Background: an optimization exercise with open tools, aiming at small area. Do not read the settings as production practice.
Where RTL was checked, it was by simulation tests only, not by an equivalence proof against the original.
Some runs may be left out. An edit can pass the tests and still lose a function that they never use.
The RTL of runs 6, 7 and 12 was laid out without a check of its function.
In runs 8 to 15 the design's own scripts or RTL, not TritonCTS, make the clock network.
No driver is modelled on the clock port, so clock power and skew are understated where the tree is cut down; a real chip needs a root buffer or a tree.
Power and IR drop assume default switching activity.

File: flow/flow/run.sh
#!/bin/bash
# Layout: the standard ORFS flow (standard.sh, unchanged synthesis),
# with the port buffers made from the smallest buffer cell.
set -euo pipefail
export BUFFER_PORTS_ARGS="-buffer_cell sky130_fd_sc_hd__buf_1"
bash standard.sh finish > standard_flow.log 2>&1
File: flow/standard.sh
#!/bin/bash
# synth_recipe.tcl (not shown) runs the flow's synth.tcl, then flattens the netlist and writes it again
# the make line also repeats each setting of config.mk as NAME=value (left out here)
make -C /OpenROAD-flow-scripts/flow DESIGN_CONFIG=/design/flow/config.mk WORK_HOME=/design/flow/orfs CLKGATE_MAP_FILE= SYNTH_SCRIPT=/design/flow/synth_recipe.tcl "${@:-finish}"
File: flow/config.mk
export PLATFORM = sky130hd
export DESIGN_NAME = mem32
export DESIGN_NICKNAME = mem32
export VERILOG_FILES = /design/flow/design.v
export SDC_FILE = /design/flow/constraint.sdc
export NUM_CORES = 4
export LEC_CHECK = 0
export CAP_MARGIN = 20
export CORE_MARGIN = 2
export CORE_UTILIZATION = 40
export CTS_BUF_LIST = sky130_fd_sc_hd__clkbuf_8
export CTS_CLUSTER_DIAMETER = 100
export CTS_CLUSTER_SIZE = 40
export SLEW_MARGIN = 20
File: flow/constraint.sdc
create_clock -name core_clock -period 5.0 [get_ports {Clk}]
set_input_delay 1.0000 -clock core_clock [delete_from_list [all_inputs] [get_ports {Clk}]]
set_output_delay 1.0000 -clock core_clock [all_outputs]
set_load 0.01 [all_outputs]
File: flow/design.v
module mem32 (
    input Clk,
    input rst,
    input wr,
    input rd,
    input [3:0] in_add,
    input [31:0] Data_in_32,
    output [31:0] Data_out_32,
    output reg valid
);
    reg [127:0] mem;    
    reg [3:0]   ra;     
    wire in_range = ~(in_add[3] & in_add[2] & (in_add[1] | in_add[0]));
    wire do_wr    = wr & ~rd & in_range & ~rst;   
    wire do_rd    = rd & ~wr & in_range;
    integer b, r, k;
    function [3:0] onehot2(input [1:0] v);
        onehot2 = 4'b0001 << v;
    endfunction
    wire [3:0] wsh = onehot2(in_add[1:0]);
    reg  [31:0] wd;
    reg  [15:0] we;     
    always @(*) begin
        for (b = 0; b < 4; b = b + 1) begin
            wd[8*b +: 8] = 8'h00;
            for (k = 0; k < 4; k = k + 1)
                wd[8*b +: 8] = wd[8*b +: 8] |
                    ({8{wsh[(b - k) & 3]}} & Data_in_32[8*k +: 8]);
        end
        for (b = 0; b < 4; b = b + 1)
            for (r = 0; r < 4; r = r + 1)
                we[4*r + b] = do_wr &
                    (r == ((in_add[3:2] + (b < in_add[1:0])) & 3));
    end
    always @(posedge Clk) begin
        for (b = 0; b < 4; b = b + 1)
            for (r = 0; r < 4; r = r + 1)
                if (we[4*r + b])
                    mem[32*r + 8*b +: 8] <= wd[8*b +: 8];
        if (rd)
            ra <= in_add;
    end
    always @(posedge Clk or posedge rst) begin
        if (rst)
            valid <= 1'b0;
        else if (!(wr && !rd && !in_range))
            valid <= do_rd;
    end
    wire [3:0] rsh = onehot2(ra[1:0]);
    reg  [15:0] rrow;   
    reg  [31:0] bd;
    reg  [31:0] dout;
    always @(*) begin
        for (b = 0; b < 4; b = b + 1)
            for (r = 0; r < 4; r = r + 1)
                rrow[4*r + b] = (r == ((ra[3:2] + (b < ra[1:0])) & 3));
        for (b = 0; b < 4; b = b + 1) begin
            bd[8*b +: 8] = 8'h00;
            for (r = 0; r < 4; r = r + 1)
                bd[8*b +: 8] = bd[8*b +: 8] |
                    ({8{rrow[4*r + b]}} & mem[32*r + 8*b +: 8]);
        end
        for (k = 0; k < 4; k = k + 1) begin
            dout[8*k +: 8] = 8'h00;
            for (b = 0; b < 4; b = b + 1)
                dout[8*k +: 8] = dout[8*k +: 8] |
                    ({8{rsh[(b - k) & 3]}} & bd[8*b +: 8]);
        end
    end
    assign Data_out_32 = dout;
endmodule
==> results by group, run 1 <==
Global route
  – First-pass GRT wire length: 23.4 mm
  – Global-route track usage on met2: 28.6%
  – GRT busiest layer: met2
  – Remaining Overflow, GRT: 0
  – Vias in the first global route: 3753
  – Largest net degree at the start of global routing: 37

Route
  – First-pass detailed-route iteration total: 4
  – Highest metal used: met4
  – DR WL met2: approximately 7.5 mm
  – Starting DRT DRC Count: 424
  – Post-DR vias/cell: 5.87
  – ANT nets after route: 0
  – DRC: 0

Final layout
  – Share of post-route cells with drive strength above 1: 24.4%
  – Number of ordinary inverters in the final layout: 3
  – Final nets: 475
  – Multi-In Gates: ~200
  – Largest register FFs: roughly 130
  – Area-dominant class: registers
  – Biggest regs: mem x128, ra x4, valid x1
  – Clock-cell share: 5.59%
  – Non-Filler Cell Area, Final: 7440 um^2
  – Fill cells: 1433
  – Multi-input logic area: roughly 2400 um^2
  – Most frequent cells in the layout: 132 x edfxtp_1, 70 x buf_1, 56 x mux4_2, 32 x o22ai_1, 17 x clkbuf_8
  – Fin cells: roughly 660
  – Clkbuf count: 17
  – Syn-to-layout area delta: 12.0%
  – Inserted Diodes: 0
  – Buffer share of cell area: approximately 4.2%

Power and ir drop
  – Switch Pwr: ~0.73 mW
  – Combinational cell power: about 0.49 mW
  – Cell-internal power: 1.97 mW
  – VDD IR max: 0.157 mV
  – Sw Share: 27.2%
  – Cell Pwr Density: 363 nW/um^2
  – Leakage: 2.34 nW
  – Top power group: registers
  – Post-route total power: between 2 and 3 mW

Yosys
  – Post-synth top cells: 132 x edfxtp_1, 56 x mux4_2, 32 x o22ai_1
  – EDFF count, synth: 132
  – Fraction of registers with async set/reset: 0.752%
  – Top-area cell type share of the netlist area: between 50% and 60%
  – Syn Nets: between 400 and 500
  – Syn_area_per_cell: 18.4 um^2
  – Adder-cell share of the synthesized area: 1.13%
  – Prevailing post-synth register cell: edfxtp_1
  – Post-synthesis cell count: 360
  – Mux cell area share after synthesis: 23.4%
  – Unique masters post-synth: 38
  – Most frequent cell after synthesis: edfxtp_1
  – Sequential element share of the synthesized area: between 60% and 70%
  – Post-synthesis register bit count: approximately 130
  – Compound-Gate Fraction of Synth Area: 5.95%

Clock network
  – Clock Pin Slew Worst Setup and Hold Paths: ~80 ps
  – Clk root buf: clkbuf_8
  – Post-CTS sizing: 0
  – Max Root-Sink Buffers: 2
  – Post-CTS Setup Bufs: 0
  – Cts-stage hold buffer count: 0
  – CTS Sinks: 133

STA
  – Slew Limit Fails: 0
  – Hold Violations, Final: 0
  – RSZ-0062 raised after global routing: false
  – Worst-margin pin slew: 1020 ps
  – Tmin final: around 4500 ps
  – Hold WS: between 400 and 500 ps
  – Sum Neg Setup Slack: 0 ps
  – Final clock skew: 0 ps
  – Fmax: 223 MHz
  – # setup viols final: 0
  – Slew HR: about a third

Outcome
  – Outcome: finished clean

Setup path
  – CP Cell Sequence: buf_4 -> or2_1 -> ha_1 -> xor2_2 -> mux4_2 -> o22ai_1 -> a31oi_1 -> buf_1
  – Critical-path cell with the highest stage delay: mux4_2
  – Crit path from: ra[1]
  – Worst path arrival time: 3480 ps
  – Reg-to-Reg End: valid
  – Worst path depth: 8
  – Endpoint class of the critical path: output port
  – Register-to-register setup slack: 4270 ps
  – Setup CP Type: reg2out
  – Crit path buf inv count: 2
  – Cell family with most CP delay: multiplexers
  – R2R depth: 2
  – CP max FO: 25

Die
  – Num rows: 47
  – Die Footprint: about 18000 um^2
  – Well Taps: 220
  – Die Ht: ~130 um
  – Core Area: 16400 um^2
  – Initial Util: approximately 40%

Place
  – Dpl cell area: 7020 um^2
  – Placed cells: 630
  – Post-detail-place hpwl: between 10 and 15 mm

Flow run
  – Max Cap Violations: 0
Figure 1. Placement density heat map (run 1).
The die is cut into 13 by 13 equal tiles; dark purple is low, yellow is high, 0 to 100% covered.
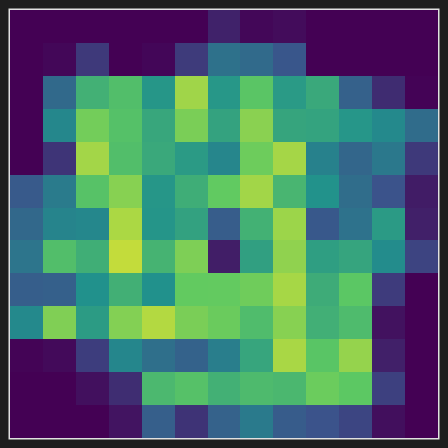
mean over tiles: 41%
emptiest ninth of the die: top right
tiles over 75% full: 17%

Figure 2. Routing view (run 1).
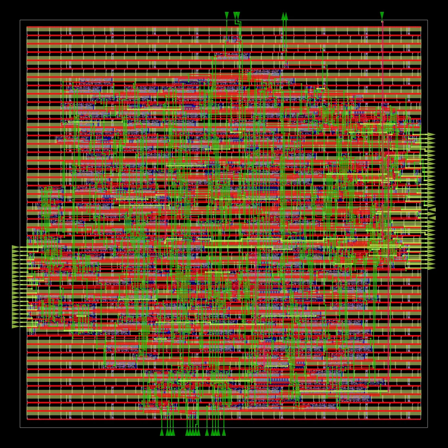
final WL: 15.5 mm
Routed wire per std cell: 23.4 um
routed length on met3: 788 um
GR Util All Layers: 18.4%
routed via count: 3887

Figure 3. Nets reached from selected ports (run 1).
The bar under the picture is 50 um long.
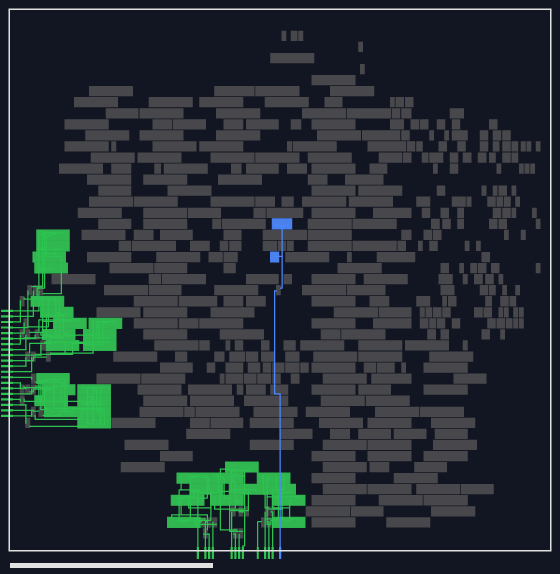
legend:
  `rst`:
    colour: blue
    bits: 1
    direction: input
    edge: bottom
    end_cells: 3
    buffers: 1
    wire: 86.9 um
  `Data_in_32`:
    colour: green
    bits: 32
    direction: input
    edge: 20 left, 12 bottom
    end_cells: 32
    buffers: 32
    wire: 1060 um
I/O Buffers: 72
IO Count: 73

Figure 4. Where the registers sit (run 1).
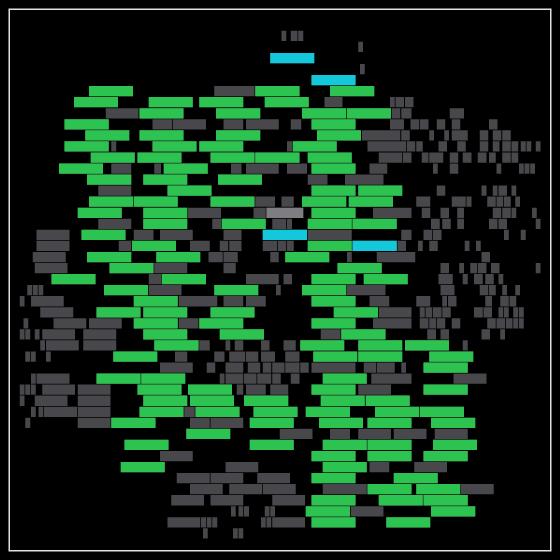
legend:
  `mem`:
    colour: green
    flops: 128
  `ra`:
    colour: cyan
    flops: 4
not coloured: 1
final core occ: 45.3%
Power Sequential: 1.29 mW
sequential share of cell area: 53.6%
Register Area: 3990 um^2

Figure 5. Congestion heat map (run 1).
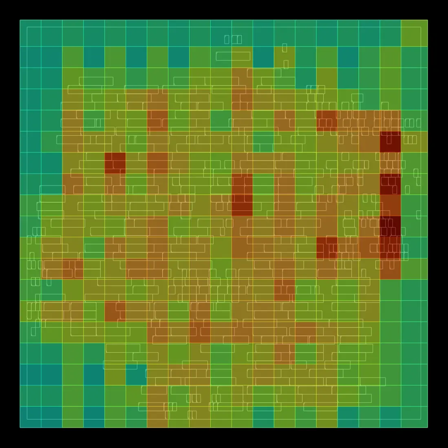

==> inputs of run 2 (changes only) <==
--- a/flow/config.mk
+++ b/flow/config.mk
@@ -9,6 +9,6 @@
 export CORE_MARGIN = 2
 export CORE_UTILIZATION = 40
-export CTS_BUF_LIST = sky130_fd_sc_hd__clkbuf_8
+export CTS_BUF_LIST = sky130_fd_sc_hd__clkbuf_4
 export CTS_CLUSTER_DIAMETER = 100
-export CTS_CLUSTER_SIZE = 40
+export CTS_CLUSTER_SIZE = 30
 export SLEW_MARGIN = 20
Figure 6. Congestion heat map (run 2).
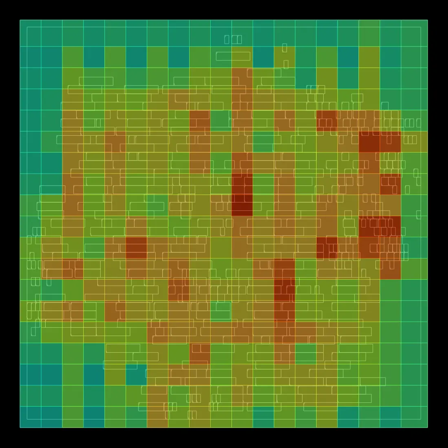
final core occ: 44.7%
GR Util All Layers: 18.2%
GR Layer Usage met1: 26.1%
met3 GRT Util: 3.83%
Routed wire per std cell: 23.3 um

Figure 7. Nets reached from selected ports (run 2).
The bar under the picture is 50 um long.
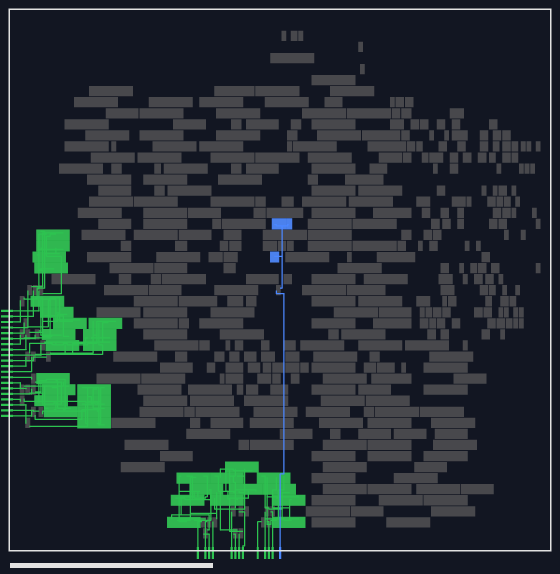
legend:
  `rst`:
    colour: blue
    bits: 1
    direction: input
    edge: bottom
    end_cells: 3
    buffers: 1
    wire: 87.8 um
  `Data_in_32`:
    colour: green
    bits: 32
    direction: input
    edge: 20 left, 12 bottom
    end_cells: 32
    buffers: 32
    wire: 1060 um

==> run 2 against run 1 <==
Effect of this change: routed wire length down 0.42%; power decreased by 6.4%; sequential power barely moved; die area did not move; via count down 0.62%; worst setup slack lost 93 ps; synthesized cell count did not move; utilization decreased by 0.63 points; sequential share of layout area increased by 0.76 points; cell count rose by 0.15%; synthesized area unchanged; critical path depth stayed put; critical path type unchanged; largest cell class unchanged.
==> results by group, run 2 <==
Yosys
  – Sequential element share of the synthesized area: 60.1% (unchanged)
  – Most frequent cell after synthesis: edfxtp_1
  – Compound-Gate Fraction of Synth Area: 5.95% (unchanged)
  – EDFF count, synth: 132 (unchanged)
  – Post-synthesis cell count: 360 (unchanged)
  – Mux cell area share after synthesis: 23.4% (unchanged)
  – Prevailing post-synth register cell: edfxtp_1
  – Fraction of registers with async set/reset: 0.752% (unchanged)
  – Top-area cell type share of the netlist area: 59.7% (unchanged)
  – Post-synthesis register bit count: 133 (unchanged)

STA
  – Final clock skew: 0 ps (unchanged)
  – Fmax: 219 MHz (-2.0%)
  – Hold WS: 336 ps (-86.6 ps)
  – Tmin final: 4570 ps (+93.2 ps)
  – RSZ-0062 raised after global routing: false
  – Hold Violations, Final: 0 (unchanged)
  – # setup viols final: 0 (unchanged)

Clock network
  – Cts-stage hold buffer count: 0 (unchanged)

Setup path
  – Crit path buf inv count: 2 (unchanged)
  – Reg-to-Reg End: valid
  – Endpoint class of the critical path: output port
  – Crit path from: ra[1]
  – Register-to-register setup slack: 4260 ps (about the same)
  – Worst path depth: 8 (unchanged)
  – Setup CP Type: reg2out
  – CP Cell Sequence: buf_4 -> or2_1 -> ha_1 -> xor2_2 -> mux4_2 -> o22ai_1 -> a31oi_1 -> buf_1
  – CP max FO: 25 (unchanged)

Final layout
  – Fill cells: 1455 (+1.5%)
  – Number of ordinary inverters in the final layout: 3 (unchanged)
  – Multi-In Gates: 197 (unchanged)
  – Register Area: 3990 um^2 (unchanged)
  – Multi-input logic area: 2430 um^2 (unchanged)
  – Share of post-route cells with drive strength above 1: 24.4% (unchanged)
  – Clock-cell share: 4.22% (-1.4 points)
  – Fin cells: 663 (+0.15%)
  – Area-dominant class: registers
  – Biggest regs: mem x128, ra x4, valid x1
  – Most frequent cells in the layout: 132 x edfxtp_1, 70 x buf_1, 56 x mux4_2, 32 x o22ai_1, 17 x clkbuf_4
  – Clkbuf count: 17 (unchanged)
  – Inserted Diodes: 1 (+1)

Route
  – Post-DR vias/cell: 5.83 (-0.77%)
  – Starting DRT DRC Count: 372 (-12%)
  – ANT nets after route: 0 (unchanged)
  – DR WL met2: 7.54 mm (+0.59%)
  – Highest metal used: met4
  – DRC: 0 (unchanged)

Power and ir drop
  – Switch Pwr: 0.706 mW (-3.7%)
  – Cell-internal power: 1.82 mW (-7.5%)
  – Combinational cell power: 0.492 mW (about the same)
  – Post-route total power: 2.53 mW (-6.4%)
  – Top power group: registers
  – Leakage: 2.29 nW (-1.9%)

Global route
  – Vias in the first global route: 3735 (-0.48%)
  – GRT busiest layer: met2
  – Global-route track usage on met2: 28.4% (-0.17 points)
  – First-pass GRT wire length: 23.2 mm (-0.59%)

Die
  – Die Ht: 133 um (unchanged)
  – Well Taps: 220 (unchanged)

Outcome
  – Outcome: finished clean

Place
  – Placed cells: 630 (unchanged)
Figure 8. Routing view (run 2).
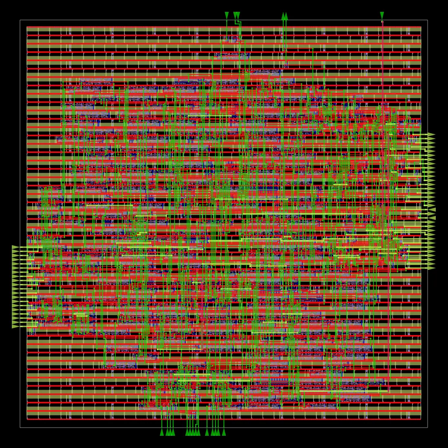

==> inputs of run 3 (changes only) <==
==> flow/run.sh (new file) <==
#!/bin/bash
# synth_recipe.tcl (not shown) runs the flow's synth.tcl, then flattens the netlist and writes it again
# the make line also repeats each setting of config.mk as NAME=value (left out here)
make -C /OpenROAD-flow-scripts/flow DESIGN_CONFIG=/design/flow/config.mk WORK_HOME=/design/flow/orfs CLKGATE_MAP_FILE= SYNTH_SCRIPT=/design/flow/synth_recipe.tcl finish
--- a/flow/config.mk
+++ b/flow/config.mk
@@ -9,6 +9,6 @@
 export CORE_MARGIN = 2
 export CORE_UTILIZATION = 40
-export CTS_BUF_LIST = sky130_fd_sc_hd__clkbuf_4
+export CTS_BUF_LIST = sky130_fd_sc_hd__clkbuf_8
 export CTS_CLUSTER_DIAMETER = 100
-export CTS_CLUSTER_SIZE = 30
+export CTS_CLUSTER_SIZE = 40
 export SLEW_MARGIN = 20
removed: flow/flow/run.sh
removed: flow/standard.sh
Figure 9. Routing view (run 3).
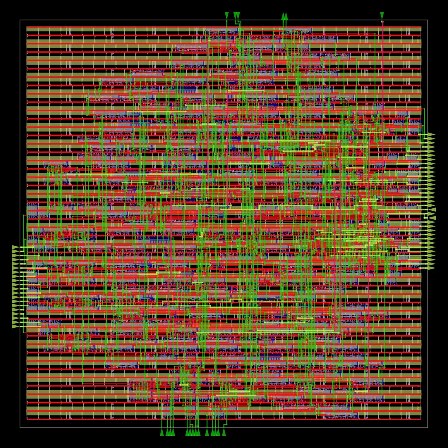
final WL: 15.8 mm
metal1 wirelength: 6.93 mm
routed length on met3: 949 um
Routed wire per std cell: 23.9 um
DR WL met2: 7.59 mm

Figure 10. A small window of the routed layout (run 3).
Window x 8 to 58, y 75 to 125 um. Cells in grey, sequential cells in the stronger grey; small squares are vias.
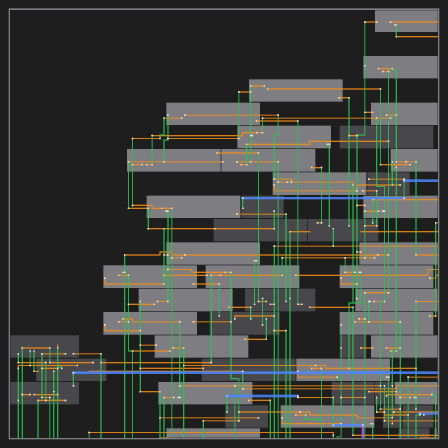
legend:
  met1:
    colour: orange
  met2:
    colour: green
  met3:
    colour: blue
  met4:
    colour: purple
sequential cells in the window: 26
cells with their middle in the window: 43
netlist names of flops here include: `mem` (25), `ra` (1)
most frequent: edfxtp_1 (26), mux4_2 (6), clkbuf_8 (4)

==> run 3 against run 2 <==
Effect of this change: still clean on timing, DRC and antenna; combinational power grew about 20%; synthesized area unchanged; clock-buffer cell count unchanged; worst setup slack improved by 120 ps; worst hold slack better by 270 ps; flip-flop and latch count is the same; cell area is 8.1% higher; register-to-register slack better by 50 ps; clock power up 35%; synthesized cell count did not move; sequential power is essentially flat; clock skew unchanged; largest power group unchanged; highest routed layer unchanged.
==> results by group, run 3 <==
Outcome
  – Outcome: finished clean

Setup path
  – CP Cell Sequence: or2_1 -> ha_1 -> mux4_1 -> o22ai_1 -> a31oi_1 -> clkdlybuf4s50_1
  – Crit path buf inv count: 1 (-1)
  – CP max FO: 8 (-68%)
  – Reg-to-Reg End: valid
  – Crit path from: ra[1]
  – Setup CP Type: reg2out
  – Endpoint class of the critical path: output port

Yosys
  – Compound-Gate Fraction of Synth Area: 5.95% (unchanged)
  – Prevailing post-synth register cell: edfxtp_1
  – EDFF count, synth: 132 (unchanged)
  – Mux cell area share after synthesis: 23.4% (unchanged)
  – Post-synthesis register bit count: 133 (unchanged)
  – Top-area cell type share of the netlist area: 59.7% (unchanged)

STA
  – Fmax: 225 MHz (+2.7%)
  – Hold WS: 608 ps (+272 ps)
  – Tmin final: 4450 ps (-122 ps)
  – Final clock skew: 0 ps (unchanged)
  – # setup viols final: 0 (unchanged)
  – RSZ-0062 raised after global routing: false

Power and ir drop
  – Cell-internal power: 2.15 mW (+18%)
  – Switch Pwr: 0.735 mW (+4.1%)
  – Combinational cell power: 0.588 mW (+20%)
  – Post-route total power: 2.89 mW (+14%)
  – Leakage: 2.55 nW (+11%)

Clock network
  – Cts-stage hold buffer count: 0 (unchanged)

Global route
  – First-pass GRT wire length: 23.8 mm (+2.4%)
  – Met3 GRT Util: 4.98% (+1.1 points)
  – Global-route track usage on met2: 29.5% (+1.1 points)
  – GR Layer Usage met1: 25.3% (-0.76 points)

Route
  – Highest metal used: met4
  – ANT nets after route: 0 (unchanged)
  – DRC: 0 (unchanged)
  – Starting DRT DRC Count: 336 (-9.7%)

Final layout
  – Fill cells: 1335 (-8.2%)
  – Clock-cell share: 5.82% (+1.6 points)
  – Area-dominant class: registers
  – Fin cells: 663 (unchanged)
  – Multi-input logic area: 2430 um^2 (unchanged)
  – Clkbuf count: 17 (unchanged)
  – Share of post-route cells with drive strength above 1: 24.8% (+0.40 points)

Place
  – Placed cells: 631 (+0.16%)

Die
  – Well Taps: 220 (unchanged)
Figure 11. Where the registers sit (run 3).
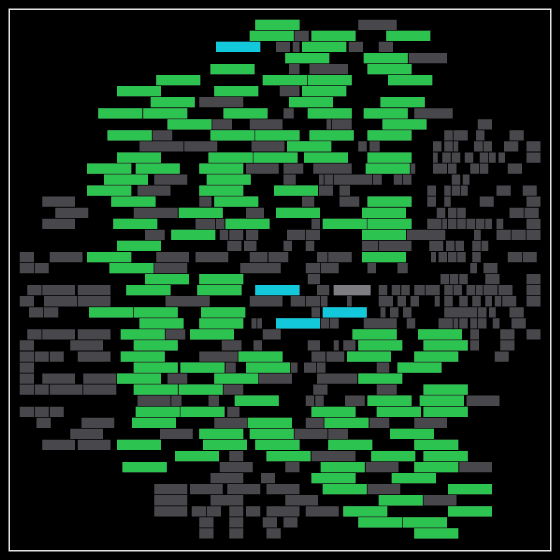

==> inputs of run 4 (changes only) <==
--- a/flow/config.mk
+++ b/flow/config.mk
@@ -8,7 +8,8 @@
 export CAP_MARGIN = 20
 export CORE_MARGIN = 2
-export CORE_UTILIZATION = 40
+export CORE_UTILIZATION = 70
 export CTS_BUF_LIST = sky130_fd_sc_hd__clkbuf_8
-export CTS_CLUSTER_DIAMETER = 100
-export CTS_CLUSTER_SIZE = 40
+export CTS_CLUSTER_DIAMETER = 200
+export CTS_CLUSTER_SIZE = 50
+export GPL_TIMING_DRIVEN = 0
 export SLEW_MARGIN = 20
Figure 12. Where the registers sit (run 4).
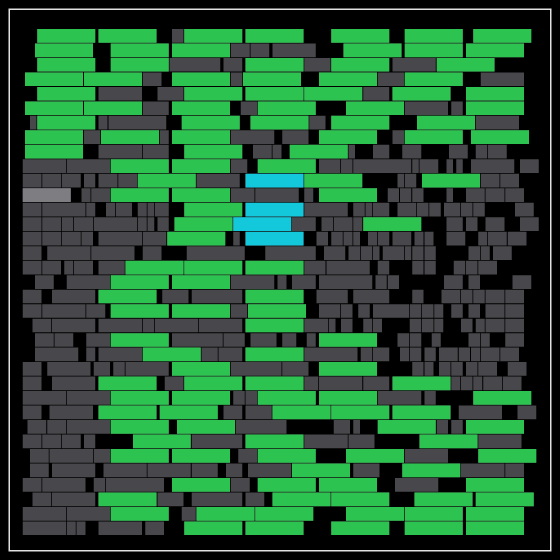
legend:
  `ra`:
    colour: cyan
    flops: 4
  `mem`:
    colour: green
    flops: 128
    where: spread over the die
Power Sequential: 1.28 mW
final core occ: 86.2%
sequential share of cell area: 50.1%

Figure 13. Routing view (run 4).
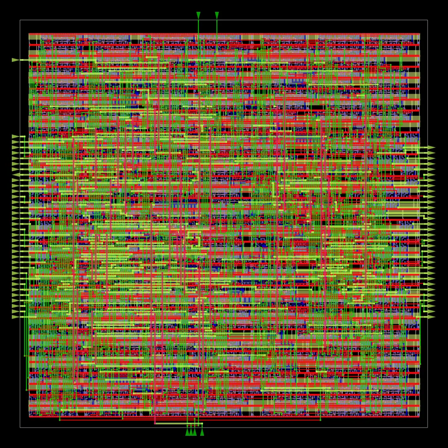
metal1 wirelength: 5.79 mm
final WL: 17.5 mm
highest metal used: met4
routed length on met3: 2.36 mm

==> run 4 against run 3 <==
Effect of this change: still clean on timing, DRC and antenna; worst hold slack improved by 3.1 ps; cell count is 10% lower; sequential share of layout area decreased by 0.24 points; sequential power is essentially flat; clock skew is the same; critical path type unchanged.
==> results by group, run 4 <==
Outcome
  – Outcome: finished clean

Yosys
  – EDFF count, synth: 132 (unchanged)
  – Prevailing post-synth register cell: edfxtp_1
  – Top-area cell type share of the netlist area: 59.7% (unchanged)
  – Synth Area in Simple Gates: 4.31%
  – Post-synthesis register bit count: 133 (unchanged)
  – Main combinational cell family by area after synthesis: multiplexers
  – Mux cell area share after synthesis: 23.4% (unchanged)
  – Synth Cell Area: 6640 um^2
  – Compound-Gate Fraction of Synth Area: 5.95% (unchanged)
  – Post-synth top cells: 132 x edfxtp_1, 56 x mux4_2, 32 x o22ai_1
  – Syn Nets: a little over 400
  – Syn_area_per_cell: 18.4 um^2

Power and ir drop
  – Switch Pwr: 0.776 mW (+5.6%)
  – Sw Share: 26.8%
  – Leakage: 2.65 nW (+3.9%)
  – Post-route total power: 2.89 mW (+0.17%)
  – Logic gate share of total power: 21.4%
  – Clock group: 0.993 mW
  – Cell-internal power: 2.12 mW (-1.7%)
  – Combinational cell power: 0.619 mW (+5.3%)
  – Top power group: registers
  – Cell Pwr Density: 363 nW/um^2
  – VDD IR max: 0.258 mV

Setup path
  – Crit-path max cell delay: 640 ps
  – Req. time, crit path: 4000 ps
  – CP max FO: 10 (+2)
  – CP Cell Sequence: buf_6 -> or2_1 -> buf_6 -> buf_2 -> ha_1 -> xor2_2 -> mux4_2 -> o22ai_1 -> a31oi_1 -> clkdlybuf4s50_1
  – Crit path buf inv count: 4 (+3)
  – Setup CP Type: reg2out
  – Crit path from: ra[0]
  – Endpoint class of the critical path: output port
  – Reg-to-Reg End: valid

Final layout
  – Multi-input logic area: 2430 um^2 (unchanged)
  – Final nets: approximately 500
  – Multi-In Gates: 197
  – Syn-to-layout area delta: 19.9%
  – Inserted Diodes: 0
  – Multi-input gate share of total cell area: 30.5%
  – Fin cells: 594 (-10%)
  – Seq_cells: approximately 130
  – Clock-cell share: 5.48% (-0.34 points)
  – Fill cells: 391 (-71%)
  – Area-dominant class: registers
  – Biggest regs: mem x128, ra x4, valid x1
  – Clkbuf count: 17 (unchanged)
  – Share of post-route cells with drive strength above 1: 26.7% (+1.8 points)

Clock network
  – Cts-stage hold buffer count: 0 (unchanged)
  – CTS tree: yes
  – Clock Pin Slew Worst Setup and Hold Paths: 80 ps
  – Post-CTS sizing: 0
  – Post-CTS Setup Bufs: 0

STA
  – Tmin final: 4700 ps (+247 ps)
  – Slew HR: 45.2%
  – Final setup margin: 302 ps
  – Final clock skew: 0 ps (unchanged)
  – RSZ-0062 raised after global routing: false
  – Fmax: 213 MHz (-5.3%)
  – Hold WS: 611 ps (+3.14 ps)
  – # setup viols final: 0 (unchanged)
  – Sum Neg Setup Slack: 0 ps
  – Fin crit share: 94.0%

Die
  – Die Footprint: 10300 um^2
  – Chip width: 101 um
  – Core Area: 9240 um^2
  – Well Taps: 129 (-41%)

Global route
  – Largest net degree at the start of global routing: 17
  – Vias in the first global route: 4333
  – GR Util All Layers: 36.7%
  – Antenna violations before repair: 0
  – GR Layer Usage met1: 47.7% (+22 points)
  – GRT busiest layer: met2
  – Met3 GRT Util: 11.2% (+6.2 points)
  – Global-route track usage on met2: 58.7% (+29 points)
  – First-pass GRT wire length: 26.1 mm (+9.7%)

Route
  – Routed wire per std cell: 29.5 um (+23%)
  – DR WL met2: 8.53 mm (+12%)
  – DRC: 0 (unchanged)
  – ANT nets after route: 0 (unchanged)
  – Starting DRT DRC Count: 545 (+62%)

Place
  – Routability Congestion: 0.959
  – Dpl cell area: 7530 um^2
  – Placed cells: 562 (-11%)
  – Placement Setup Slack: 814 ps

Min path
  – Hold Path Sink: valid
Figure 14. A small window of the routed layout (run 4).
Window x 0 to 50, y 51 to 101 um. Cells in grey, sequential cells in the stronger grey; small squares are vias.
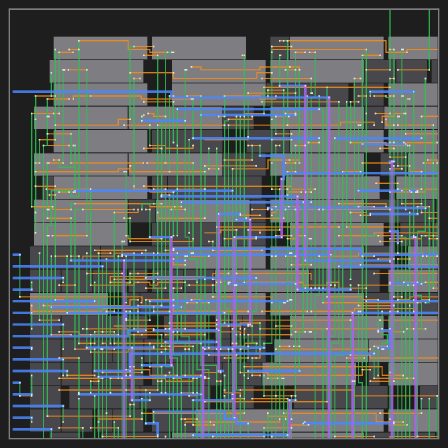

==> inputs of run 5 (changes only) <==
==> flow/flow/run.sh (new file) <==
#!/bin/bash
# Layout: the standard ORFS flow (standard.sh, unchanged synthesis),
# with the port buffers made from the smallest buffer cell and larger
# clock-tree sink clusters.
set -euo pipefail
export BUFFER_PORTS_ARGS="-buffer_cell sky130_fd_sc_hd__buf_1"
export CTS_ARGS="-sink_clustering_enable -repair_clock_nets -buf_list sky130_fd_sc_hd__clkbuf_8 -sink_clustering_size 40 -sink_clustering_max_diameter 150 -sink_buffer_max_cap_derate 0.3"
bash standard.sh finish > standard_flow.log 2>&1
==> flow/standard.sh (new file) <==
#!/bin/bash
# synth_recipe.tcl (not shown) runs the flow's synth.tcl, then flattens the netlist and writes it again
# the make line also repeats each setting of config.mk as NAME=value (left out here)
make -C /OpenROAD-flow-scripts/flow DESIGN_CONFIG=/design/flow/config.mk WORK_HOME=/design/flow/orfs CLKGATE_MAP_FILE= SYNTH_SCRIPT=/design/flow/synth_recipe.tcl "${@:-finish}"
--- a/flow/config.mk
+++ b/flow/config.mk
@@ -8,8 +8,7 @@
 export CAP_MARGIN = 20
 export CORE_MARGIN = 2
-export CORE_UTILIZATION = 70
+export CORE_UTILIZATION = 40
 export CTS_BUF_LIST = sky130_fd_sc_hd__clkbuf_8
-export CTS_CLUSTER_DIAMETER = 200
-export CTS_CLUSTER_SIZE = 50
-export GPL_TIMING_DRIVEN = 0
+export CTS_CLUSTER_DIAMETER = 100
+export CTS_CLUSTER_SIZE = 40
 export SLEW_MARGIN = 20
removed: flow/run.sh
Figure 15. A small window of the routed layout (run 5).
Window x 8 to 58, y 75 to 125 um. Cells in grey, sequential cells in the stronger grey; small squares are vias.
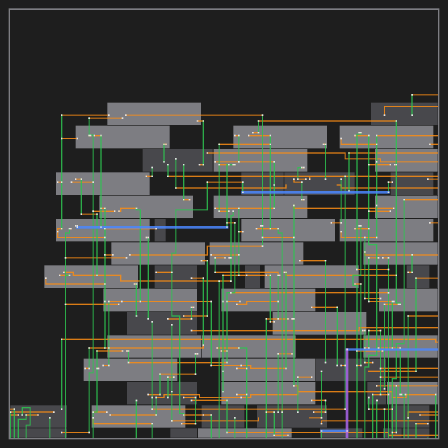

==> run 5 against run 4 <==
Effect of this change: clock skew is the same; combinational power shrank 21%; global-route usage shrank 18 points; critical path depth shrank 2; die area grew 72%; highest routed layer unchanged.
==> results by group, run 5 <==
Outcome
  – Outcome: finished clean

Clock network
  – Post-CTS Setup Bufs: 0 (unchanged)

Die
  – Core Area: 16400 um^2 (+78%)
  – Die Footprint: 17700 um^2 (+72%)
  – Chip width: 133 um (+31%)
  – Well Taps: 220 (+71%)

Route
  – Metal1 wirelength: 7.03 mm (+21%)
  – DRC: 0 (unchanged)
  – Final WL: 15.5 mm (-11%)
  – Routed wire per std cell: 23.4 um (-20%)

STA
  – RSZ-0062 raised after global routing: false
  – Fmax: 223 MHz (+4.9%)
  – Final setup margin: 520 ps (+218 ps)
  – Tmin final: 4480 ps (-218 ps)
  – Final clock skew: 0 ps (unchanged)
  – Fin crit share: 89.6% (-4.4 points)

Final layout
  – Clock-cell share: 5.59% (+0.10 points)
  – Fin cells: 662 (+11%)
  – Sequential share of cell area: 53.6% (+3.6 points)
  – Share of post-route cells with drive strength above 1: 24.4% (-2.2 points)
  – Inserted Diodes: 0 (unchanged)
  – Clkbuf count: 17 (unchanged)
  – Biggest regs: mem x128, ra x4, valid x1
  – Fill cells: 1433 (+270%)
  – Final nets: 475 (-4.6%)
  – Multi-input gate share of total cell area: 32.7% (+2.2 points)

Power and ir drop
  – Clock group: 0.919 mW (-7.5%)
  – Top power group: registers
  – Combinational cell power: 0.492 mW (-21%)
  – Power Sequential: 1.29 mW (about the same)

Place
  – Placement Setup Slack: 968 ps (+154 ps)
  – Routability Congestion: 0.803 (-16%)
  – Placed cells: 630 (+12%)

Setup path
  – Setup CP Type: reg2out
  – Endpoint class of the critical path: output port
  – Crit path buf inv count: 2 (-2)
  – Req. time, crit path: 4000 ps (about the same)
  – CP Cell Sequence: buf_4 -> or2_1 -> ha_1 -> xor2_2 -> mux4_2 -> o22ai_1 -> a31oi_1 -> buf_1

Global route
  – First-pass GRT wire length: 23.4 mm (-10%)
  – GR Util All Layers: 18.4% (-18 points)
  – Global-route track usage on met2: 28.6% (-30 points)
  – Met3 GRT Util: 4.18% (-7.0 points)
  – GR Layer Usage met1: 26.1% (-22 points)

Yosys
  – Syn_area_per_cell: 18.4 um^2 (unchanged)
  – Mux cell area share after synthesis: 23.4% (unchanged)
  – Compound-Gate Fraction of Synth Area: 5.95% (unchanged)
  – Synth Area in Simple Gates: 4.31% (unchanged)
==> inputs of run 6 (changes only) <==
==> flow/design.v (replaced) <==
module mem32 (
    input Clk,
    input rst,
    input wr,
    input rd,
    input [3:0] in_add,
    input [31:0] Data_in_32,
    output [31:0] Data_out_32,
    output reg valid
);
    reg [127:0] mem;    
    reg [3:0]   ra;     
    wire       in_range = ~(in_add[3] & in_add[2] & (in_add[1] | in_add[0]));
    wire       do_wr    = wr & ~rd & in_range & ~rst;   
    wire       do_rd    = rd & ~wr & in_range;
    wire [1:0] ws       = in_add[1:0];
    wire [1:0] wrow     = in_add[3:2];
    reg  [31:0] wd;
    integer b, r, k;
    always @(*) begin
        for (b = 0; b < 4; b = b + 1)
            wd[8*b +: 8] = Data_in_32[8*((b - ws) & 3) +: 8];
    end
    always @(posedge Clk) begin
        for (b = 0; b < 4; b = b + 1)
            for (r = 0; r < 4; r = r + 1)
                if (do_wr && (r == wrow + (b < ws)))
                    mem[32*r + 8*b +: 8] <= wd[8*b +: 8];
        if (rd)
            ra <= in_add;
    end
    always @(posedge Clk or posedge rst) begin
        if (rst)
            valid <= 1'b0;
        else if (!(wr && !rd && !in_range))
            valid <= do_rd;
    end
    reg [31:0] bd;
    reg [31:0] dout;
    always @(*) begin
        for (b = 0; b < 4; b = b + 1)
            bd[8*b +: 8] = mem[32*((ra[3:2] + (b < ra[1:0])) & 3) + 8*b +: 8];
        for (k = 0; k < 4; k = k + 1)
            dout[8*k +: 8] = bd[8*((k + ra[1:0]) & 3) +: 8];
    end
    assign Data_out_32 = dout;
endmodule
==> flow/run.sh (new file) <==
#!/bin/bash
# synth_recipe.tcl (not shown) runs the flow's synth.tcl, then flattens the netlist and writes it again
# the make line also repeats each setting of config.mk as NAME=value (left out here)
make -C /OpenROAD-flow-scripts/flow DESIGN_CONFIG=/design/flow/config.mk WORK_HOME=/design/flow/orfs CLKGATE_MAP_FILE= SYNTH_SCRIPT=/design/flow/synth_recipe.tcl finish
--- a/flow/config.mk
+++ b/flow/config.mk
@@ -9,6 +9,3 @@
 export CORE_MARGIN = 2
 export CORE_UTILIZATION = 40
-export CTS_BUF_LIST = sky130_fd_sc_hd__clkbuf_8
-export CTS_CLUSTER_DIAMETER = 100
-export CTS_CLUSTER_SIZE = 40
 export SLEW_MARGIN = 20
removed: flow/flow/run.sh
removed: flow/standard.sh
Figure 16. Routing view (run 6).
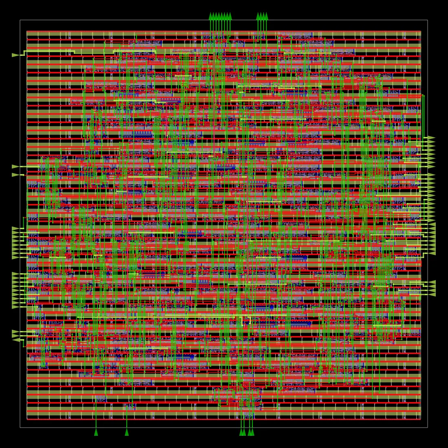
routed via count: 3643
metal1 wirelength: 6.65 mm
final WL: 15.5 mm
Routed wire per std cell: 24.9 um
routed length on met3: 717 um

==> run 6 against run 5 <==
Effect of this change: largest power group unchanged; sequential share of layout area shrank 6.7 points; still clean on timing, DRC and antenna; worst setup slack lost 210 ps; global-route usage shrank 0.25 points; clock-buffer cell count is the same; synthesized area grew 2.3%; flip-flop and latch count is the same; clock power grew 38%.
==> results by group, run 6 <==
Outcome
  – Outcome: finished clean

Min path
  – Hold Path Sink: valid
  – Hold depth: 2

Power and ir drop
  – Top power group: registers
  – Power Sequential: 1.29 mW (about the same)
  – Power share of the sequential group: between 40% and 50%
  – Clock network power share: 39.6%
  – Leakage: 2.85 nW
  – Post-route total power: between 3 and 4 mW
  – Sw Share: 23.2%
  – Combinational cell power: 0.652 mW (+33%)
  – Clock group: 1.27 mW (+38%)

Yosys
  – Mux cell area share after synthesis: 33.7% (+10 points)
  – Prevailing post-synth register cell: edfxtp_1
  – Post-synth top area cell: edfxtp_1
  – Synth Area in Simple Gates: 2.23% (-2.1 points)
  – Syn_area_per_cell: 23.0 um^2 (+25%)
  – Synth Cell Area: approximately 6800 um^2
  – Post-synthesis cell count: 295
  – Post-synth top cells: 132 x edfxtp_1, 62 x mux4_2, 34 x mux4_1
  – Most frequent cell after synthesis: edfxtp_1
  – Compound-Gate Fraction of Synth Area: 0.258% (-5.7 points)
  – Fraction of registers with async set/reset: 0.752%
  – Synth Area in XOR/XNOR: less than 1%

Clock network
  – Clock Pin Slew Worst Setup and Hold Paths: 60 ps
  – Post-CTS Setup Bufs: 0 (unchanged)
  – Later-pin clock latency in the skew report: 410 ps
  – CTS Sinks: between 100 and 150
  – Clk root buf: clkbuf_16
  – Max Root-Sink Buffers: 2

Final layout
  – Fin cells: 623 (-5.9%)
  – Multi-In Gates: ~140
  – Largest register FFs: 128
  – Clkbuf count: 17 (unchanged)
  – Share of post-route cells with drive strength above 1: 31.3% (+6.8 points)
  – Fill cells: 1339 (-6.6%)
  – Sequential share of cell area: 46.9% (-6.7 points)
  – Final nets: 443 (-6.7%)
  – Clock-cell share: 7.21% (+1.6 points)
  – Number of ordinary inverters in the final layout: 7
  – Inserted Diodes: 0 (unchanged)
  – Syn-to-layout area delta: 25.1%
  – Non-clock buffer count: 96
  – Biggest regs: mem x128, ra x4, valid x1
  – Register Area: 3990 um^2
  – Area-dominant class: registers
  – Multi-input gate share of total cell area: 31.8% (-0.94 points)
  – Biggest register: mem
  – Most common cell after layout, fill and taps aside: edfxtp_1
  – Buffer share of cell area: 10.5%
  – Final core occ: 51.3%

Place
  – Placed cells: 591 (-6.2%)
  – Post-detail-place hpwl: ~12 mm
  – Placement Setup Slack: 716 ps (-253 ps)
  – Routability Congestion: 0.784 (-2.3%)
  – I/O Buffers: 72

Global route
  – Vias in the first global route: 3607
  – First-pass GRT wire length: 23.2 mm (-0.68%)
  – Antenna violations before repair: 0
  – GR Util All Layers: 18.1% (-0.25 points)
  – Global-route track usage on met2: 29.8% (+1.2 points)
  – Largest net degree at the start of global routing: 35
  – Met3 GRT Util: 4.08% (-0.095 points)
  – GR Layer Usage met1: 24.1% (-2.0 points)

STA
  – Fmax: 213 MHz (-4.5%)
  – RSZ-0062 raised after global routing: false
  – Final clock skew: 0 ps (unchanged)
  – Hold WS: 568 ps
  – Tmin final: 4690 ps (+213 ps)
  – Slew Limit Fails: 0
  – Final setup margin: 307 ps (-213 ps)
  – Fin crit share: 93.9% (+4.3 points)
  – Hold Violations, Final: 0
  – Sum Neg Setup Slack: 0 ps

Setup path
  – R2R depth: 2
  – Worst flop-to-flop path startpoint: valid
  – Setup crit end: Data_out_32[21]
  – Setup CP Type: reg2out
  – Reg-to-Reg End: valid
  – CP Cell Sequence: inv_2 -> ha_1 -> inv_1 -> ha_1 -> mux4_1 -> mux4_1 -> clkdlybuf4s50_1
  – Endpoint class of the critical path: output port
  – Crit path buf inv count: 3 (+1)
  – Register-to-register setup slack: 4270 ps
  – Req. time, crit path: 4000 ps (about the same)

Die
  – Well Taps: 220 (unchanged)
  – Chip width: 134 um (+1.1%)
  – Die Footprint: 18000 um^2 (+2.2%)
  – Core Area: 16600 um^2 (+1.1%)
  – Initial Util: 41.0%

Route
  – Starting DRT DRC Count: 255
  – DR WL met2: 8.01 mm
  – DRC: 0 (unchanged)
Figure 17. Placement density heat map (run 6).
The die is cut into 13 by 13 equal tiles; dark purple is low, yellow is high, 0 to 100% covered.
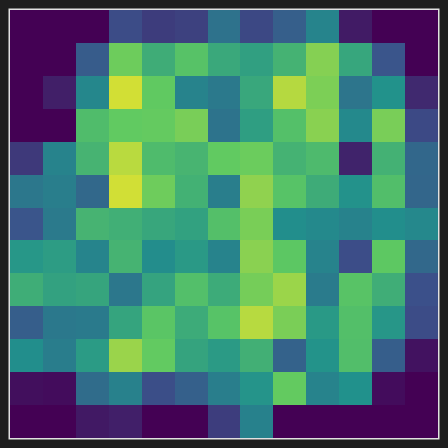
nearly empty tiles: 12%
densest ninth of the die: middle
fullest tile: 93%
mean over tiles: 46%
tiles over 75% full: 15%

Figure 18. Congestion heat map (run 6).
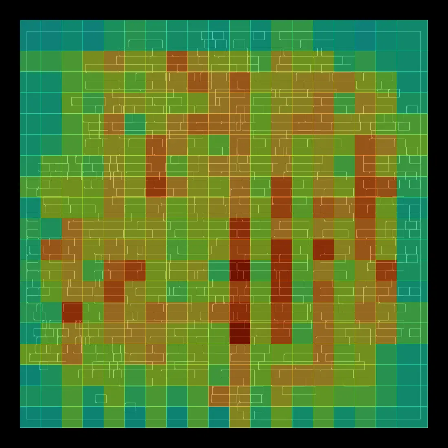

==> inputs of run 7 (changes only) <==
==> flow/design.v (replaced) <==
`timescale 1ns / 1ps
module mem32 (
    input Clk,                
    input rst,              
    input wr,         
    input rd,            
    input [3:0] in_add,      
    input [31:0] Data_in_32,  
    output reg [31:0] Data_out_32,  
    output reg valid
);
    reg [7:0] A [0:15];  
    always @(posedge Clk or posedge rst) begin
        if (rst) begin
            Data_out_32 <= 32'b0;
            valid <= 0;
        end else begin
            case ({wr, rd}) 
                2'b10: begin
                    if (in_add <= 12) begin  
                        A[in_add]     <= Data_in_32[7:0];    
                        A[in_add + 1] <= Data_in_32[15:8];   
                        A[in_add + 2] <= Data_in_32[23:16];  
                        A[in_add + 3] <= Data_in_32[31:24];  
                        valid <= 0;
                    end
                end
                2'b01: begin
                    if (in_add <= 12) begin  
                        Data_out_32[7:0]    <= A[in_add];      
                        Data_out_32[15:8]   <= A[in_add + 1];  
                        Data_out_32[23:16]  <= A[in_add + 2];  
                        Data_out_32[31:24]  <= A[in_add + 3]; 
                        valid <= 1; 
                    end else begin
                        Data_out_32 <= 32'b0; 
                        valid <= 0; 
                    end
                end
                default: begin
                    Data_out_32 <= 32'b0;  
                    valid <= 0;
                end
            endcase
        end
    end
endmodule
Figure 19. Congestion heat map (run 7).
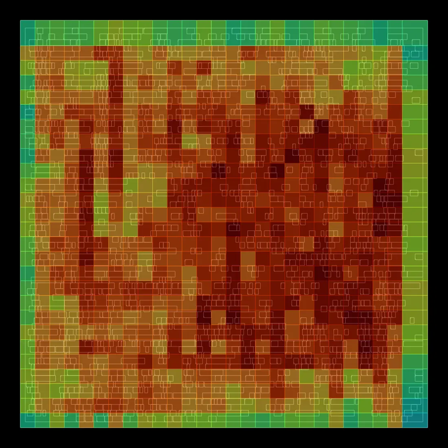
GR Layer Usage met1: 60.7%
global-route track usage on met2: 68.9%
GRT busiest layer: met2

Figure 20. Routing view (run 7).
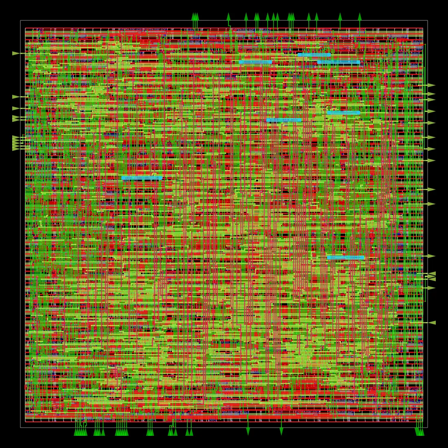
routed via count: 16100
final WL: 89.5 mm
Routed wire per std cell: 41.9 um

==> run 7 against run 6 <==
Effect of this change: flip-flop and latch count increased by 28; die area increased by 100%; clock skew increased by 16 ps; synthesized cell count increased to 5.6 times the previous value; utilization decreased by 4.9 points; combinational power increased by 79%; worst setup slack improved by 710 ps; via count increased to 4.4 times the previous value; sequential share of layout area decreased by 18 points; global-route usage increased by 31 points; register-to-register slack got worse by 1800 ps; critical endpoint is now Data_out_32[26]; highest routed layer is now met5.
==> results by group, run 7 <==
Outcome
  – Outcome: finished clean

Power and ir drop
  – Clock group: 1.39 mW (+9%)
  – Post-route total power: 4.16 mW (+29%)

Final layout
  – Inserted Diodes: 4 (+4)
  – Buffer share of cell area: 9.69% (-0.85 points)
  – Clock-cell share: 3.64% (-3.6 points)
  – Sequential share of cell area: 29.2% (-18 points)
  – Clkbuf count: 17 (unchanged)
  – Non-clock buffer count: 178 (+85%)
  – Final core occ: 46.4% (-4.9 points)
  – Area-dominant class: multi-input gates
  – Largest register FFs: 128 (unchanged)
  – Number of ordinary inverters in the final layout: 13 (+6)
  – Syn-to-layout area delta: 14.2%
  – Multi-In Gates: 1293 (+860%)
  – Most common cell after layout, fill and taps aside: nand2_1

Global route
  – Met3 GRT Util: 21.4% (+17 points)
  – First-pass GRT wire length: 123 mm (+430%)
  – Vias in the first global route: 14800 (+310%)
  – Antenna violations before repair: 9 (+9)

Clock network
  – Post-CTS Setup Bufs: 0 (unchanged)
  – Later-pin clock latency in the skew report: 470 ps (+60 ps)
  – CTS Sinks: 161 (+21%)
  – Max Root-Sink Buffers: 2 (unchanged)
  – Clock Pin Slew Worst Setup and Hold Paths: 70 ps (about the same)

Die
  – Well Taps: 455 (+110%)
  – Core Area: 34500 um^2 (+110%)
  – Die Footprint: 36600 um^2 (+100%)

Route
  – DR WL met2: 36.5 mm (+360%)
  – Metal1 wirelength: 32.5 mm (+390%)
  – DRC: 0 (unchanged)
  – Routed length on met3: 13.5 mm (+1800%)

STA
  – Fin crit share: 79.7% (-14 points)
  – Final setup margin: 1010 ps (+707 ps)
  – Slew Limit Fails: 0 (unchanged)
  – RSZ-0062 raised after global routing: false
  – Hold WS: 488 ps (-79.7 ps)
  – Final clock skew: 16.2 ps (+16.2 ps)
  – Fmax: 251 MHz (+18%)

Yosys
  – Mux cell area share after synthesis: 13.2% (-21 points)
  – Synth Area in XOR/XNOR: 0.178% (-0.43 points)
  – Post-synth top cells: 195 x nand2_1, 142 x mux2i_1, 138 x nor2_1
  – Compound-Gate Fraction of Synth Area: 29.1% (+29 points)
  – Fraction of registers with async set/reset: 20.5% (+20 points)
  – Synth Cell Area: 14000 um^2 (+110%)
  – Post-synthesis cell count: 1646 (+460%)
  – Synth Area in Simple Gates: 18.0% (+16 points)

Setup path
  – Worst flop-to-flop path startpoint: A[5][3]
  – Setup CP Type: in2reg
  – Crit path buf inv count: 2 (-1)

Min path
  – Hold depth: 2 (unchanged)
  – Hold Path Sink: Data_out_32[10]

Place
  – Placement Setup Slack: 477 ps (-238 ps)
  – Routability Congestion: 1.09 (+39%)
  – Post-detail-place hpwl: 64.1 mm (+460%)
Figure 21. A small window of the routed layout (run 7).
Window x 23 to 73, y 118 to 168 um. Cells in grey, sequential cells in the stronger grey; small squares are vias.
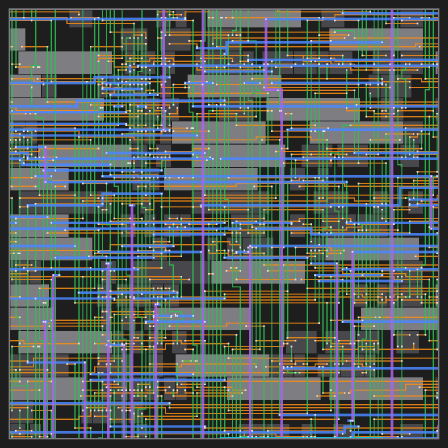

## Run 8: files that changed since run 7, shown whole
removed: flow/run.sh
==> flow/design.v <==
module mem32 (
    input Clk,
    input rst,
    input wr,
    input rd,
    input [3:0] in_add,
    input [31:0] Data_in_32,
    output [31:0] Data_out_32,
    output reg valid
);
    reg [127:0] mem;    
    reg [3:0]   ra;     
    wire in_range = ~(in_add[3] & in_add[2] & (in_add[1] | in_add[0]));
    wire do_wr    = wr & ~rd & in_range & ~rst;   
    wire do_rd    = rd & ~wr & in_range;
    integer b, r, k;
    function [3:0] onehot2(input [1:0] v);
        onehot2 = 4'b0001 << v;
    endfunction
    wire [3:0] wsh = onehot2(in_add[1:0]);
    reg  [31:0] wd;
    reg  [15:0] we;     
    always @(*) begin
        for (b = 0; b < 4; b = b + 1) begin
            wd[8*b +: 8] = 8'h00;
            for (k = 0; k < 4; k = k + 1)
                wd[8*b +: 8] = wd[8*b +: 8] |
                    ({8{wsh[(b - k) & 3]}} & Data_in_32[8*k +: 8]);
        end
        for (b = 0; b < 4; b = b + 1)
            for (r = 0; r < 4; r = r + 1)
                we[4*r + b] = do_wr &
                    (r == ((in_add[3:2] + (b < in_add[1:0])) & 3));
    end
    always @(posedge Clk) begin
        for (b = 0; b < 4; b = b + 1)
            for (r = 0; r < 4; r = r + 1)
                if (we[4*r + b])
                    mem[32*r + 8*b +: 8] <= wd[8*b +: 8];
        if (rd)
            ra <= in_add;
    end
    always @(posedge Clk or posedge rst) begin
        if (rst)
            valid <= 1'b0;
        else if (!(wr && !rd && !in_range))
            valid <= do_rd;
    end
    wire [3:0] rsh = onehot2(ra[1:0]);
    reg  [15:0] rrow;   
    reg  [31:0] bd;
    reg  [31:0] dout;
    always @(*) begin
        for (b = 0; b < 4; b = b + 1)
            for (r = 0; r < 4; r = r + 1)
                rrow[4*r + b] = (r == ((ra[3:2] + (b < ra[1:0])) & 3));
        for (b = 0; b < 4; b = b + 1) begin
            bd[8*b +: 8] = 8'h00;
            for (r = 0; r < 4; r = r + 1)
                bd[8*b +: 8] = bd[8*b +: 8] |
                    ({8{rrow[4*r + b]}} & mem[32*r + 8*b +: 8]);
        end
        for (k = 0; k < 4; k = k + 1) begin
            dout[8*k +: 8] = 8'h00;
            for (b = 0; b < 4; b = b + 1)
                dout[8*k +: 8] = dout[8*k +: 8] |
                    ({8{rsh[(b - k) & 3]}} & bd[8*b +: 8]);
        end
    end
    assign Data_out_32 = dout;
endmodule
==> flow/flow/run.sh <==
#!/bin/bash
# Layout: the standard ORFS flow (standard.sh, unchanged synthesis),
# with the port buffers made from the smallest buffer cell and a small
# hand-built clock tree (flow/cts_manual.tcl) in place of TritonCTS.
set -euo pipefail
here=$(pwd)
export BUFFER_PORTS_ARGS="-buffer_cell sky130_fd_sc_hd__buf_1"
export PRE_CTS_TCL="$here/flow/cts_manual.tcl"
export CTS_CLOCK_NET=Clk
export CTS_ROOT_CELL=sky130_fd_sc_hd__clkbuf_8
export CTS_LEAF_CELL=sky130_fd_sc_hd__clkbuf_16
export CTS_NX=2
export CTS_NY=2
bash standard.sh finish > standard_flow.log 2>&1
==> flow/flow/cts_manual.tcl <==
# Clock tree built by hand in place of TritonCTS (sourced as PRE_CTS_TCL).
# The clock port drives one root buffer; the root drives one leaf buffer per
# cluster of registers; the clusters split the registers by position into
# CTS_NX columns and CTS_NY rows of about equal size, and each leaf sits at
# its cluster's centre. All registers are two buffers from the port.
set cts_root_cell $::env(CTS_ROOT_CELL)
set cts_leaf_cell $::env(CTS_LEAF_CELL)
set cts_nx $::env(CTS_NX)
set cts_ny $::env(CTS_NY)

set db [ord::get_db]
set block [ord::get_db_block]
set clk_net [$block findNet $::env(CTS_CLOCK_NET)]

set sinks {}
foreach it [$clk_net getITerms] {
  set inst [$it getInst]
  set bb [$inst getBBox]
  set x [expr {([$bb xMin] + [$bb xMax]) / 2}]
  set y [expr {([$bb yMin] + [$bb yMax]) / 2}]
  lappend sinks [list $it $x $y]
}
puts "manual CTS: [llength $sinks] sinks on [$clk_net getName]"

proc split_even {items n idx} {
  set items [lsort -integer -index $idx $items]
  set len [llength $items]
  set out {}
  for {set i 0} {$i < $n} {incr i} {
    set a [expr {($i * $len) / $n}]
    set b [expr {(($i + 1) * $len) / $n - 1}]
    lappend out [lrange $items $a $b]
  }
  return $out
}

set clusters {}
foreach col [split_even $sinks $cts_nx 1] {
  foreach c [split_even $col $cts_ny 2] {
    if {[llength $c] > 0} { lappend clusters $c }
  }
}

set root_master [$db findMaster $cts_root_cell]
set leaf_master [$db findMaster $cts_leaf_cell]

# root buffer: input on the clock port's net, output on a new net
set root [odb::dbInst_create $block $root_master "cts_root"]
set root_net [odb::dbNet_create $block "cts_root_net"]
$root_net setSigType CLOCK
[$root findITerm A] connect $clk_net
[$root findITerm X] connect $root_net

set sx 0; set sy 0; set sn 0
set k 0
foreach c $clusters {
  set cx 0; set cy 0
  foreach s $c { incr cx [lindex $s 1]; incr cy [lindex $s 2] }
  set cx [expr {$cx / [llength $c]}]
  set cy [expr {$cy / [llength $c]}]
  incr sx $cx; incr sy $cy; incr sn
  set leaf [odb::dbInst_create $block $leaf_master "cts_leaf_$k"]
  set net [odb::dbNet_create $block "cts_leaf_net_$k"]
  $net setSigType CLOCK
  foreach s $c {
    set it [lindex $s 0]
    $it disconnect
    $it connect $net
  }
  [$leaf findITerm A] connect $root_net
  [$leaf findITerm X] connect $net
  $leaf setLocation $cx $cy
  $leaf setPlacementStatus PLACED
  puts "manual CTS: leaf $k drives [llength $c] sinks at ($cx, $cy)"
  incr k
}
$root setLocation [expr {$sx / $sn}] [expr {$sy / $sn}]
$root setPlacementStatus PLACED

set_propagated_clock [all_clocks]

# the tree is built; TritonCTS is not run
rename clock_tree_synthesis ""
proc clock_tree_synthesis {args} { puts "manual CTS: clock_tree_synthesis skipped" }
==> flow/standard.sh <==
#!/bin/bash
# synth_recipe.tcl (not shown) runs the flow's synth.tcl, then flattens the netlist and writes it again
# the make line also repeats each setting of config.mk as NAME=value (left out here)
make -C /OpenROAD-flow-scripts/flow DESIGN_CONFIG=/design/flow/config.mk WORK_HOME=/design/flow/orfs CLKGATE_MAP_FILE= SYNTH_SCRIPT=/design/flow/synth_recipe.tcl "${@:-finish}"
Figure 22. A small window of the routed layout (run 8).
Window x 8 to 58, y 75 to 125 um. Cells in grey, sequential cells in the stronger grey; small squares are vias.
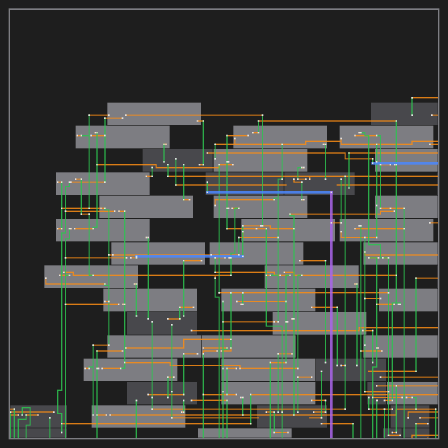
legend:
  met4:
    colour: purple
  met2:
    colour: green
  met3:
    colour: blue
  met1:
    colour: orange
netlist names of flops here include: `mem` (30)
most frequent: edfxtp_1 (30), mux4_2 (7)
cells with their middle in the window: 41
sequential cells in the window: 30

==> run 8 against run 7 <==
Effect of this change: worst hold slack worse by 32 ps; still clean; sequential share of layout area up 27 points; global-route usage down 32 points; synthesized cell count down 78%.
==> results by group, run 8 <==
Outcome
  – Outcome: finished clean

STA
  – Fin crit share: 89.1% (+9.3 points)
  – Final clock skew: 0 ps (-16.2 ps)
  – Final setup margin: 547 ps (-466 ps)
  – Slew Limit Fails: 0 (unchanged)
  – Fmax: 225 MHz (-10%)

Yosys
  – Syn_area_per_cell: 18.4 um^2
  – Top-area cell type share of the netlist area: between 50% and 60%
  – Adder-cell share of the synthesized area: 1.13%
  – Compound-Gate Fraction of Synth Area: 5.95% (-23 points)
  – Synth Cell Area: 6640 um^2 (-53%)
  – Synth Area in Simple Gates: 4.31% (-14 points)
  – Mux cell area share after synthesis: 23.4% (+10 points)
  – Fraction of registers with async set/reset: 0.752% (-20 points)

Clock network
  – Post-CTS Setup Bufs: 0 (unchanged)
  – Clock Pin Slew Worst Setup and Hold Paths: 120 ps (+50 ps)

Global route
  – First-pass GRT wire length: 22.7 mm (-81%)
  – Vias in the first global route: 3601 (-76%)
  – GR Layer Usage met1: 26.0% (-35 points)
  – GRT busiest layer: met2
  – Antenna violations before repair: 0 (-9)

Die
  – Core Area: 16400 um^2 (-53%)
  – Well Taps: 220 (-52%)
  – Die Footprint: 17700 um^2 (-52%)

Route
  – Final WL: 15.2 mm (-83%)
  – Routed via count: 3748 (-77%)
  – DRC: 0 (unchanged)
  – Routed wire per std cell: 24.0 um (-43%)
  – Metal1 wirelength: 6.83 mm (-79%)
  – Routed length on met3: 789 um (-94%)

Final layout
  – Largest register FFs: 128 (unchanged)
  – Most common cell after layout, fill and taps aside: edfxtp_1
  – Multi-In Gates: 197 (-85%)
  – Number of ordinary inverters in the final layout: 3 (-10)
  – Syn-to-layout area delta: 7.42%
  – Inserted Diodes: 0 (-4)
  – Sequential share of cell area: 55.9% (+27 points)

Setup path
  – Crit path buf inv count: 2 (unchanged)
  – Critical-path cell with the highest stage delay: mux4_2
  – Setup CP Type: reg2out

Power and ir drop
  – Post-route total power: 2.23 mW (-46%)

Place
  – Routability Congestion: 0.803 (-27%)
  – Post-detail-place hpwl: 11.5 mm (-82%)
Figure 23. Congestion heat map (run 8).
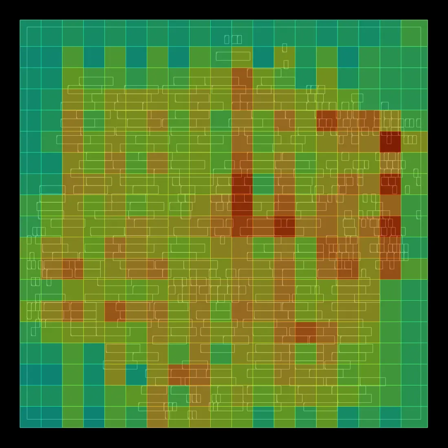
global-route track usage on met2: 28.0%
GR Util All Layers: 17.1%
final core occ: 43.5%
met3 GRT Util: 1.19%

Figure 24. Nets reached from selected ports (run 8).
The bar under the picture is 50 um long.
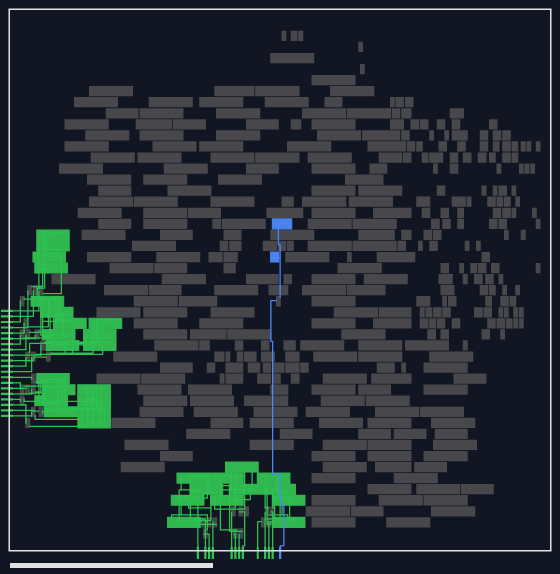

==> inputs of run 9 (changes only) <==
--- a/flow/config.mk
+++ b/flow/config.mk
@@ -8,4 +8,5 @@
 export CAP_MARGIN = 20
 export CORE_MARGIN = 2
-export CORE_UTILIZATION = 40
+export CORE_UTILIZATION = 60
+export PLACE_DENSITY = 0.85
 export SLEW_MARGIN = 20
Figure 25. Nets reached from selected ports (run 9).
The bar under the picture is 20 um long.
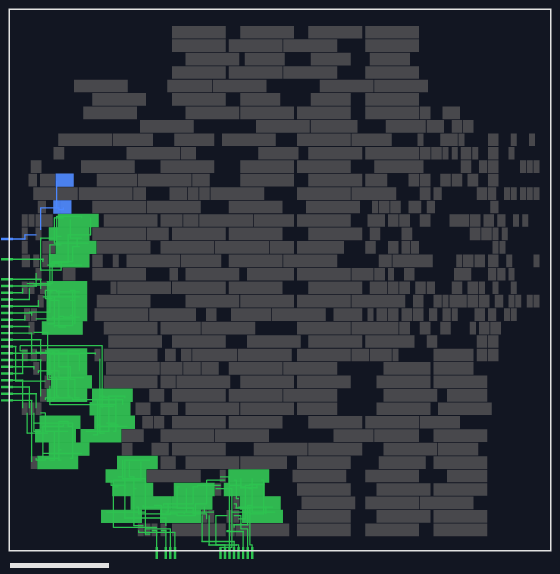
legend:
  `Data_in_32`:
    colour: green
    bits: 32
    direction: input
    edge: 20 left, 12 bottom
    end_cells: 32
    buffers: 32
    wire: 1030 um
  `rst`:
    colour: blue
    bits: 1
    direction: input
    edge: left
    end_cells: 3
    buffers: 1
    wire: 20.8 um

Figure 26. Where the registers sit (run 9).
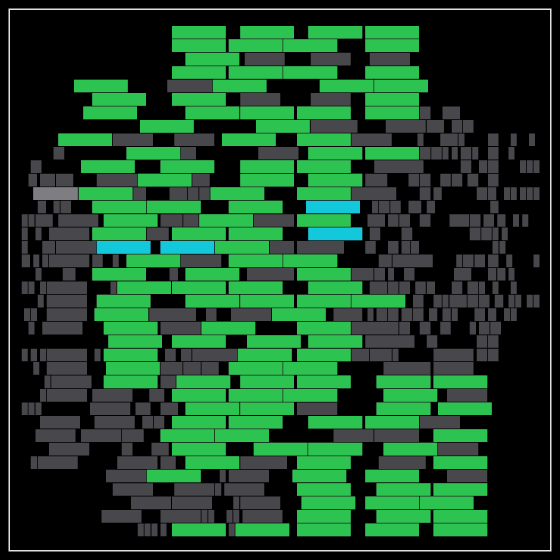
legend:
  `ra`:
    colour: cyan
    flops: 4
    where: middle
  `mem`:
    colour: green
    flops: 128

==> run 9 against run 8 <==
Effect of this change: first-iteration DRC count rose by 49%; utilization rose by 21 points; power fell by 0.37%; critical path type unchanged; critical endpoint unchanged; cell count fell by 13%; synthesized area did not move; maximum frequency rose by 3.4%; flip-flop and latch count did not move.
==> results by group, run 9 <==
Global route
  – Antenna violations before repair: 0 (unchanged)
  – Global-route track usage on met2: 40.5% (+12 points)
  – GR Util All Layers: 25.2% (+8.1 points)
  – GR Layer Usage met1: 37.9% (+12 points)
  – Met3 GRT Util: 3.29% (+2.1 points)
  – Vias in the first global route: 3576 (-0.69%)
  – GRT busiest layer: met2
  – First-pass GRT wire length: 21.7 mm (-4.7%)

Setup path
  – Crit path buf inv count: 1 (-1)
  – Critical-path cell with the highest stage delay: edfxtp_1
  – R2R depth: 2
  – Endpoint class of the critical path: output port
  – Register-to-register setup slack: around 4300 ps
  – CP Cell Sequence: or2_1 -> ha_1 -> xor2_2 -> mux4_2 -> o22ai_1 -> a31oi_1 -> buf_1
  – Worst flop-to-flop path startpoint: valid
  – Setup CP Type: reg2out
  – Setup crit end: Data_out_32[6]

Place
  – Routability Congestion: 0.863 (+7.5%)
  – Dpl cell area: 6920 um^2
  – Placement Setup Slack: 1180 ps
  – Post-detail-place hpwl: 10.8 mm (-6.3%)
  – I/O Buffers: 72
  – Placed cells: 550

Route
  – DR WL met2: 6.98 mm
  – DRC: 0 (unchanged)
  – Routed length on met3: 1.63 mm (+110%)
  – Highest metal used: met4
  – Routed wire per std cell: 26.5 um (+11%)
  – Post-DR vias/cell: 7.06
  – Final WL: 14.7 mm (-3.2%)
  – Routed via count: 3916 (+4.5%)
  – ANT nets after route: 0
  – Metal1 wirelength: 5.74 mm (-16%)
  – First-pass detailed-route iteration total: 5

Final layout
  – Multi-input logic area: between 2000 and 2500 um^2
  – Final core occ: 64.9% (+21 points)
  – Largest register FFs: 128 (unchanged)
  – Share of post-route cells with drive strength above 1: about 20%
  – Number of ordinary inverters in the final layout: 3 (unchanged)
  – Register Area: 3990 um^2
  – Final nets: approximately 460
  – Syn-to-layout area delta: 5.92%
  – Non-Filler Cell Area, Final: 7030 um^2
  – Fin cells: 555
  – Fill cells: ~760
  – Multi-In Gates: 197 (unchanged)
  – Most common cell after layout, fill and taps aside: edfxtp_1
  – Area-dominant class: registers
  – Sequential share of cell area: 56.7% (+0.80 points)
  – Seq_cells: between 100 and 150
  – Inserted Diodes: 0 (unchanged)
  – Biggest register: mem

STA
  – Tmin final: 4310 ps
  – Final clock skew: 0 ps (unchanged)
  – Fin crit share: 86.1% (-2.9 points)
  – Slew Limit Fails: 0 (unchanged)
  – Hold Violations, Final: 0
  – # setup viols final: 0
  – RSZ-0062 raised after global routing: false
  – Final setup margin: 694 ps (+147 ps)
  – Sum Neg Setup Slack: 0 ps
  – Hold WS: about 450 ps
  – Fmax: 232 MHz (+3.4%)

Yosys
  – Sequential element share of the synthesized area: between 60% and 70%
  – Synth Cell Area: 6640 um^2 (unchanged)
  – Fraction of registers with async set/reset: 0.752% (unchanged)
  – YS warnings: 1
  – Syn Nets: around 400
  – Post-synth top cells: 132 x edfxtp_1, 56 x mux4_2, 32 x o22ai_1
  – Post-synthesis register bit count: about 130
  – EDFF count, synth: approximately 130
  – Top-area cell type share of the netlist area: 59.7% (unchanged)
  – Synth top area cells: edfxtp_1 60%, mux4_2 19%, mux4_1 3.2%
  – Adder-cell share of the synthesized area: 1.13% (unchanged)
  – Main combinational cell family by area after synthesis: multiplexers
  – Syn_area_per_cell: 18.4 um^2 (unchanged)
  – Prevailing post-synth register cell: edfxtp_1
  – Compound-Gate Fraction of Synth Area: 5.95% (unchanged)
  – Mux cell area share after synthesis: 23.4% (unchanged)
  – Synth Area in Simple Gates: 4.31% (unchanged)
  – Post-synthesis cell count: 360
  – Most frequent cell after synthesis: edfxtp_1

Clock network
  – Clock Pin Slew Worst Setup and Hold Paths: 110 ps (about the same)
  – Cts-stage hold buffer count: 0
  – Post-CTS sizing: 0
  – Post-CTS Setup Bufs: 0 (unchanged)

Die
  – Die Footprint: 11900 um^2 (-32%)
  – Die Ht: 109 um
  – Well Taps: 140 (-36%)
  – Core Area: 10800 um^2 (-34%)
  – Num rows: 38
  – Chip width: about 110 um
  – Initial Util: 61.3%
  – IO Count: 73

Outcome
  – Outcome: finished clean

Power and ir drop
  – VDD IR max: ~0.20 mV
  – Cell-internal power: 1.63 mW
  – Post-route total power: 2.23 mW (-0.37%)
  – Combinational cell power: ~0.48 mW
  – Leakage: 2.19 nW
  – Power share of the sequential group: 58.2%
  – Logic gate share of total power: 21.6%
  – Cell Pwr Density: 316 nW/um^2
Figure 27. Congestion heat map (run 9).
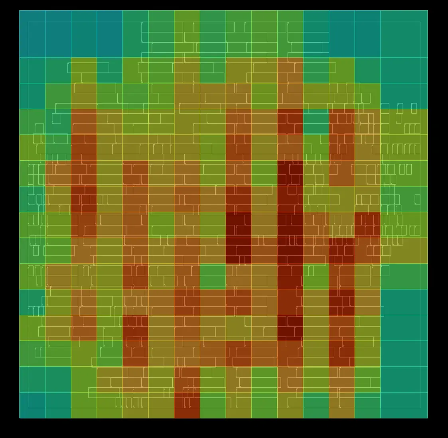

==> inputs of run 10 (changes only) <==
--- a/flow/flow/run.sh
+++ b/flow/flow/run.sh
@@ -12,3 +12,4 @@
 export CTS_NX=2
 export CTS_NY=2
+export AREA_RECOVERY_TCL="$here/flow/downsize.tcl"
 bash standard.sh finish > standard_flow.log 2>&1
--- a/flow/flow/cts_manual.tcl
+++ b/flow/flow/cts_manual.tcl
@@ -83,2 +83,4 @@
 rename clock_tree_synthesis ""
 proc clock_tree_synthesis {args} { puts "manual CTS: clock_tree_synthesis skipped" }
+
+if {[info exists ::env(AREA_RECOVERY_TCL)]} { source $::env(AREA_RECOVERY_TCL) }
==> flow/flow/downsize.tcl (new file) <==
# Area recovery (sourced from the PRE_CTS_TCL hook): every combinational
# cell that is not part of the clock tree is swapped for the smallest cell
# with the same function, then repair_design fixes any slew, capacitance or
# fanout limit that this breaks. repair_timing runs after this in cts.tcl.
set_dont_use $::env(DONT_USE_CELLS)
sta::make_equiv_cells [get_libs *]
set saved 0.0
set swapped 0
foreach inst [get_cells *] {
  set name [get_full_name $inst]
  if {[string match "cts_*" $name]} { continue }
  set lc [get_property $inst liberty_cell]
  if {$lc == "" || $lc == "NULL"} { continue }
  if {[regexp {__(s?e?df|dl[xr]|s?dlclkp)} [get_name $lc]]} { continue }
  set eq [sta::find_equiv_cells $lc]
  if {[llength $eq] < 2} { continue }
  set best $lc
  set best_area [get_property $lc area]
  foreach e $eq {
    set en [get_name $e]
    if {[regexp {probe|lpflow|dly|clkdlybuf} $en] || [get_property $e dont_use]} { continue }
    set a [get_property $e area]
    if {$a < $best_area - 1e-6} { set best $e; set best_area $a }
  }
  if {$best != $lc} {
    set saved [expr {$saved + [get_property $lc area] - $best_area}]
    incr swapped
    replace_cell $inst $best
  }
}
puts "area recovery: swapped $swapped cells, [format %.1f $saved] um2 less"
estimate_parasitics -placement
repair_design -slew_margin $::env(SLEW_MARGIN) -cap_margin $::env(CAP_MARGIN)
--- a/flow/config.mk
+++ b/flow/config.mk
@@ -6,7 +6,7 @@
 export NUM_CORES = 4
 export LEC_CHECK = 0
-export CAP_MARGIN = 20
+export CAP_MARGIN = 5
 export CORE_MARGIN = 2
 export CORE_UTILIZATION = 60
 export PLACE_DENSITY = 0.85
-export SLEW_MARGIN = 20
+export SLEW_MARGIN = 5
Figure 28. Congestion heat map (run 10).
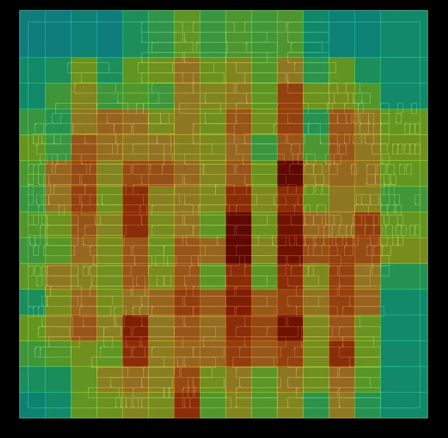
final core occ: 63.9%
Routed wire per std cell: 26.3 um
global-route track usage on met2: 39.9%

Figure 29. Nets reached from selected ports (run 10).
The bar under the picture is 20 um long.
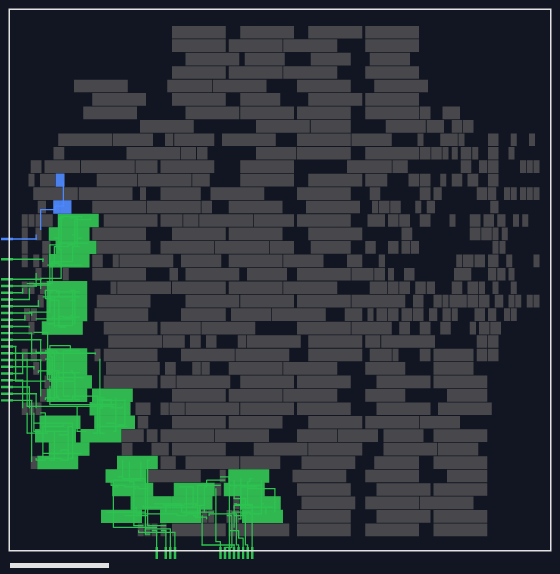
legend:
  `Data_in_32`:
    colour: green
    bits: 32
    direction: input
    edge: 20 left, 12 bottom
    end_cells: 32
    buffers: 32
    wire: 1030 um
  `rst`:
    colour: blue
    bits: 1
    direction: input
    edge: left
    end_cells: 3
    buffers: 1
    wire: 19.8 um

==> run 10 against run 9 <==
Effect of this change: critical path depth up 1; synthesized area unchanged; synthesized cell count unchanged; power down 0.33%; sequential share of layout area up 0.86 points; cell count up 0.36%; clock skew unchanged; utilization down 0.97 points; cell area down 1.5%; die area unchanged; worst hold slack worse by 15 ps; register-to-register slack about the same.
==> results by group, run 10 <==
Final layout
  – Seq_cells: 133 (unchanged)
  – Sequential share of cell area: 57.6% (+0.86 points)
  – Fill cells: 769 (+1.6%)
  – Non-Filler Cell Area, Final: 6930 um^2 (-1.5%)
  – Largest register FFs: 128 (unchanged)
  – Number of ordinary inverters in the final layout: 3 (unchanged)
  – Fin cells: 557 (+0.36%)
  – Area-dominant class: registers
  – Register Area: 3990 um^2 (unchanged)
  – Multi-In Gates: 197 (unchanged)
  – Share of post-route cells with drive strength above 1: 18.5% (-1.5 points)
  – Inserted Diodes: 0 (unchanged)
  – Syn-to-layout area delta: 4.33%

Die
  – IO Count: 73 (unchanged)
  – Die Footprint: 11900 um^2 (unchanged)
  – Die Ht: 109 um (unchanged)
  – Initial Util: 61.3% (unchanged)
  – Well Taps: 140 (unchanged)
  – Num rows: 38 (unchanged)
  – Chip width: 109 um (unchanged)

STA
  – Hold Violations, Final: 0 (unchanged)
  – # setup viols final: 0 (unchanged)
  – Final setup margin: 393 ps (-301 ps)
  – Tmin final: 4610 ps (+301 ps)
  – Fin crit share: 92.1% (+6.0 points)
  – RSZ-0062 raised after global routing: false
  – Hold WS: 439 ps (-15.1 ps)
  – Fmax: 217 MHz (-6.5%)
  – Sum Neg Setup Slack: 0 ps (unchanged)

Setup path
  – Worst flop-to-flop path startpoint: valid
  – Setup crit end: Data_out_32[6]
  – Crit path buf inv count: 2 (+1)
  – Critical-path cell with the highest stage delay: edfxtp_1
  – Register-to-register setup slack: 4330 ps (about the same)

Route
  – Routed length on met3: 1.46 mm (-10%)
  – Final WL: 14.7 mm (-0.38%)
  – Routed via count: 3872 (-1.1%)
  – DRC: 0 (unchanged)
  – Metal1 wirelength: 5.98 mm (+4.3%)

Place
  – I/O Buffers: 72 (unchanged)
  – Dpl cell area: 6920 um^2 (unchanged)
  – Routability Congestion: 0.863 (unchanged)

Yosys
  – Syn_area_per_cell: 18.4 um^2 (unchanged)
  – Syn Nets: 406 (unchanged)
  – Prevailing post-synth register cell: edfxtp_1
  – EDFF count, synth: 132 (unchanged)
  – Mux cell area share after synthesis: 23.4% (unchanged)
  – Synth Cell Area: 6640 um^2 (unchanged)
  – Top-area cell type share of the netlist area: 59.7% (unchanged)
  – YS warnings: 1 (unchanged)
  – Synth top area cells: edfxtp_1 60%, mux4_2 19%, mux4_1 3.2%
  – Adder-cell share of the synthesized area: 1.13% (unchanged)
  – Compound-Gate Fraction of Synth Area: 5.95% (unchanged)

Power and ir drop
  – Cell Pwr Density: 320 nW/um^2 (+1.2%)
  – Post-route total power: 2.22 mW (-0.33%)
  – Combinational cell power: 0.478 mW (-0.8%)
  – Leakage: 2.14 nW (-2.5%)

Outcome
  – Outcome: finished clean

Global route
  – Antenna violations before repair: 0 (unchanged)
  – GR Layer Usage met1: 38.5% (+0.54 points)
  – First-pass GRT wire length: 21.8 mm (+0.48%)
  – Vias in the first global route: 3615 (+1.1%)
  – GRT busiest layer: met2

Clock network
  – Cts-stage hold buffer count: 0 (unchanged)
  – Post-CTS Setup Bufs: 0 (unchanged)
Figure 30. Routing view (run 10).
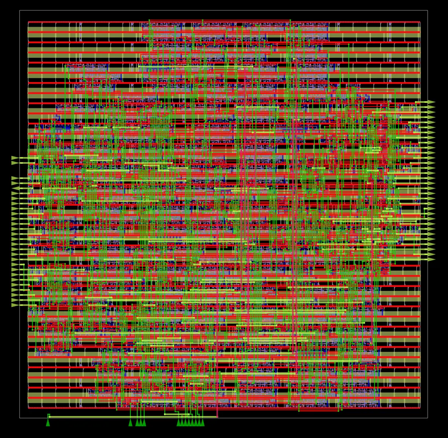

==> inputs of run 11 (changes only) <==
--- a/flow/flow/downsize.tcl
+++ b/flow/flow/downsize.tcl
@@ -3,5 +3,4 @@
 # with the same function, then repair_design fixes any slew, capacitance or
 # fanout limit that this breaks. repair_timing runs after this in cts.tcl.
-set_dont_use $::env(DONT_USE_CELLS)
 sta::make_equiv_cells [get_libs *]
 set saved 0.0
@@ -19,5 +18,5 @@
   foreach e $eq {
     set en [get_name $e]
-    if {[regexp {probe|lpflow|dly|clkdlybuf} $en] || [get_property $e dont_use]} { continue }
+    if {[regexp {probe|lpflow|dly|clkdlybuf} $en]} { continue }
     set a [get_property $e area]
     if {$a < $best_area - 1e-6} { set best $e; set best_area $a }
--- a/flow/config.mk
+++ b/flow/config.mk
@@ -6,7 +6,7 @@
 export NUM_CORES = 4
 export LEC_CHECK = 0
-export CAP_MARGIN = 5
+export CAP_MARGIN = 20
 export CORE_MARGIN = 2
 export CORE_UTILIZATION = 60
 export PLACE_DENSITY = 0.85
-export SLEW_MARGIN = 5
+export SLEW_MARGIN = 20
Figure 31. Routing view (run 11).
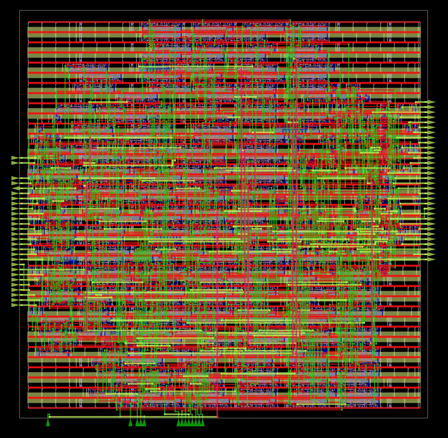
DR WL met2: 6.58 mm
routed length on met3: 1.63 mm

==> run 11 against run 10 <==
Effect of this change: routed wire length down 1.9%; combinational power about the same; maximum frequency down 0.31%; global-route usage down 0.52 points.
==> results by group, run 11 <==
Outcome
  – Outcome: finished clean

Die
  – Die Ht: 109 um (unchanged)
  – IO Count: 73 (unchanged)
  – Num rows: 38 (unchanged)
  – Well Taps: 140 (unchanged)
  – Initial Util: 61.3% (unchanged)
  – Chip width: 109 um (unchanged)
  – Die Footprint: 11900 um^2 (unchanged)

Place
  – Placement Setup Slack: between 1000 and 1500 ps
  – Routability Congestion: 0.863 (unchanged)
  – Dpl cell area: 6920 um^2 (unchanged)
  – I/O Buffers: 72 (unchanged)

Global route
  – Vias in the first global route: 3581 (-0.94%)
  – First-pass GRT wire length: 21.4 mm (-1.7%)
  – Antenna violations before repair: 0 (unchanged)

STA
  – Tmin final: 4620 ps (+14.2 ps)
  – Hold WS: 437 ps (-1.96 ps)
  – Final setup margin: 378 ps (-14.2 ps)
  – Slew HR: between 30% and 40%
  – Sum Neg Setup Slack: 0 ps (unchanged)
  – Final clock skew: 0 ps
  – Fin crit share: 92.4% (+0.28 points)
  – # setup viols final: 0 (unchanged)
  – Hold Violations, Final: 0 (unchanged)
  – Fmax: 216 MHz (-0.31%)
  – RSZ-0062 raised after global routing: false
  – Slew Limit Fails: 0

Route
  – Post-DR vias/cell: 6.99
  – Final WL: 14.4 mm (-1.9%)
  – Starting DRT DRC Count: 553
  – Metal1 wirelength: 5.71 mm (-4.5%)
  – Routed wire per std cell: 25.9 um (-1.8%)
  – Routed via count: 3887 (+0.39%)
  – DRC: 0 (unchanged)

Yosys
  – Compound-Gate Fraction of Synth Area: 5.95% (unchanged)
  – Top-area cell type share of the netlist area: 59.7% (unchanged)
  – EDFF count, synth: 132 (unchanged)
  – Synth Cell Area: 6640 um^2 (unchanged)
  – Post-synthesis cell count: 360
  – Adder-cell share of the synthesized area: 1.13% (unchanged)
  – Syn Nets: 406 (unchanged)
  – Syn_area_per_cell: 18.4 um^2 (unchanged)
  – Synth Area in Simple Gates: 4.31%
  – Synth top area cells: edfxtp_1 60%, mux4_2 19%, mux4_1 3.2%
  – YS warnings: 1 (unchanged)
  – Mux cell area share after synthesis: 23.4% (unchanged)
  – Prevailing post-synth register cell: edfxtp_1

Min path
  – Tightest Hold Check Type: in2async

Final layout
  – Largest register FFs: 128 (unchanged)
  – Fill cells: 771 (+0.26%)
  – Share of post-route cells with drive strength above 1: 19.7% (+1.2 points)
  – Number of ordinary inverters in the final layout: 3 (unchanged)
  – Multi-input gate share of total cell area: 33.8%
  – Area-dominant class: registers
  – Register Area: 3990 um^2 (unchanged)
  – Biggest register: mem
  – Syn-to-layout area delta: 4.60%
  – Most frequent cells in the layout: 132 x edfxtp_1, 70 x buf_1, 64 x mux4_2, 32 x o22ai_1
  – Inserted Diodes: 0 (unchanged)
  – Seq_cells: 133 (unchanged)
  – Sequential share of cell area: 57.4% (-0.15 points)
  – Multi-In Gates: 197 (unchanged)
  – Non-Filler Cell Area, Final: 6950 um^2 (+0.25%)
  – Fin cells: 556 (-0.18%)

Setup path
  – R2R depth: 2
  – Crit path from: ra[0]
  – Worst path arrival time: roughly 3600 ps
  – Setup crit end: Data_out_32[9]
  – CP max FO: 20
  – Register-to-register setup slack: 4330 ps (about the same)
  – Crit path buf inv count: 2 (unchanged)
  – Critical-path cell with the highest stage delay: edfxtp_1
  – Reg-to-Reg End: valid
  – Worst flop-to-flop path startpoint: valid
  – CP Cell Sequence: nand2_1 -> inv_2 -> ha_1 -> xor2_1 -> mux4_2 -> o22ai_1 -> a31oi_1 -> buf_1

Power and ir drop
  – Leakage: 2.14 nW (+0.12%)
  – Switch Pwr: 0.586 mW
  – Cell Pwr Density: 319 nW/um^2 (-0.23%)
  – Clock group: 0.447 mW
  – Post-route total power: 2.22 mW (about the same)
  – Cell-internal power: 1.63 mW
  – Combinational cell power: 0.479 mW (about the same)
  – Sw Share: between 20% and 30%
  – VDD IR max: 0.203 mV

Clock network
  – Post-CTS Setup Bufs: 0 (unchanged)
  – Post-CTS sizing: 0
  – Cts-stage hold buffer count: 0 (unchanged)
  – Later-pin clock latency in the skew report: 380 ps

Flow run
  – Max Cap Violations: 0
Figure 32. Congestion heat map (run 11).
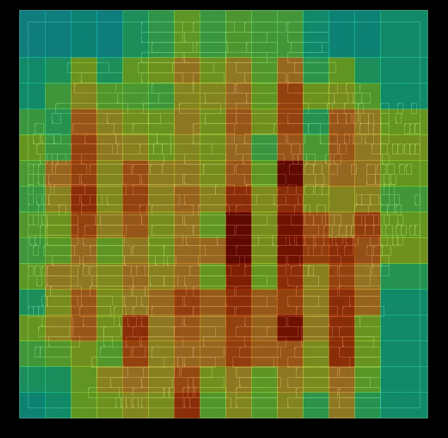
GRT busiest layer: met1
final core occ: 64.1%
GR Util All Layers: 24.6%
GR Layer Usage met1: 38.1%
global-route track usage on met2: 38.1%

Figure 33. Placement density heat map (run 11).
The die is cut into 11 by 11 equal tiles; dark purple is low, yellow is high, 0 to 100% covered.
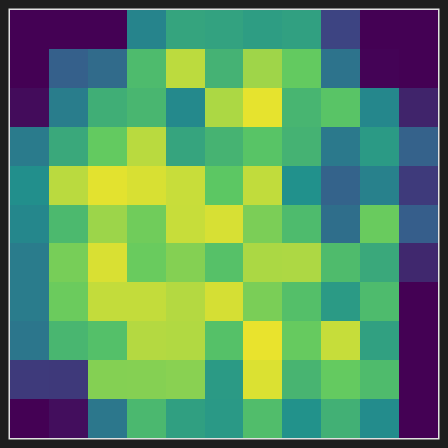

==> inputs of run 12 (changes only) <==
==> flow/design.v (replaced) <==
module mem32 (
    input Clk,
    input rst,
    input wr,
    input rd,
    input [3:0] in_add,
    input [31:0] Data_in_32,
    output [31:0] Data_out_32,
    output reg valid
);
    reg [127:0] mem;    
    reg [3:0]   ra;     
    wire in_range = ~(in_add[3] & in_add[2] & (in_add[1] | in_add[0]));
    wire do_wr    = wr & ~rd & in_range & ~rst;   
    wire do_rd    = rd & ~wr & in_range;
    function [2:0] carry(input [1:0] s);
        carry = {s[1] & s[0], s[1], s[1] | s[0]};
    endfunction
    wire [31:0] w1 = in_add[0] ? {Data_in_32[23:0], Data_in_32[31:24]} : Data_in_32;
    wire [31:0] wd = in_add[1] ? {w1[15:0], w1[31:16]} : w1;
    wire [2:0] wc = carry(in_add[1:0]);
    wire [3:0] wa;      
    assign wa[0] = do_wr & ~in_add[3] & ~in_add[2];
    assign wa[1] = do_wr & ~in_add[3] &  in_add[2];
    assign wa[2] = do_wr &  in_add[3] & ~in_add[2];
    assign wa[3] = do_wr &  in_add[3] &  in_add[2];
    reg [15:0] we;      
    integer b, r;
    always @(*) begin
        for (r = 0; r < 4; r = r + 1) begin
            we[4*r + 3] = wa[r];
            for (b = 0; b < 3; b = b + 1)
                we[4*r + b] = wc[b] ? (r > 0 && wa[(r + 3) & 3]) : wa[r];
        end
    end
    always @(posedge Clk) begin
        for (b = 0; b < 4; b = b + 1)
            for (r = 0; r < 4; r = r + 1)
                if (we[4*r + b])
                    mem[32*r + 8*b +: 8] <= wd[8*b +: 8];
        if (rd)
            ra <= in_add;
    end
    always @(posedge Clk or posedge rst) begin
        if (rst)
            valid <= 1'b0;
        else if (!(wr && !rd && !in_range))
            valid <= do_rd;
    end
    wire [2:0] rc = carry(ra[1:0]);
    reg  [1:0]  rr;
    reg  [31:0] bd;
    always @(*) begin
        for (b = 0; b < 4; b = b + 1) begin
            if (b == 3)
                rr = ra[3:2];
            else
                rr = {ra[3] | (ra[2] & rc[b]), ra[2] ^ rc[b]};
            bd[8*b +: 8] = mem[32*rr + 8*b +: 8];
        end
    end
    wire [3:0] rs = 4'b0001 << ra[1:0];       
    reg  [31:0] dout;
    integer k;
    always @(*) begin
        for (k = 0; k < 4; k = k + 1) begin
            dout[8*k +: 8] = 8'h00;
            for (b = 0; b < 4; b = b + 1)
                dout[8*k +: 8] = dout[8*k +: 8] |
                    ({8{rs[(b - k) & 3]}} & bd[8*b +: 8]);
        end
    end
    assign Data_out_32 = dout;
endmodule
--- a/flow/flow/downsize.tcl
+++ b/flow/flow/downsize.tcl
@@ -3,4 +3,5 @@
 # with the same function, then repair_design fixes any slew, capacitance or
 # fanout limit that this breaks. repair_timing runs after this in cts.tcl.
+set_dont_use $::env(DONT_USE_CELLS)
 sta::make_equiv_cells [get_libs *]
 set saved 0.0
@@ -18,5 +19,5 @@
   foreach e $eq {
     set en [get_name $e]
-    if {[regexp {probe|lpflow|dly|clkdlybuf} $en]} { continue }
+    if {[regexp {probe|lpflow|dly|clkdlybuf} $en] || [get_property $e dont_use]} { continue }
     set a [get_property $e area]
     if {$a < $best_area - 1e-6} { set best $e; set best_area $a }
--- a/flow/config.mk
+++ b/flow/config.mk
@@ -6,7 +6,7 @@
 export NUM_CORES = 4
 export LEC_CHECK = 0
-export CAP_MARGIN = 20
+export CAP_MARGIN = 5
 export CORE_MARGIN = 2
 export CORE_UTILIZATION = 60
 export PLACE_DENSITY = 0.85
-export SLEW_MARGIN = 20
+export SLEW_MARGIN = 5
Figure 34. Placement density heat map (run 12).
The die is cut into 11 by 11 equal tiles; dark purple is low, yellow is high, 0 to 100% covered.
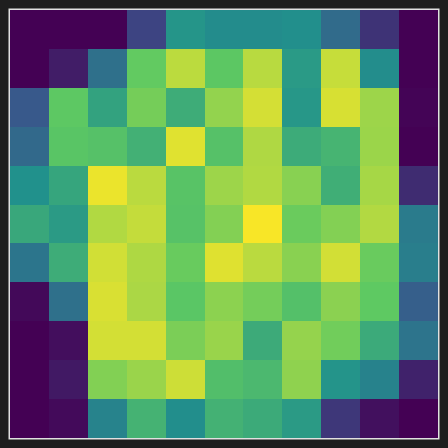
Initial Util: 62.3%
final core occ: 66.9%
Core Area: 10400 um^2

==> run 12 against run 11 <==
Effect of this change: die area shrank 2.2%; combinational power decreased by 6.9%; cell count up 1.1%; sequential power about the same; synthesized cell count increased by 1.7%; via count grew 1.5%; critical endpoint is now Data_out_32[13]; sequential share of layout area is 0.14 points lower; critical path type unchanged; worst hold slack improved by 7.0 ps; worst setup slack gained 190 ps; critical path depth grew 1; global-route usage rose by 0.66 points; highest routed layer unchanged.
==> results by group, run 12 <==
STA
  – Hold WS: 444 ps (+6.98 ps)
  – # setup viols final: 0 (unchanged)
  – Fin crit share: 88.6% (-3.8 points)
  – Final clock skew: 0 ps (unchanged)
  – Worst-margin pin slew: roughly 1100 ps
  – Fmax: 226 MHz (+4.3%)
  – Hold Violations, Final: 0 (unchanged)
  – Final setup margin: 570 ps (+192 ps)
  – RSZ-0062 raised after global routing: false
  – Slew HR: 22.5% (-16 points)
  – Slew Limit Fails: 0 (unchanged)

Final layout
  – Largest register FFs: 128 (unchanged)
  – Non-Filler Cell Area, Final: 6960 um^2 (+0.25%)
  – Share of post-route cells with drive strength above 1: 19.0% (-0.70 points)
  – Fin cells: 562 (+1.1%)
  – Inserted Diodes: 0 (unchanged)
  – Multi-input gate share of total cell area: 32.8% (-0.98 points)
  – Seq_cells: 133 (unchanged)
  – Fill cells: 707 (-8.3%)
  – Multi-In Gates: 196 (-0.51%)
  – Sequential share of cell area: 57.3% (-0.14 points)
  – Number of ordinary inverters in the final layout: 8 (+5)
  – Register Area: 3990 um^2 (unchanged)
  – Area-dominant class: registers

Route
  – Starting DRT DRC Count: 669 (+21%)
  – Routed via count: 3946 (+1.5%)
  – Metal1 wirelength: 5.24 mm (-8.3%)
  – Final WL: 14.2 mm (-1.2%)
  – DRC: 0 (unchanged)
  – Routed length on met3: 1.49 mm (-8.7%)
  – Post-DR vias/cell: 7.02 (+0.43%)
  – DR WL met2: 7.21 mm (+9.6%)

Die
  – Well Taps: 136 (-2.9%)
  – Die Ht: 108 um (-1.1%)
  – Chip width: 108 um (-1.1%)
  – Die Footprint: 11700 um^2 (-2.2%)
  – Num rows: 37 (-2.6%)
  – IO Count: 73 (unchanged)

Yosys
  – Synth top area cells: edfxtp_1 61%, mux4_2 21%, a22oi_1 7.4%
  – Syn_area_per_cell: 17.7 um^2 (-3.9%)
  – Post-synthesis cell count: 366 (+1.7%)
  – Adder-cell share of the synthesized area: 0.579% (-0.55 points)
  – Compound-Gate Fraction of Synth Area: 7.93% (+2.0 points)
  – EDFF count, synth: 132 (unchanged)
  – Syn Nets: 409 (+0.74%)
  – YS warnings: 1 (unchanged)
  – Sequential element share of the synthesized area: 61.5%
  – Synth Cell Area: 6490 um^2 (-2.3%)
  – Top-area cell type share of the netlist area: 61.1% (+1.4 points)
  – Mux cell area share after synthesis: 23.2% (-0.14 points)
  – Prevailing post-synth register cell: edfxtp_1

Power and ir drop
  – Post-route total power: 2.17 mW (-2.2%)
  – Power share of the sequential group: 59.0%
  – Leakage: 2.24 nW (+4.7%)
  – Cell-internal power: 1.61 mW (-1.2%)
  – Combinational cell power: 0.446 mW (-6.9%)
  – Sw Share: 25.6% (-0.76 points)
  – VDD IR max: 0.214 mV (+5.3%)
  – Switch Pwr: 0.556 mW (-5.0%)
  – Clock network power share: between 20% and 30%
  – Cell Pwr Density: 312 nW/um^2 (-2.4%)

Setup path
  – Endpoint class of the critical path: output port
  – Register-to-register setup slack: 4300 ps (-30 ps)
  – Worst path arrival time: 3430 ps (-190 ps)
  – Reg-to-Reg End: valid
  – CP max FO: 33 (+65%)
  – CP Cell Sequence: nor2_1 -> clkbuf_2 -> inv_1 -> ha_1 -> nor2_1 -> mux4_2 -> a22oi_1 -> nand2_1 -> buf_1
  – Crit path buf inv count: 3 (+1)
  – Critical-path cell with the highest stage delay: nor2_1
  – Worst flop-to-flop path startpoint: valid

Global route
  – GR Util All Layers: 25.3% (+0.66 points)
  – Antenna violations before repair: 0 (unchanged)
  – Vias in the first global route: 3610 (+0.81%)
  – First-pass GRT wire length: 21.8 mm (+2.1%)

Clock network
  – Cts-stage hold buffer count: 0 (unchanged)
  – Post-CTS sizing: 0 (unchanged)
  – Later-pin clock latency in the skew report: 360 ps (-20 ps)
  – Post-CTS Setup Bufs: 0 (unchanged)

Place
  – Routability Congestion: 0.810 (-6.1%)
  – I/O Buffers: 72 (unchanged)
  – Dpl cell area: 6830 um^2 (-1.3%)
  – Placement Setup Slack: 1320 ps (+135 ps)

Min path
  – Tightest Hold Check Type: in2async

Flow run
  – Max Cap Violations: 0 (unchanged)

Outcome
  – Outcome: finished clean
Figure 35. Congestion heat map (run 12).
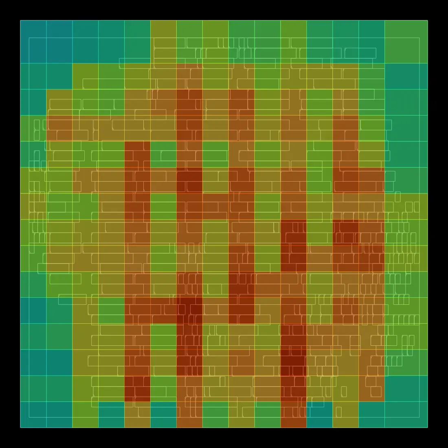
met3 GRT Util: 2.23%
global-route track usage on met2: 42.6%
GRT busiest layer: met2
Routed wire per std cell: 25.3 um
GR Layer Usage met1: 37.9%

Figure 36. Routing view (run 12).
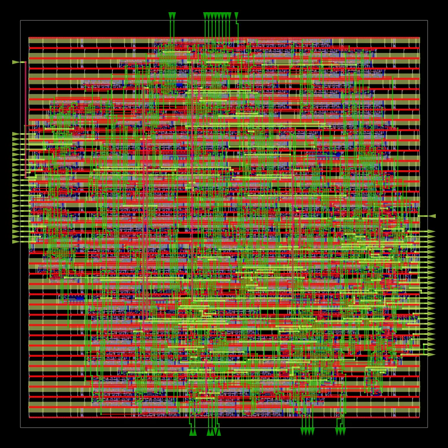

==> inputs of run 13 (changes only) <==
--- a/flow/design.v
+++ b/flow/design.v
@@ -17,6 +17,16 @@
         carry = {s[1] & s[0], s[1], s[1] | s[0]};
     endfunction
-    wire [31:0] w1 = in_add[0] ? {Data_in_32[23:0], Data_in_32[31:24]} : Data_in_32;
-    wire [31:0] wd = in_add[1] ? {w1[15:0], w1[31:16]} : w1;
+    integer b, r;
+    wire [3:0] ws = 4'b0001 << in_add[1:0];    
+    reg  [31:0] wd;
+    integer k;
+    always @(*) begin
+        for (b = 0; b < 4; b = b + 1) begin
+            wd[8*b +: 8] = 8'h00;
+            for (k = 0; k < 4; k = k + 1)
+                wd[8*b +: 8] = wd[8*b +: 8] |
+                    ({8{ws[(b - k) & 3]}} & Data_in_32[8*k +: 8]);
+        end
+    end
     wire [2:0] wc = carry(in_add[1:0]);
     wire [3:0] wa;      
@@ -26,5 +36,4 @@
     assign wa[3] = do_wr &  in_add[3] &  in_add[2];
     reg [15:0] we;      
-    integer b, r;
     always @(*) begin
         for (r = 0; r < 4; r = r + 1) begin
@@ -57,18 +66,11 @@
             else
                 rr = {ra[3] | (ra[2] & rc[b]), ra[2] ^ rc[b]};
-            bd[8*b +: 8] = mem[32*rr + 8*b +: 8];
+            bd[8*b +: 8] = ({8{rr == 2'd0}} & mem[8*b +: 8]) |
+                           ({8{rr == 2'd1}} & mem[32 + 8*b +: 8]) |
+                           ({8{rr == 2'd2}} & mem[64 + 8*b +: 8]) |
+                           ({8{rr == 2'd3}} & mem[96 + 8*b +: 8]);
         end
     end
-    wire [3:0] rs = 4'b0001 << ra[1:0];       
-    reg  [31:0] dout;
-    integer k;
-    always @(*) begin
-        for (k = 0; k < 4; k = k + 1) begin
-            dout[8*k +: 8] = 8'h00;
-            for (b = 0; b < 4; b = b + 1)
-                dout[8*k +: 8] = dout[8*k +: 8] |
-                    ({8{rs[(b - k) & 3]}} & bd[8*b +: 8]);
-        end
-    end
-    assign Data_out_32 = dout;
+    wire [31:0] r1 = ra[0] ? {bd[7:0], bd[31:8]} : bd;
+    assign Data_out_32 = ra[1] ? {r1[15:0], r1[31:16]} : r1;
 endmodule
==> flow/flow/run.sh (replaced) <==
#!/bin/bash
# Layout: the standard ORFS flow (standard.sh) with these changes:
# - synthesis maps the logic with an area-oriented ABC script
#   (flow/abc_map.script in place of ORFS's abc_speed.script, in a copy of
#   ORFS's scripts folder); registers are mapped before ABC runs, so they
#   are the standard synthesis's, with the same names and cells;
# - port buffers use the smallest buffer cell;
# - a small hand-built clock tree (flow/cts_manual.tcl) replaces TritonCTS,
#   followed by area recovery (flow/downsize.tcl).
set -euo pipefail
here=$(pwd)
mkdir -p "$here/scripts"
cp -r "$FLOW_HOME/scripts/." "$here/scripts/"
cp "$here/flow/abc_map.script" "$here/scripts/abc_speed.script"
export SCRIPTS_DIR="$here/scripts"
export BUFFER_PORTS_ARGS="-buffer_cell sky130_fd_sc_hd__buf_1"
export PRE_CTS_TCL="$here/flow/cts_manual.tcl"
export CTS_CLOCK_NET=Clk
export CTS_ROOT_CELL=sky130_fd_sc_hd__clkbuf_8
export CTS_LEAF_CELL=sky130_fd_sc_hd__clkbuf_16
export CTS_NX=2
export CTS_NY=2
export AREA_RECOVERY_TCL="$here/flow/downsize.tcl"
bash standard.sh finish > standard_flow.log 2>&1
==> flow/flow/abc_map.script (new file) <==
&get -n
&st
&dch -f
&nf -R 1000 -p
&put
dnsize -c
--- a/flow/config.mk
+++ b/flow/config.mk
@@ -8,5 +8,5 @@
 export CAP_MARGIN = 5
 export CORE_MARGIN = 2
-export CORE_UTILIZATION = 60
-export PLACE_DENSITY = 0.85
+export CORE_UTILIZATION = 35
+export PLACE_DENSITY = 0.5
 export SLEW_MARGIN = 5
Figure 37. Routing view (run 13).
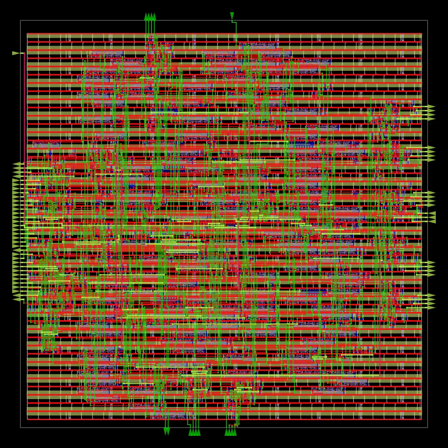
routed via count: 4637
Routed wire per std cell: 20.8 um
metal1 wirelength: 7.90 mm
DR WL met2: 7.79 mm
GR Util All Layers: 18.2%

==> run 13 against run 12 <==
Effect of this change: routed wire length increased by 20%; critical path type unchanged; critical endpoint is now Data_out_32[22]; clock skew is the same; still clean; sequential power is essentially flat; synthesized area shrank 7.4%; cell area down 2.5%; via count increased by 18%; synthesized cell count grew 37%.
==> results by group, run 13 <==
Global route
  – Vias in the first global route: 4205 (+16%)
  – Antenna violations before repair: 0 (unchanged)
  – First-pass GRT wire length: 25.2 mm (+15%)
  – Global-route track usage on met2: 30.1% (-13 points)
  – GRT busiest layer: met2
  – Largest net degree at the start of global routing: 41
  – GR Layer Usage met1: 27.0% (-11 points)
  – Met3 GRT Util: 1.65% (-0.58 points)
  – Remaining Overflow, GRT: 0

Yosys
  – Synth Cell Area: 6000 um^2 (-7.4%)
  – EDFF count, synth: 132 (unchanged)
  – Most frequent cell after synthesis: nand2_1
  – Adder-cell share of the synthesized area: 0.625% (+0.047 points)
  – Compound-Gate Fraction of Synth Area: 18.7% (+11 points)
  – Synth top area cells: edfxtp_1 66%, a222oi_1 11%, nand2_1 8.8%
  – Main combinational cell family by area after synthesis: compound AO/OA/AOI/OAI gates
  – Top-area cell type share of the netlist area: 66.0% (+4.9 points)
  – Sequential element share of the synthesized area: 66.4% (+4.9 points)
  – Unique masters post-synth: 17
  – YS warnings: 1 (unchanged)
  – Post-synthesis cell count: 503 (+37%)
  – Syn Nets: 546 (+33%)
  – Syn_area_per_cell: 11.9 um^2 (-33%)
  – Mux cell area share after synthesis: 0% (-23 points)
  – Prevailing post-synth register cell: edfxtp_1
  – Post-synthesis register bit count: roughly 130

Setup path
  – CP Cell Sequence: clkbuf_1 -> and2_0 -> ha_1 -> nor2_1 -> a222oi_1 -> nand2_1 -> nor2_1 -> a21oi_1 -> nor2_1 -> a21oi_1 -> buf_1
  – Register-to-register setup slack: 4360 ps (+60 ps)
  – Critical-path cell with the highest stage delay: nor2_1
  – Req. time, crit path: about 4000 ps
  – CP max FO: 12 (-64%)
  – Crit path buf inv count: 2 (-1)
  – Endpoint class of the critical path: output port
  – Reg-to-Reg End: valid
  – Worst flop-to-flop path startpoint: valid
  – Worst path arrival time: 3290 ps (-140 ps)

Power and ir drop
  – Cell-internal power: 1.60 mW (-1.1%)
  – Cell Pwr Density: 331 nW/um^2 (+6.1%)
  – Clock group: 0.461 mW
  – Clock network power share: 20.5% (about the same)
  – Switch Pwr: 0.649 mW (+17%)
  – Leakage: 2.18 nW (-2.5%)
  – Power Sequential: 1.29 mW
  – Post-route total power: 2.25 mW (+3.5%)
  – VDD IR max: 0.193 mV (-9.8%)
  – Logic gate share of total power: 22.0%
  – Power share of the sequential group: 57.5% (-1.5 points)
  – Sw Share: 28.9% (+3.3 points)
  – Combinational cell power: 0.494 mW (+11%)

Final layout
  – Inserted Diodes: 0 (unchanged)
  – Non-Filler Cell Area, Final: 6790 um^2 (-2.5%)
  – Multi-input gate share of total cell area: 29.5% (-3.3 points)
  – Area-dominant class: registers
  – Sequential share of cell area: 58.8% (+1.5 points)
  – Fill cells: 1623 (+130%)
  – Biggest regs: mem x128, ra x4, valid x1
  – Seq_cells: 133 (unchanged)
  – Final core occ: 40.7% (-26 points)
  – Number of ordinary inverters in the final layout: 5 (-3)
  – Largest register FFs: 128 (unchanged)
  – Share of post-route cells with drive strength above 1: 2.00% (-17 points)
  – Fin cells: 819 (+46%)
  – Register Area: 3990 um^2 (unchanged)
  – Multi-In Gates: 365 (+86%)

Place
  – I/O Buffers: 72 (unchanged)
  – Placement Setup Slack: 1240 ps (-71.7 ps)
  – Post-detail-place hpwl: approximately 13 mm
  – Routability Congestion: 0.802 (-0.99%)
  – Placed cells: 811
  – Dpl cell area: 6680 um^2 (-2.2%)

Clock network
  – Later-pin clock latency in the skew report: 380 ps (+20 ps)
  – Post-CTS Setup Bufs: 0 (unchanged)
  – Post-CTS sizing: 0 (unchanged)
  – Cts-stage hold buffer count: 0 (unchanged)

Die
  – Well Taps: 220 (+62%)
  – Initial Util: 36.0% (-26 points)
  – Num rows: 47 (+27%)
  – Chip width: 135 um (+25%)
  – IO Count: 73 (unchanged)
  – Die Ht: 135 um (+25%)
  – Die Footprint: 18200 um^2 (+56%)
  – Core Area: 16700 um^2 (+60%)

Route
  – Starting DRT DRC Count: 625 (-6.6%)
  – DRC: 0 (unchanged)
  – Routed length on met3: 1.12 mm (-25%)
  – Final WL: 17.1 mm (+20%)
  – Post-DR vias/cell: 5.66 (-19%)

STA
  – Hold Violations, Final: 0 (unchanged)
  – Slew HR: 15.3% (-7.3 points)
  – RSZ-0062 raised after global routing: false
  – Fin crit share: 85.7% (-2.9 points)
  – Sum Neg Setup Slack: 0 ps
  – Worst-margin pin slew: 1270 ps (+139 ps)
  – Tmin final: 4290 ps
  – Slew Limit Fails: 0 (unchanged)
  – Fmax: 233 MHz (+3.4%)
  – Hold WS: 441 ps (-2.30 ps)
  – Final setup margin: 714 ps (+144 ps)
  – # setup viols final: 0 (unchanged)
  – Final clock skew: 0 ps (unchanged)

Flow run
  – Max Cap Violations: 0 (unchanged)

Outcome
  – Outcome: finished clean

Min path
  – Tightest Hold Check Type: in2async
Figure 38. A small window of the routed layout (run 13).
Window x 9 to 59, y 76 to 126 um. Cells in grey, sequential cells in the stronger grey; small squares are vias.
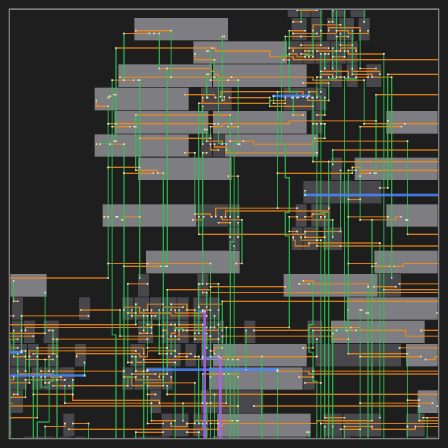
legend:
  met1:
    colour: orange
  met2:
    colour: green
  met3:
    colour: blue
  met4:
    colour: purple
most frequent: edfxtp_1 (22), nand2_1 (20), nor2_1 (13)
cells with their middle in the window: 102
sequential cells in the window: 22
netlist names of flops here include: `mem` (19), `ra` (3)

Figure 39. Where the registers sit (run 13).
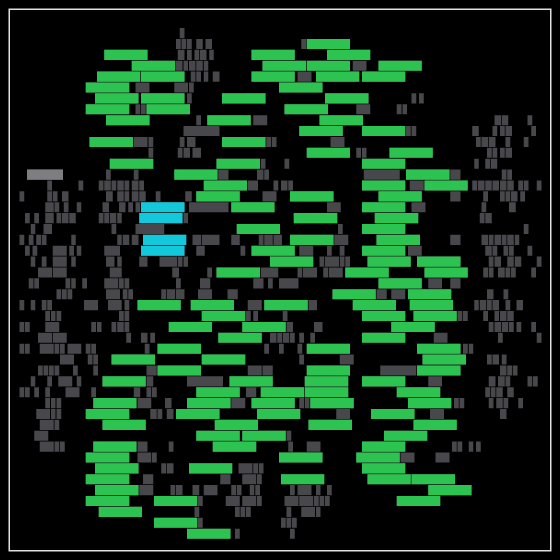

==> inputs of run 14 (changes only) <==
--- a/flow/config.mk
+++ b/flow/config.mk
@@ -8,5 +8,4 @@
 export CAP_MARGIN = 5
 export CORE_MARGIN = 2
-export CORE_UTILIZATION = 35
-export PLACE_DENSITY = 0.5
+export CORE_UTILIZATION = 45
 export SLEW_MARGIN = 5
Figure 40. Where the registers sit (run 14).
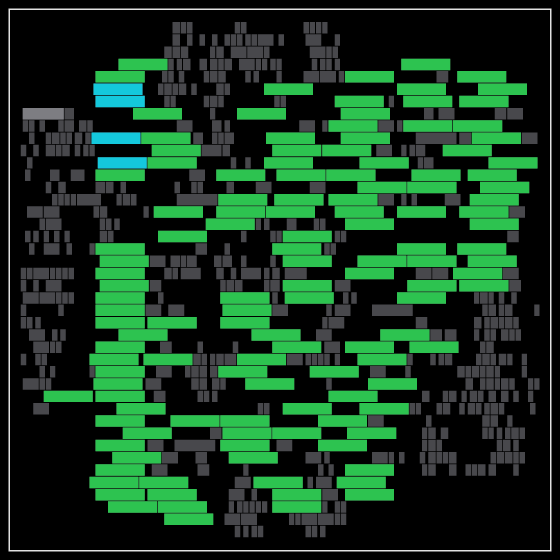
sequential share of cell area: 59.7%
Power Sequential: 1.30 mW
final core occ: 50.9%

==> run 14 against run 13 <==
Effect of this change: still clean; sequential power hardly changed; synthesized area stayed put; synthesized cell count stayed put; maximum frequency hardly changed; via count is 0.84% lower; global-route usage is 3.0 points higher; flip-flop and latch count stayed put; cell count is 5.7% lower; combinational power is 5.5% lower; clock power is 2% lower; utilization is 10 points higher; worst hold slack better by 2.3 ps; critical endpoint is now Data_out_32[26]; largest cell class unchanged; largest power group unchanged.
==> results by group, run 14 <==
Yosys
  – EDFF count, synth: 132 (unchanged)
  – Synth Cell Area: 6000 um^2 (unchanged)
  – Syn_area_per_cell: 11.9 um^2 (unchanged)
  – Prevailing post-synth register cell: edfxtp_1
  – Compound-Gate Fraction of Synth Area: 18.7% (unchanged)
  – Most frequent cell after synthesis: nand2_1
  – Sequential element share of the synthesized area: 66.4% (unchanged)
  – Adder-cell share of the synthesized area: 0.625% (unchanged)
  – YS warnings: 1 (unchanged)
  – Top-area cell type share of the netlist area: 66.0% (unchanged)
  – Syn Nets: 546 (unchanged)

Route
  – Metal1 wirelength: 6.71 mm (-15%)
  – Routed length on met3: 1.38 mm (+23%)
  – Post-DR vias/cell: 5.96 (+5.2%)
  – Starting DRT DRC Count: 699 (+12%)
  – DR WL met2: 7.06 mm (-9.4%)
  – Routed via count: 4598 (-0.84%)
  – Final WL: 15.5 mm (-9.5%)

STA
  – Hold Violations, Final: 0 (unchanged)
  – Sum Neg Setup Slack: 0 ps (unchanged)
  – Final setup margin: 715 ps (+0.954 ps)
  – # setup viols final: 0 (unchanged)
  – Hold WS: 444 ps (+2.34 ps)
  – Slew HR: 18.9% (+3.7 points)
  – Tmin final: 4280 ps (-0.954 ps)
  – Fmax: 233 MHz (about the same)
  – Final clock skew: 0 ps (unchanged)

Die
  – Num rows: 42 (-11%)
  – Core Area: 13100 um^2 (-21%)
  – Chip width: 120 um (-11%)
  – IO Count: 73 (unchanged)

Setup path
  – Reg-to-Reg End: valid
  – Worst flop-to-flop path startpoint: valid
  – Crit path buf inv count: 1 (-1)
  – CP max FO: 20 (+8)
  – CP Cell Sequence: or2_0 -> ha_1 -> nor2b_1 -> nand2_1 -> nand2_1 -> nand2_1 -> o21ai_0 -> nor2_1 -> a21oi_1 -> buf_1
  – Register-to-register setup slack: 4360 ps (about the same)
  – Endpoint class of the critical path: output port
  – Req. time, crit path: 4000 ps (about the same)

Global route
  – Antenna violations before repair: 0 (unchanged)
  – GR Layer Usage met1: 32.7% (+5.6 points)
  – Met3 GRT Util: 1.43% (-0.23 points)
  – GR Util All Layers: 21.3% (+3.0 points)
  – GRT busiest layer: met2
  – Global-route track usage on met2: 34.1% (+4.0 points)

Clock network
  – Post-CTS Setup Bufs: 0 (unchanged)
  – Later-pin clock latency in the skew report: 380 ps (about the same)
  – Post-CTS sizing: 0 (unchanged)
  – Cts-stage hold buffer count: 0 (unchanged)

Final layout
  – Number of ordinary inverters in the final layout: 5 (unchanged)
  – Non-Filler Cell Area, Final: 6690 um^2 (-1.5%)
  – Fill cells: 1162 (-28%)
  – Biggest regs: mem x128, ra x4, valid x1
  – Fin cells: 772 (-5.7%)
  – Register Area: 3990 um^2 (unchanged)
  – Inserted Diodes: 0 (unchanged)
  – Area-dominant class: registers
  – Seq_cells: 133 (unchanged)
  – Largest register FFs: 128 (unchanged)

Power and ir drop
  – VDD IR max: 0.197 mV (+2.1%)
  – Clock network power share: 20.3% (-0.2 points)
  – Post-route total power: 2.21 mW (-1.4%)
  – Clock group: 0.450 mW (-2%)
  – Combinational cell power: 0.467 mW (-5.5%)
  – Power share of the sequential group: 58.6% (+1.1 points)
  – Cell-internal power: 1.59 mW (-0.40%)
  – Switch Pwr: 0.625 mW (-3.8%)
  – Sw Share: 28.2% (-0.71 points)
  – Logic gate share of total power: 21.1% (-0.9 points)

Place
  – Placed cells: 766 (-5.5%)
  – Routability Congestion: 0.829 (+3.3%)
  – Placement Setup Slack: 1210 ps (-37.4 ps)

Min path
  – Tightest Hold Check Type: in2async

Flow run
  – Max Cap Violations: 0 (unchanged)

Outcome
  – Outcome: finished clean
Figure 41. A small window of the routed layout (run 14).
Window x 5 to 55, y 65 to 115 um. Cells in grey, sequential cells in the stronger grey; small squares are vias.
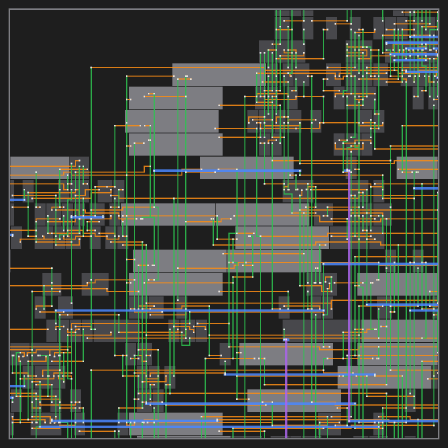
legend:
  met3:
    colour: blue
  met1:
    colour: orange
  met4:
    colour: purple
  met2:
    colour: green
sequential cells in the window: 19
most frequent: nand2_1 (33), edfxtp_1 (18), nor2_1 (16)
cells with their middle in the window: 139
netlist names of flops here include: `mem` (14), `ra` (4)

Figure 42. Routing view (run 14).
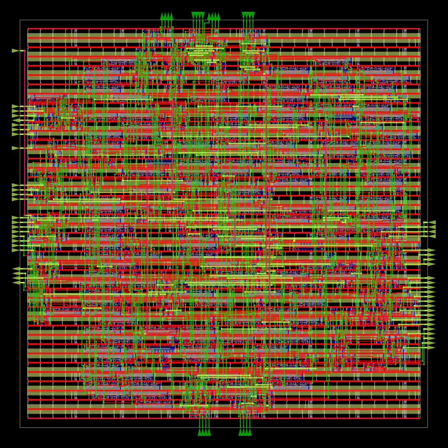

==> inputs of run 15 (changes only) <==
--- a/flow/config.mk
+++ b/flow/config.mk
@@ -9,3 +9,4 @@
 export CORE_MARGIN = 2
 export CORE_UTILIZATION = 45
+export GPL_TIMING_DRIVEN = 0
 export SLEW_MARGIN = 5
Figure 43. Routing view (run 15).
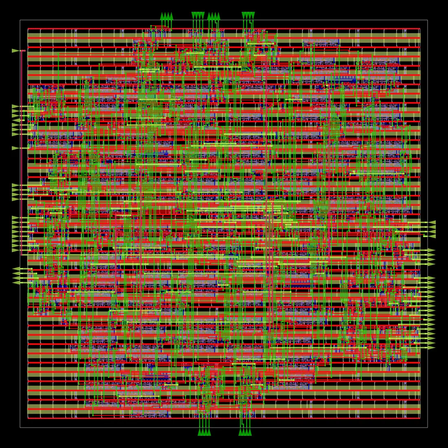
DR WL met2: 7.47 mm
metal1 wirelength: 6.78 mm
routed length on met3: 1.08 mm
Routed wire per std cell: 20.5 um
final WL: 15.7 mm

==> run 15 against run 14 <==
Effect of this change: clock power grew 2%; critical path depth grew 1; critical endpoint is now Data_out_32[13]; first-iteration DRC count shrank 23%; combinational power is essentially flat; critical path type unchanged; routed wire length grew 1.3%; highest routed layer unchanged; worst setup slack lost 310 ps; sequential share of layout area grew 0.16 points; clock skew is the same.
==> results by group, run 15 <==
Place
  – I/O Buffers: 72
  – Dpl cell area: 6690 um^2
  – Placed cells: 758 (-1.0%)
  – Routability Congestion: 0.766 (-7.6%)
  – Placement Setup Slack: 97.5 ps (-1110 ps)

STA
  – Hold Violations, Final: 0 (unchanged)
  – Sum Neg Setup Slack: 0 ps (unchanged)
  – Fin crit share: 92.0%
  – Tmin final: 4600 ps (+314 ps)
  – Final setup margin: 401 ps (-314 ps)
  – # setup viols final: 0 (unchanged)
  – Final clock skew: 0 ps (unchanged)
  – Fmax: 217 MHz (-6.8%)
  – Hold WS: 434 ps (-10.3 ps)
  – Slew HR: 10.3% (-8.7 points)

Route
  – Routed via count: 4552 (-1.0%)
  – Starting DRT DRC Count: 540 (-23%)
  – First-pass detailed-route iteration total: 7
  – Post-DR vias/cell: 5.97 (+0.17%)

Clock network
  – Clock Pin Slew Worst Setup and Hold Paths: 120 ps
  – Later-pin clock latency in the skew report: 390 ps (about the same)
  – Post-CTS Setup Bufs: 0 (unchanged)
  – Cts-stage hold buffer count: 0 (unchanged)
  – Post-CTS sizing: 3 (+3)

Yosys
  – Prevailing post-synth register cell: edfxtp_1
  – Synth Area in Simple Gates: 13.9%
  – Compound-Gate Fraction of Synth Area: 18.7% (unchanged)
  – YS warnings: 1 (unchanged)
  – Syn_area_per_cell: 11.9 um^2 (unchanged)
  – Syn Nets: 546 (unchanged)
  – Adder-cell share of the synthesized area: 0.625% (unchanged)
  – Top-area cell type share of the netlist area: 66.0% (unchanged)
  – Post-synthesis register bit count: around 130
  – Post-synthesis cell count: 503
  – Post-synth top cells: 141 x nand2_1, 132 x edfxtp_1, 64 x a222oi_1
  – Most frequent cell after synthesis: nand2_1
  – Sequential element share of the synthesized area: 66.4% (unchanged)
  – EDFF count, synth: 132 (unchanged)
  – Fraction of registers with async set/reset: 0.752%
  – Synth Cell Area: 6000 um^2 (unchanged)

Power and ir drop
  – Combinational cell power: 0.469 mW (about the same)
  – Post-route total power: 2.22 mW (+0.37%)
  – Clock group: 0.459 mW (+2%)
  – Cell-internal power: 1.59 mW (about the same)
  – Switch Pwr: 0.634 mW (+1.4%)
  – Sw Share: 28.5% (+0.29 points)
  – Logic gate share of total power: 21.1% (about the same)
  – VDD IR max: 0.193 mV (-2.0%)
  – Power Sequential: 1.30 mW (about the same)
  – Clock network power share: 20.6% (+0.3 points)
  – Power share of the sequential group: 58.3% (-0.3 points)

Setup path
  – Reg-to-Reg End: valid
  – Req. time, crit path: 4000 ps (about the same)
  – Crit-path max cell delay: 540 ps
  – CP max FO: 24 (+20%)
  – Register-to-register setup slack: 4360 ps (about the same)
  – Endpoint class of the critical path: output port
  – Crit path buf inv count: 2 (+1)
  – CP Cell Sequence: clkbuf_2 -> or2_0 -> ha_1 -> and2_0 -> a222oi_1 -> nand2_1 -> nand2_1 -> o21ai_0 -> nand2_1 -> o21ai_0 -> buf_1
  – Worst flop-to-flop path startpoint: valid
  – Most frequent CP cell: nand2_1

Final layout
  – Seq_cells: 133 (unchanged)
  – Area-dominant class: registers
  – Number of ordinary inverters in the final layout: 5 (unchanged)
  – Final core occ: 50.8% (-0.13 points)
  – Fin cells: 763 (-1.2%)
  – Inserted Diodes: 0 (unchanged)
  – Final nets: 632
  – Syn-to-layout area delta: 11.1%
  – Largest register FFs: 128 (unchanged)
  – Biggest regs: mem x128, ra x4, valid x1
  – Fill cells: 1161 (-0.086%)
  – Multi-input gate share of total cell area: 30.4%
  – Sequential share of cell area: 59.8% (+0.16 points)
  – Non-Filler Cell Area, Final: 6670 um^2 (-0.26%)
  – Register Area: 3990 um^2 (unchanged)

Global route
  – GRT busiest layer: met2
  – GR Layer Usage met1: 30.7% (-2.0 points)
  – Global-route track usage on met2: 36.5% (+2.4 points)
  – GR Util All Layers: 21.4% (+0.14 points)
  – Antenna violations before repair: 0 (unchanged)
  – Met3 GRT Util: 1.76% (+0.33 points)
  – Vias in the first global route: 4147
  – Remaining Overflow, GRT: 0

Min path
  – Tightest Hold Check Type: in2async

Flow run
  – Max Cap Violations: 0 (unchanged)

Outcome
  – Outcome: finished clean

Die
  – IO Count: 73 (unchanged)
  – Chip width: 120 um (unchanged)
  – Core Area: 13100 um^2 (unchanged)
  – Num rows: 42 (unchanged)
Figure 44. Nets reached from selected ports (run 15).
The bar under the picture is 20 um long.
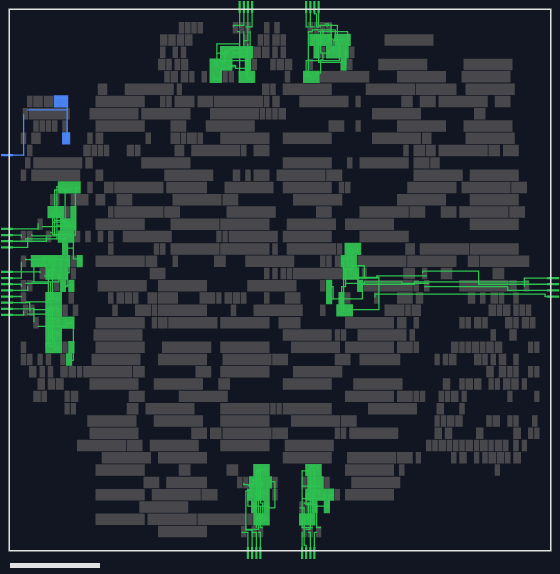


==> notes/layouts.md <==
Pictures saved along the way, in no particular order.

Placement density heat map.
Plate I
The die is cut into 12 by 12 equal tiles; dark purple is low, yellow is high, 0 to 100% covered.
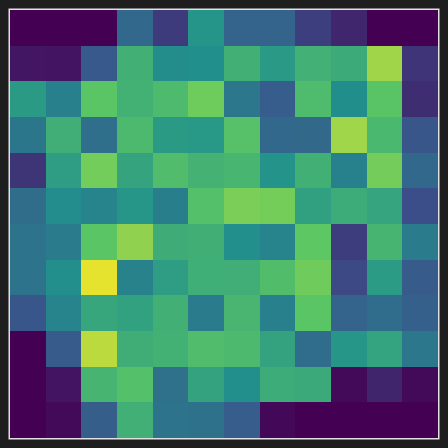
Plate II
The die is cut into 13 by 13 equal tiles; dark purple is low, yellow is high, 0 to 100% covered.
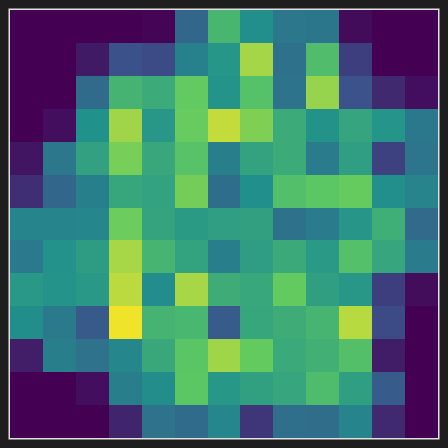
Plate III
The die is cut into 13 by 13 equal tiles; dark purple is low, yellow is high, 0 to 100% covered.
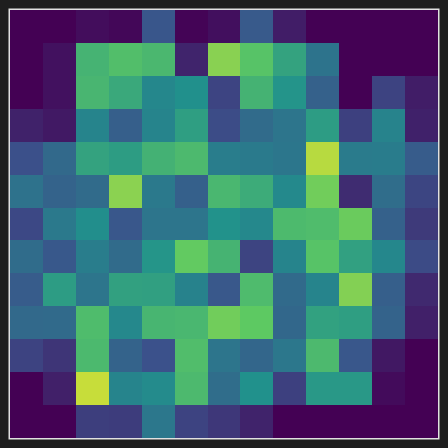
Plate IV
The die is cut into 11 by 11 equal tiles; dark purple is low, yellow is high, 0 to 100% covered.
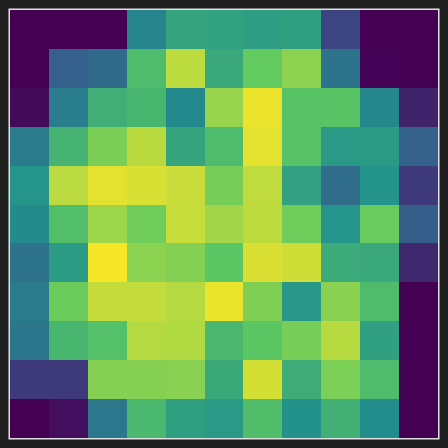
Plate V
The die is cut into 13 by 13 equal tiles; dark purple is low, yellow is high, 0 to 100% covered.
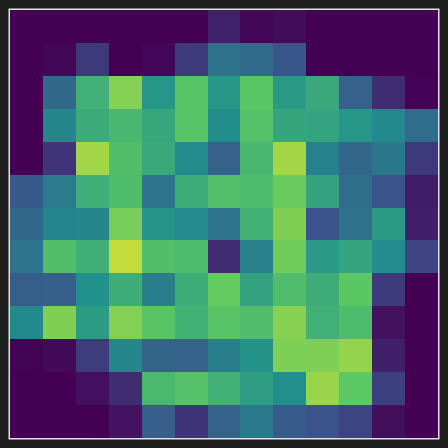
Plate VI
The die is cut into 19 by 19 equal tiles; dark purple is low, yellow is high, 0 to 100% covered.
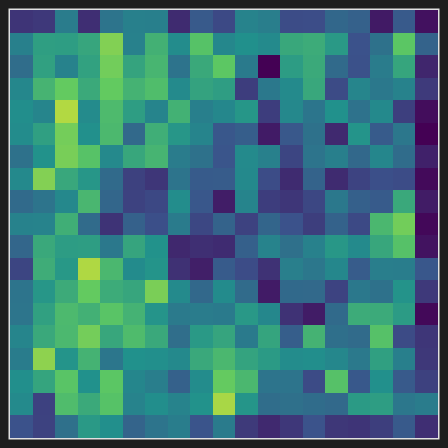
For run 3, see Plate II.
For run 15, see Plate I.
For run 13, see Plate III.
For run 9, see Plate IV.
For run 7, see Plate VI.
For run 8, see Plate V.
The one with the highest utilization is Plate IV.

Key to Plate II:
fullest tile: 98%
emptiest ninth of the die: top left
nearly empty tiles: 14%
mean over tiles: 43%
tiles over 75% full: 11%


==> gallery <==
Congestion heat map.
picture 1
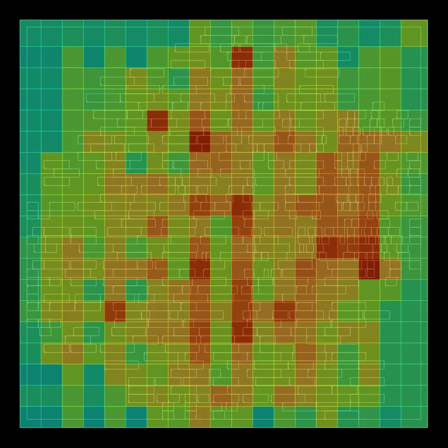
picture 2
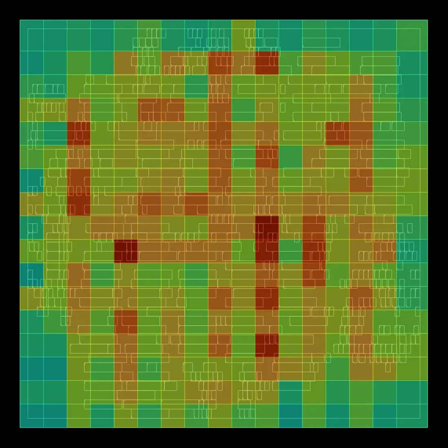
picture 3
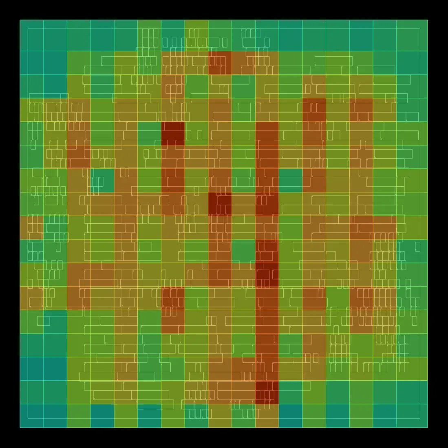
picture 4
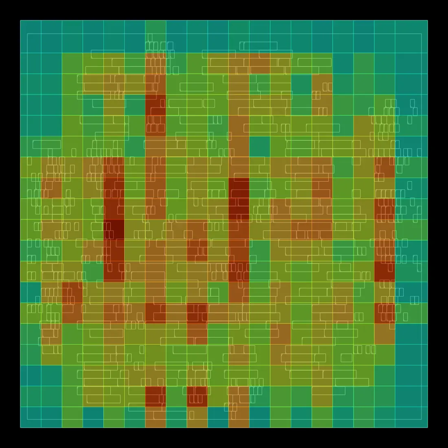
picture 5
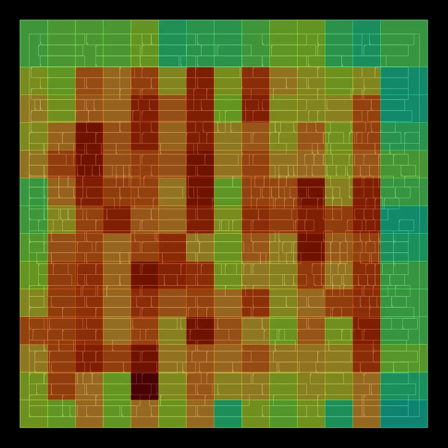
Of these, lowest utilization: picture 4
Of these, highest utilization: picture 5
run 4: picture 5
run 3: picture 1
run 13: picture 4
run 14: picture 3
run 15: picture 2

[what the ideal ports hide]
Ports are ideal in the flow. The routed layouts listed here were re-timed in OpenROAD.
Step 1 sets driving cells, clkbuf_16 on the clock port and buf_2 on the other inputs (assumed; they add their load-dependent delay and slew).
Step 2 times the ports against the registers' clock, not the clock port: input delays grow and output delays shrink by t, the midpoint of the rising clock arrivals with the driver on.
Three values: no drivers, after step 1, after step 2; two values: the first two.
run	shift t [ns]	setup slack, ns	worst hold slack (ns)	clock arrival spread, ns	worst data-port slew with drivers (ns)
run 1	0.467	0.520 / 0.478 / 0.945	0.422 / 0.432 / 0.650	0.010 / 0.010	0.07
run 2	0.546	0.426 / 0.385 / 0.931	0.336 / 0.348 / 0.659	0.019 / 0.019	0.07
run 3	0.464	0.548 / 0.509 / 0.973	0.608 / 0.608 / 0.608	0.010 / 0.010	0.04
run 4	0.461	0.302 / 0.265 / 0.726	0.611 / 0.611 / 0.611	0.014 / 0.014	0.06
run 5	0.467	0.520 / 0.478 / 0.945	0.422 / 0.432 / 0.650	0.010 / 0.010	0.07
run 6	0.443	0.307 / 0.267 / 0.710	0.568 / 0.568 / 0.568	0.010 / 0.011	0.04
run 7	0.514	1.014 / 1.043 / 0.529	0.488 / 0.488 / 0.488	0.018 / 0.017	0.06
run 8	0.423	0.547 / 0.503 / 0.927	0.456 / 0.465 / 0.658	0.013 / 0.013	0.07
run 9	0.406	0.694 / 0.660 / 1.066	0.454 / 0.441 / 0.590	0.010 / 0.010	0.04
run 10	0.407	0.393 / 0.359 / 0.766	0.439 / 0.426 / 0.589	0.010 / 0.011	0.03
run 11	0.406	0.378 / 0.345 / 0.752	0.437 / 0.425 / 0.588	0.011 / 0.011	0.03
run 12	0.396	0.570 / 0.539 / 0.935	0.444 / 0.440 / 0.611	0.012 / 0.012	0.04
run 13	0.414	0.714 / 0.675 / 0.967	0.441 / 0.434 / 0.563	0.014 / 0.015	0.04
run 14	0.409	0.715 / 0.679 / 0.570	0.444 / 0.427 / 0.555	0.012 / 0.012	0.04
run 15	0.422	0.401 / 0.364 / 0.491	0.434 / 0.420 / 0.554	0.013 / 0.013	0.06
After both steps every run listed still meets setup and hold. For run 7, which loses most, drivers alone change the setup slack by +0.029 ns; drivers and shift together by -0.485 ns.
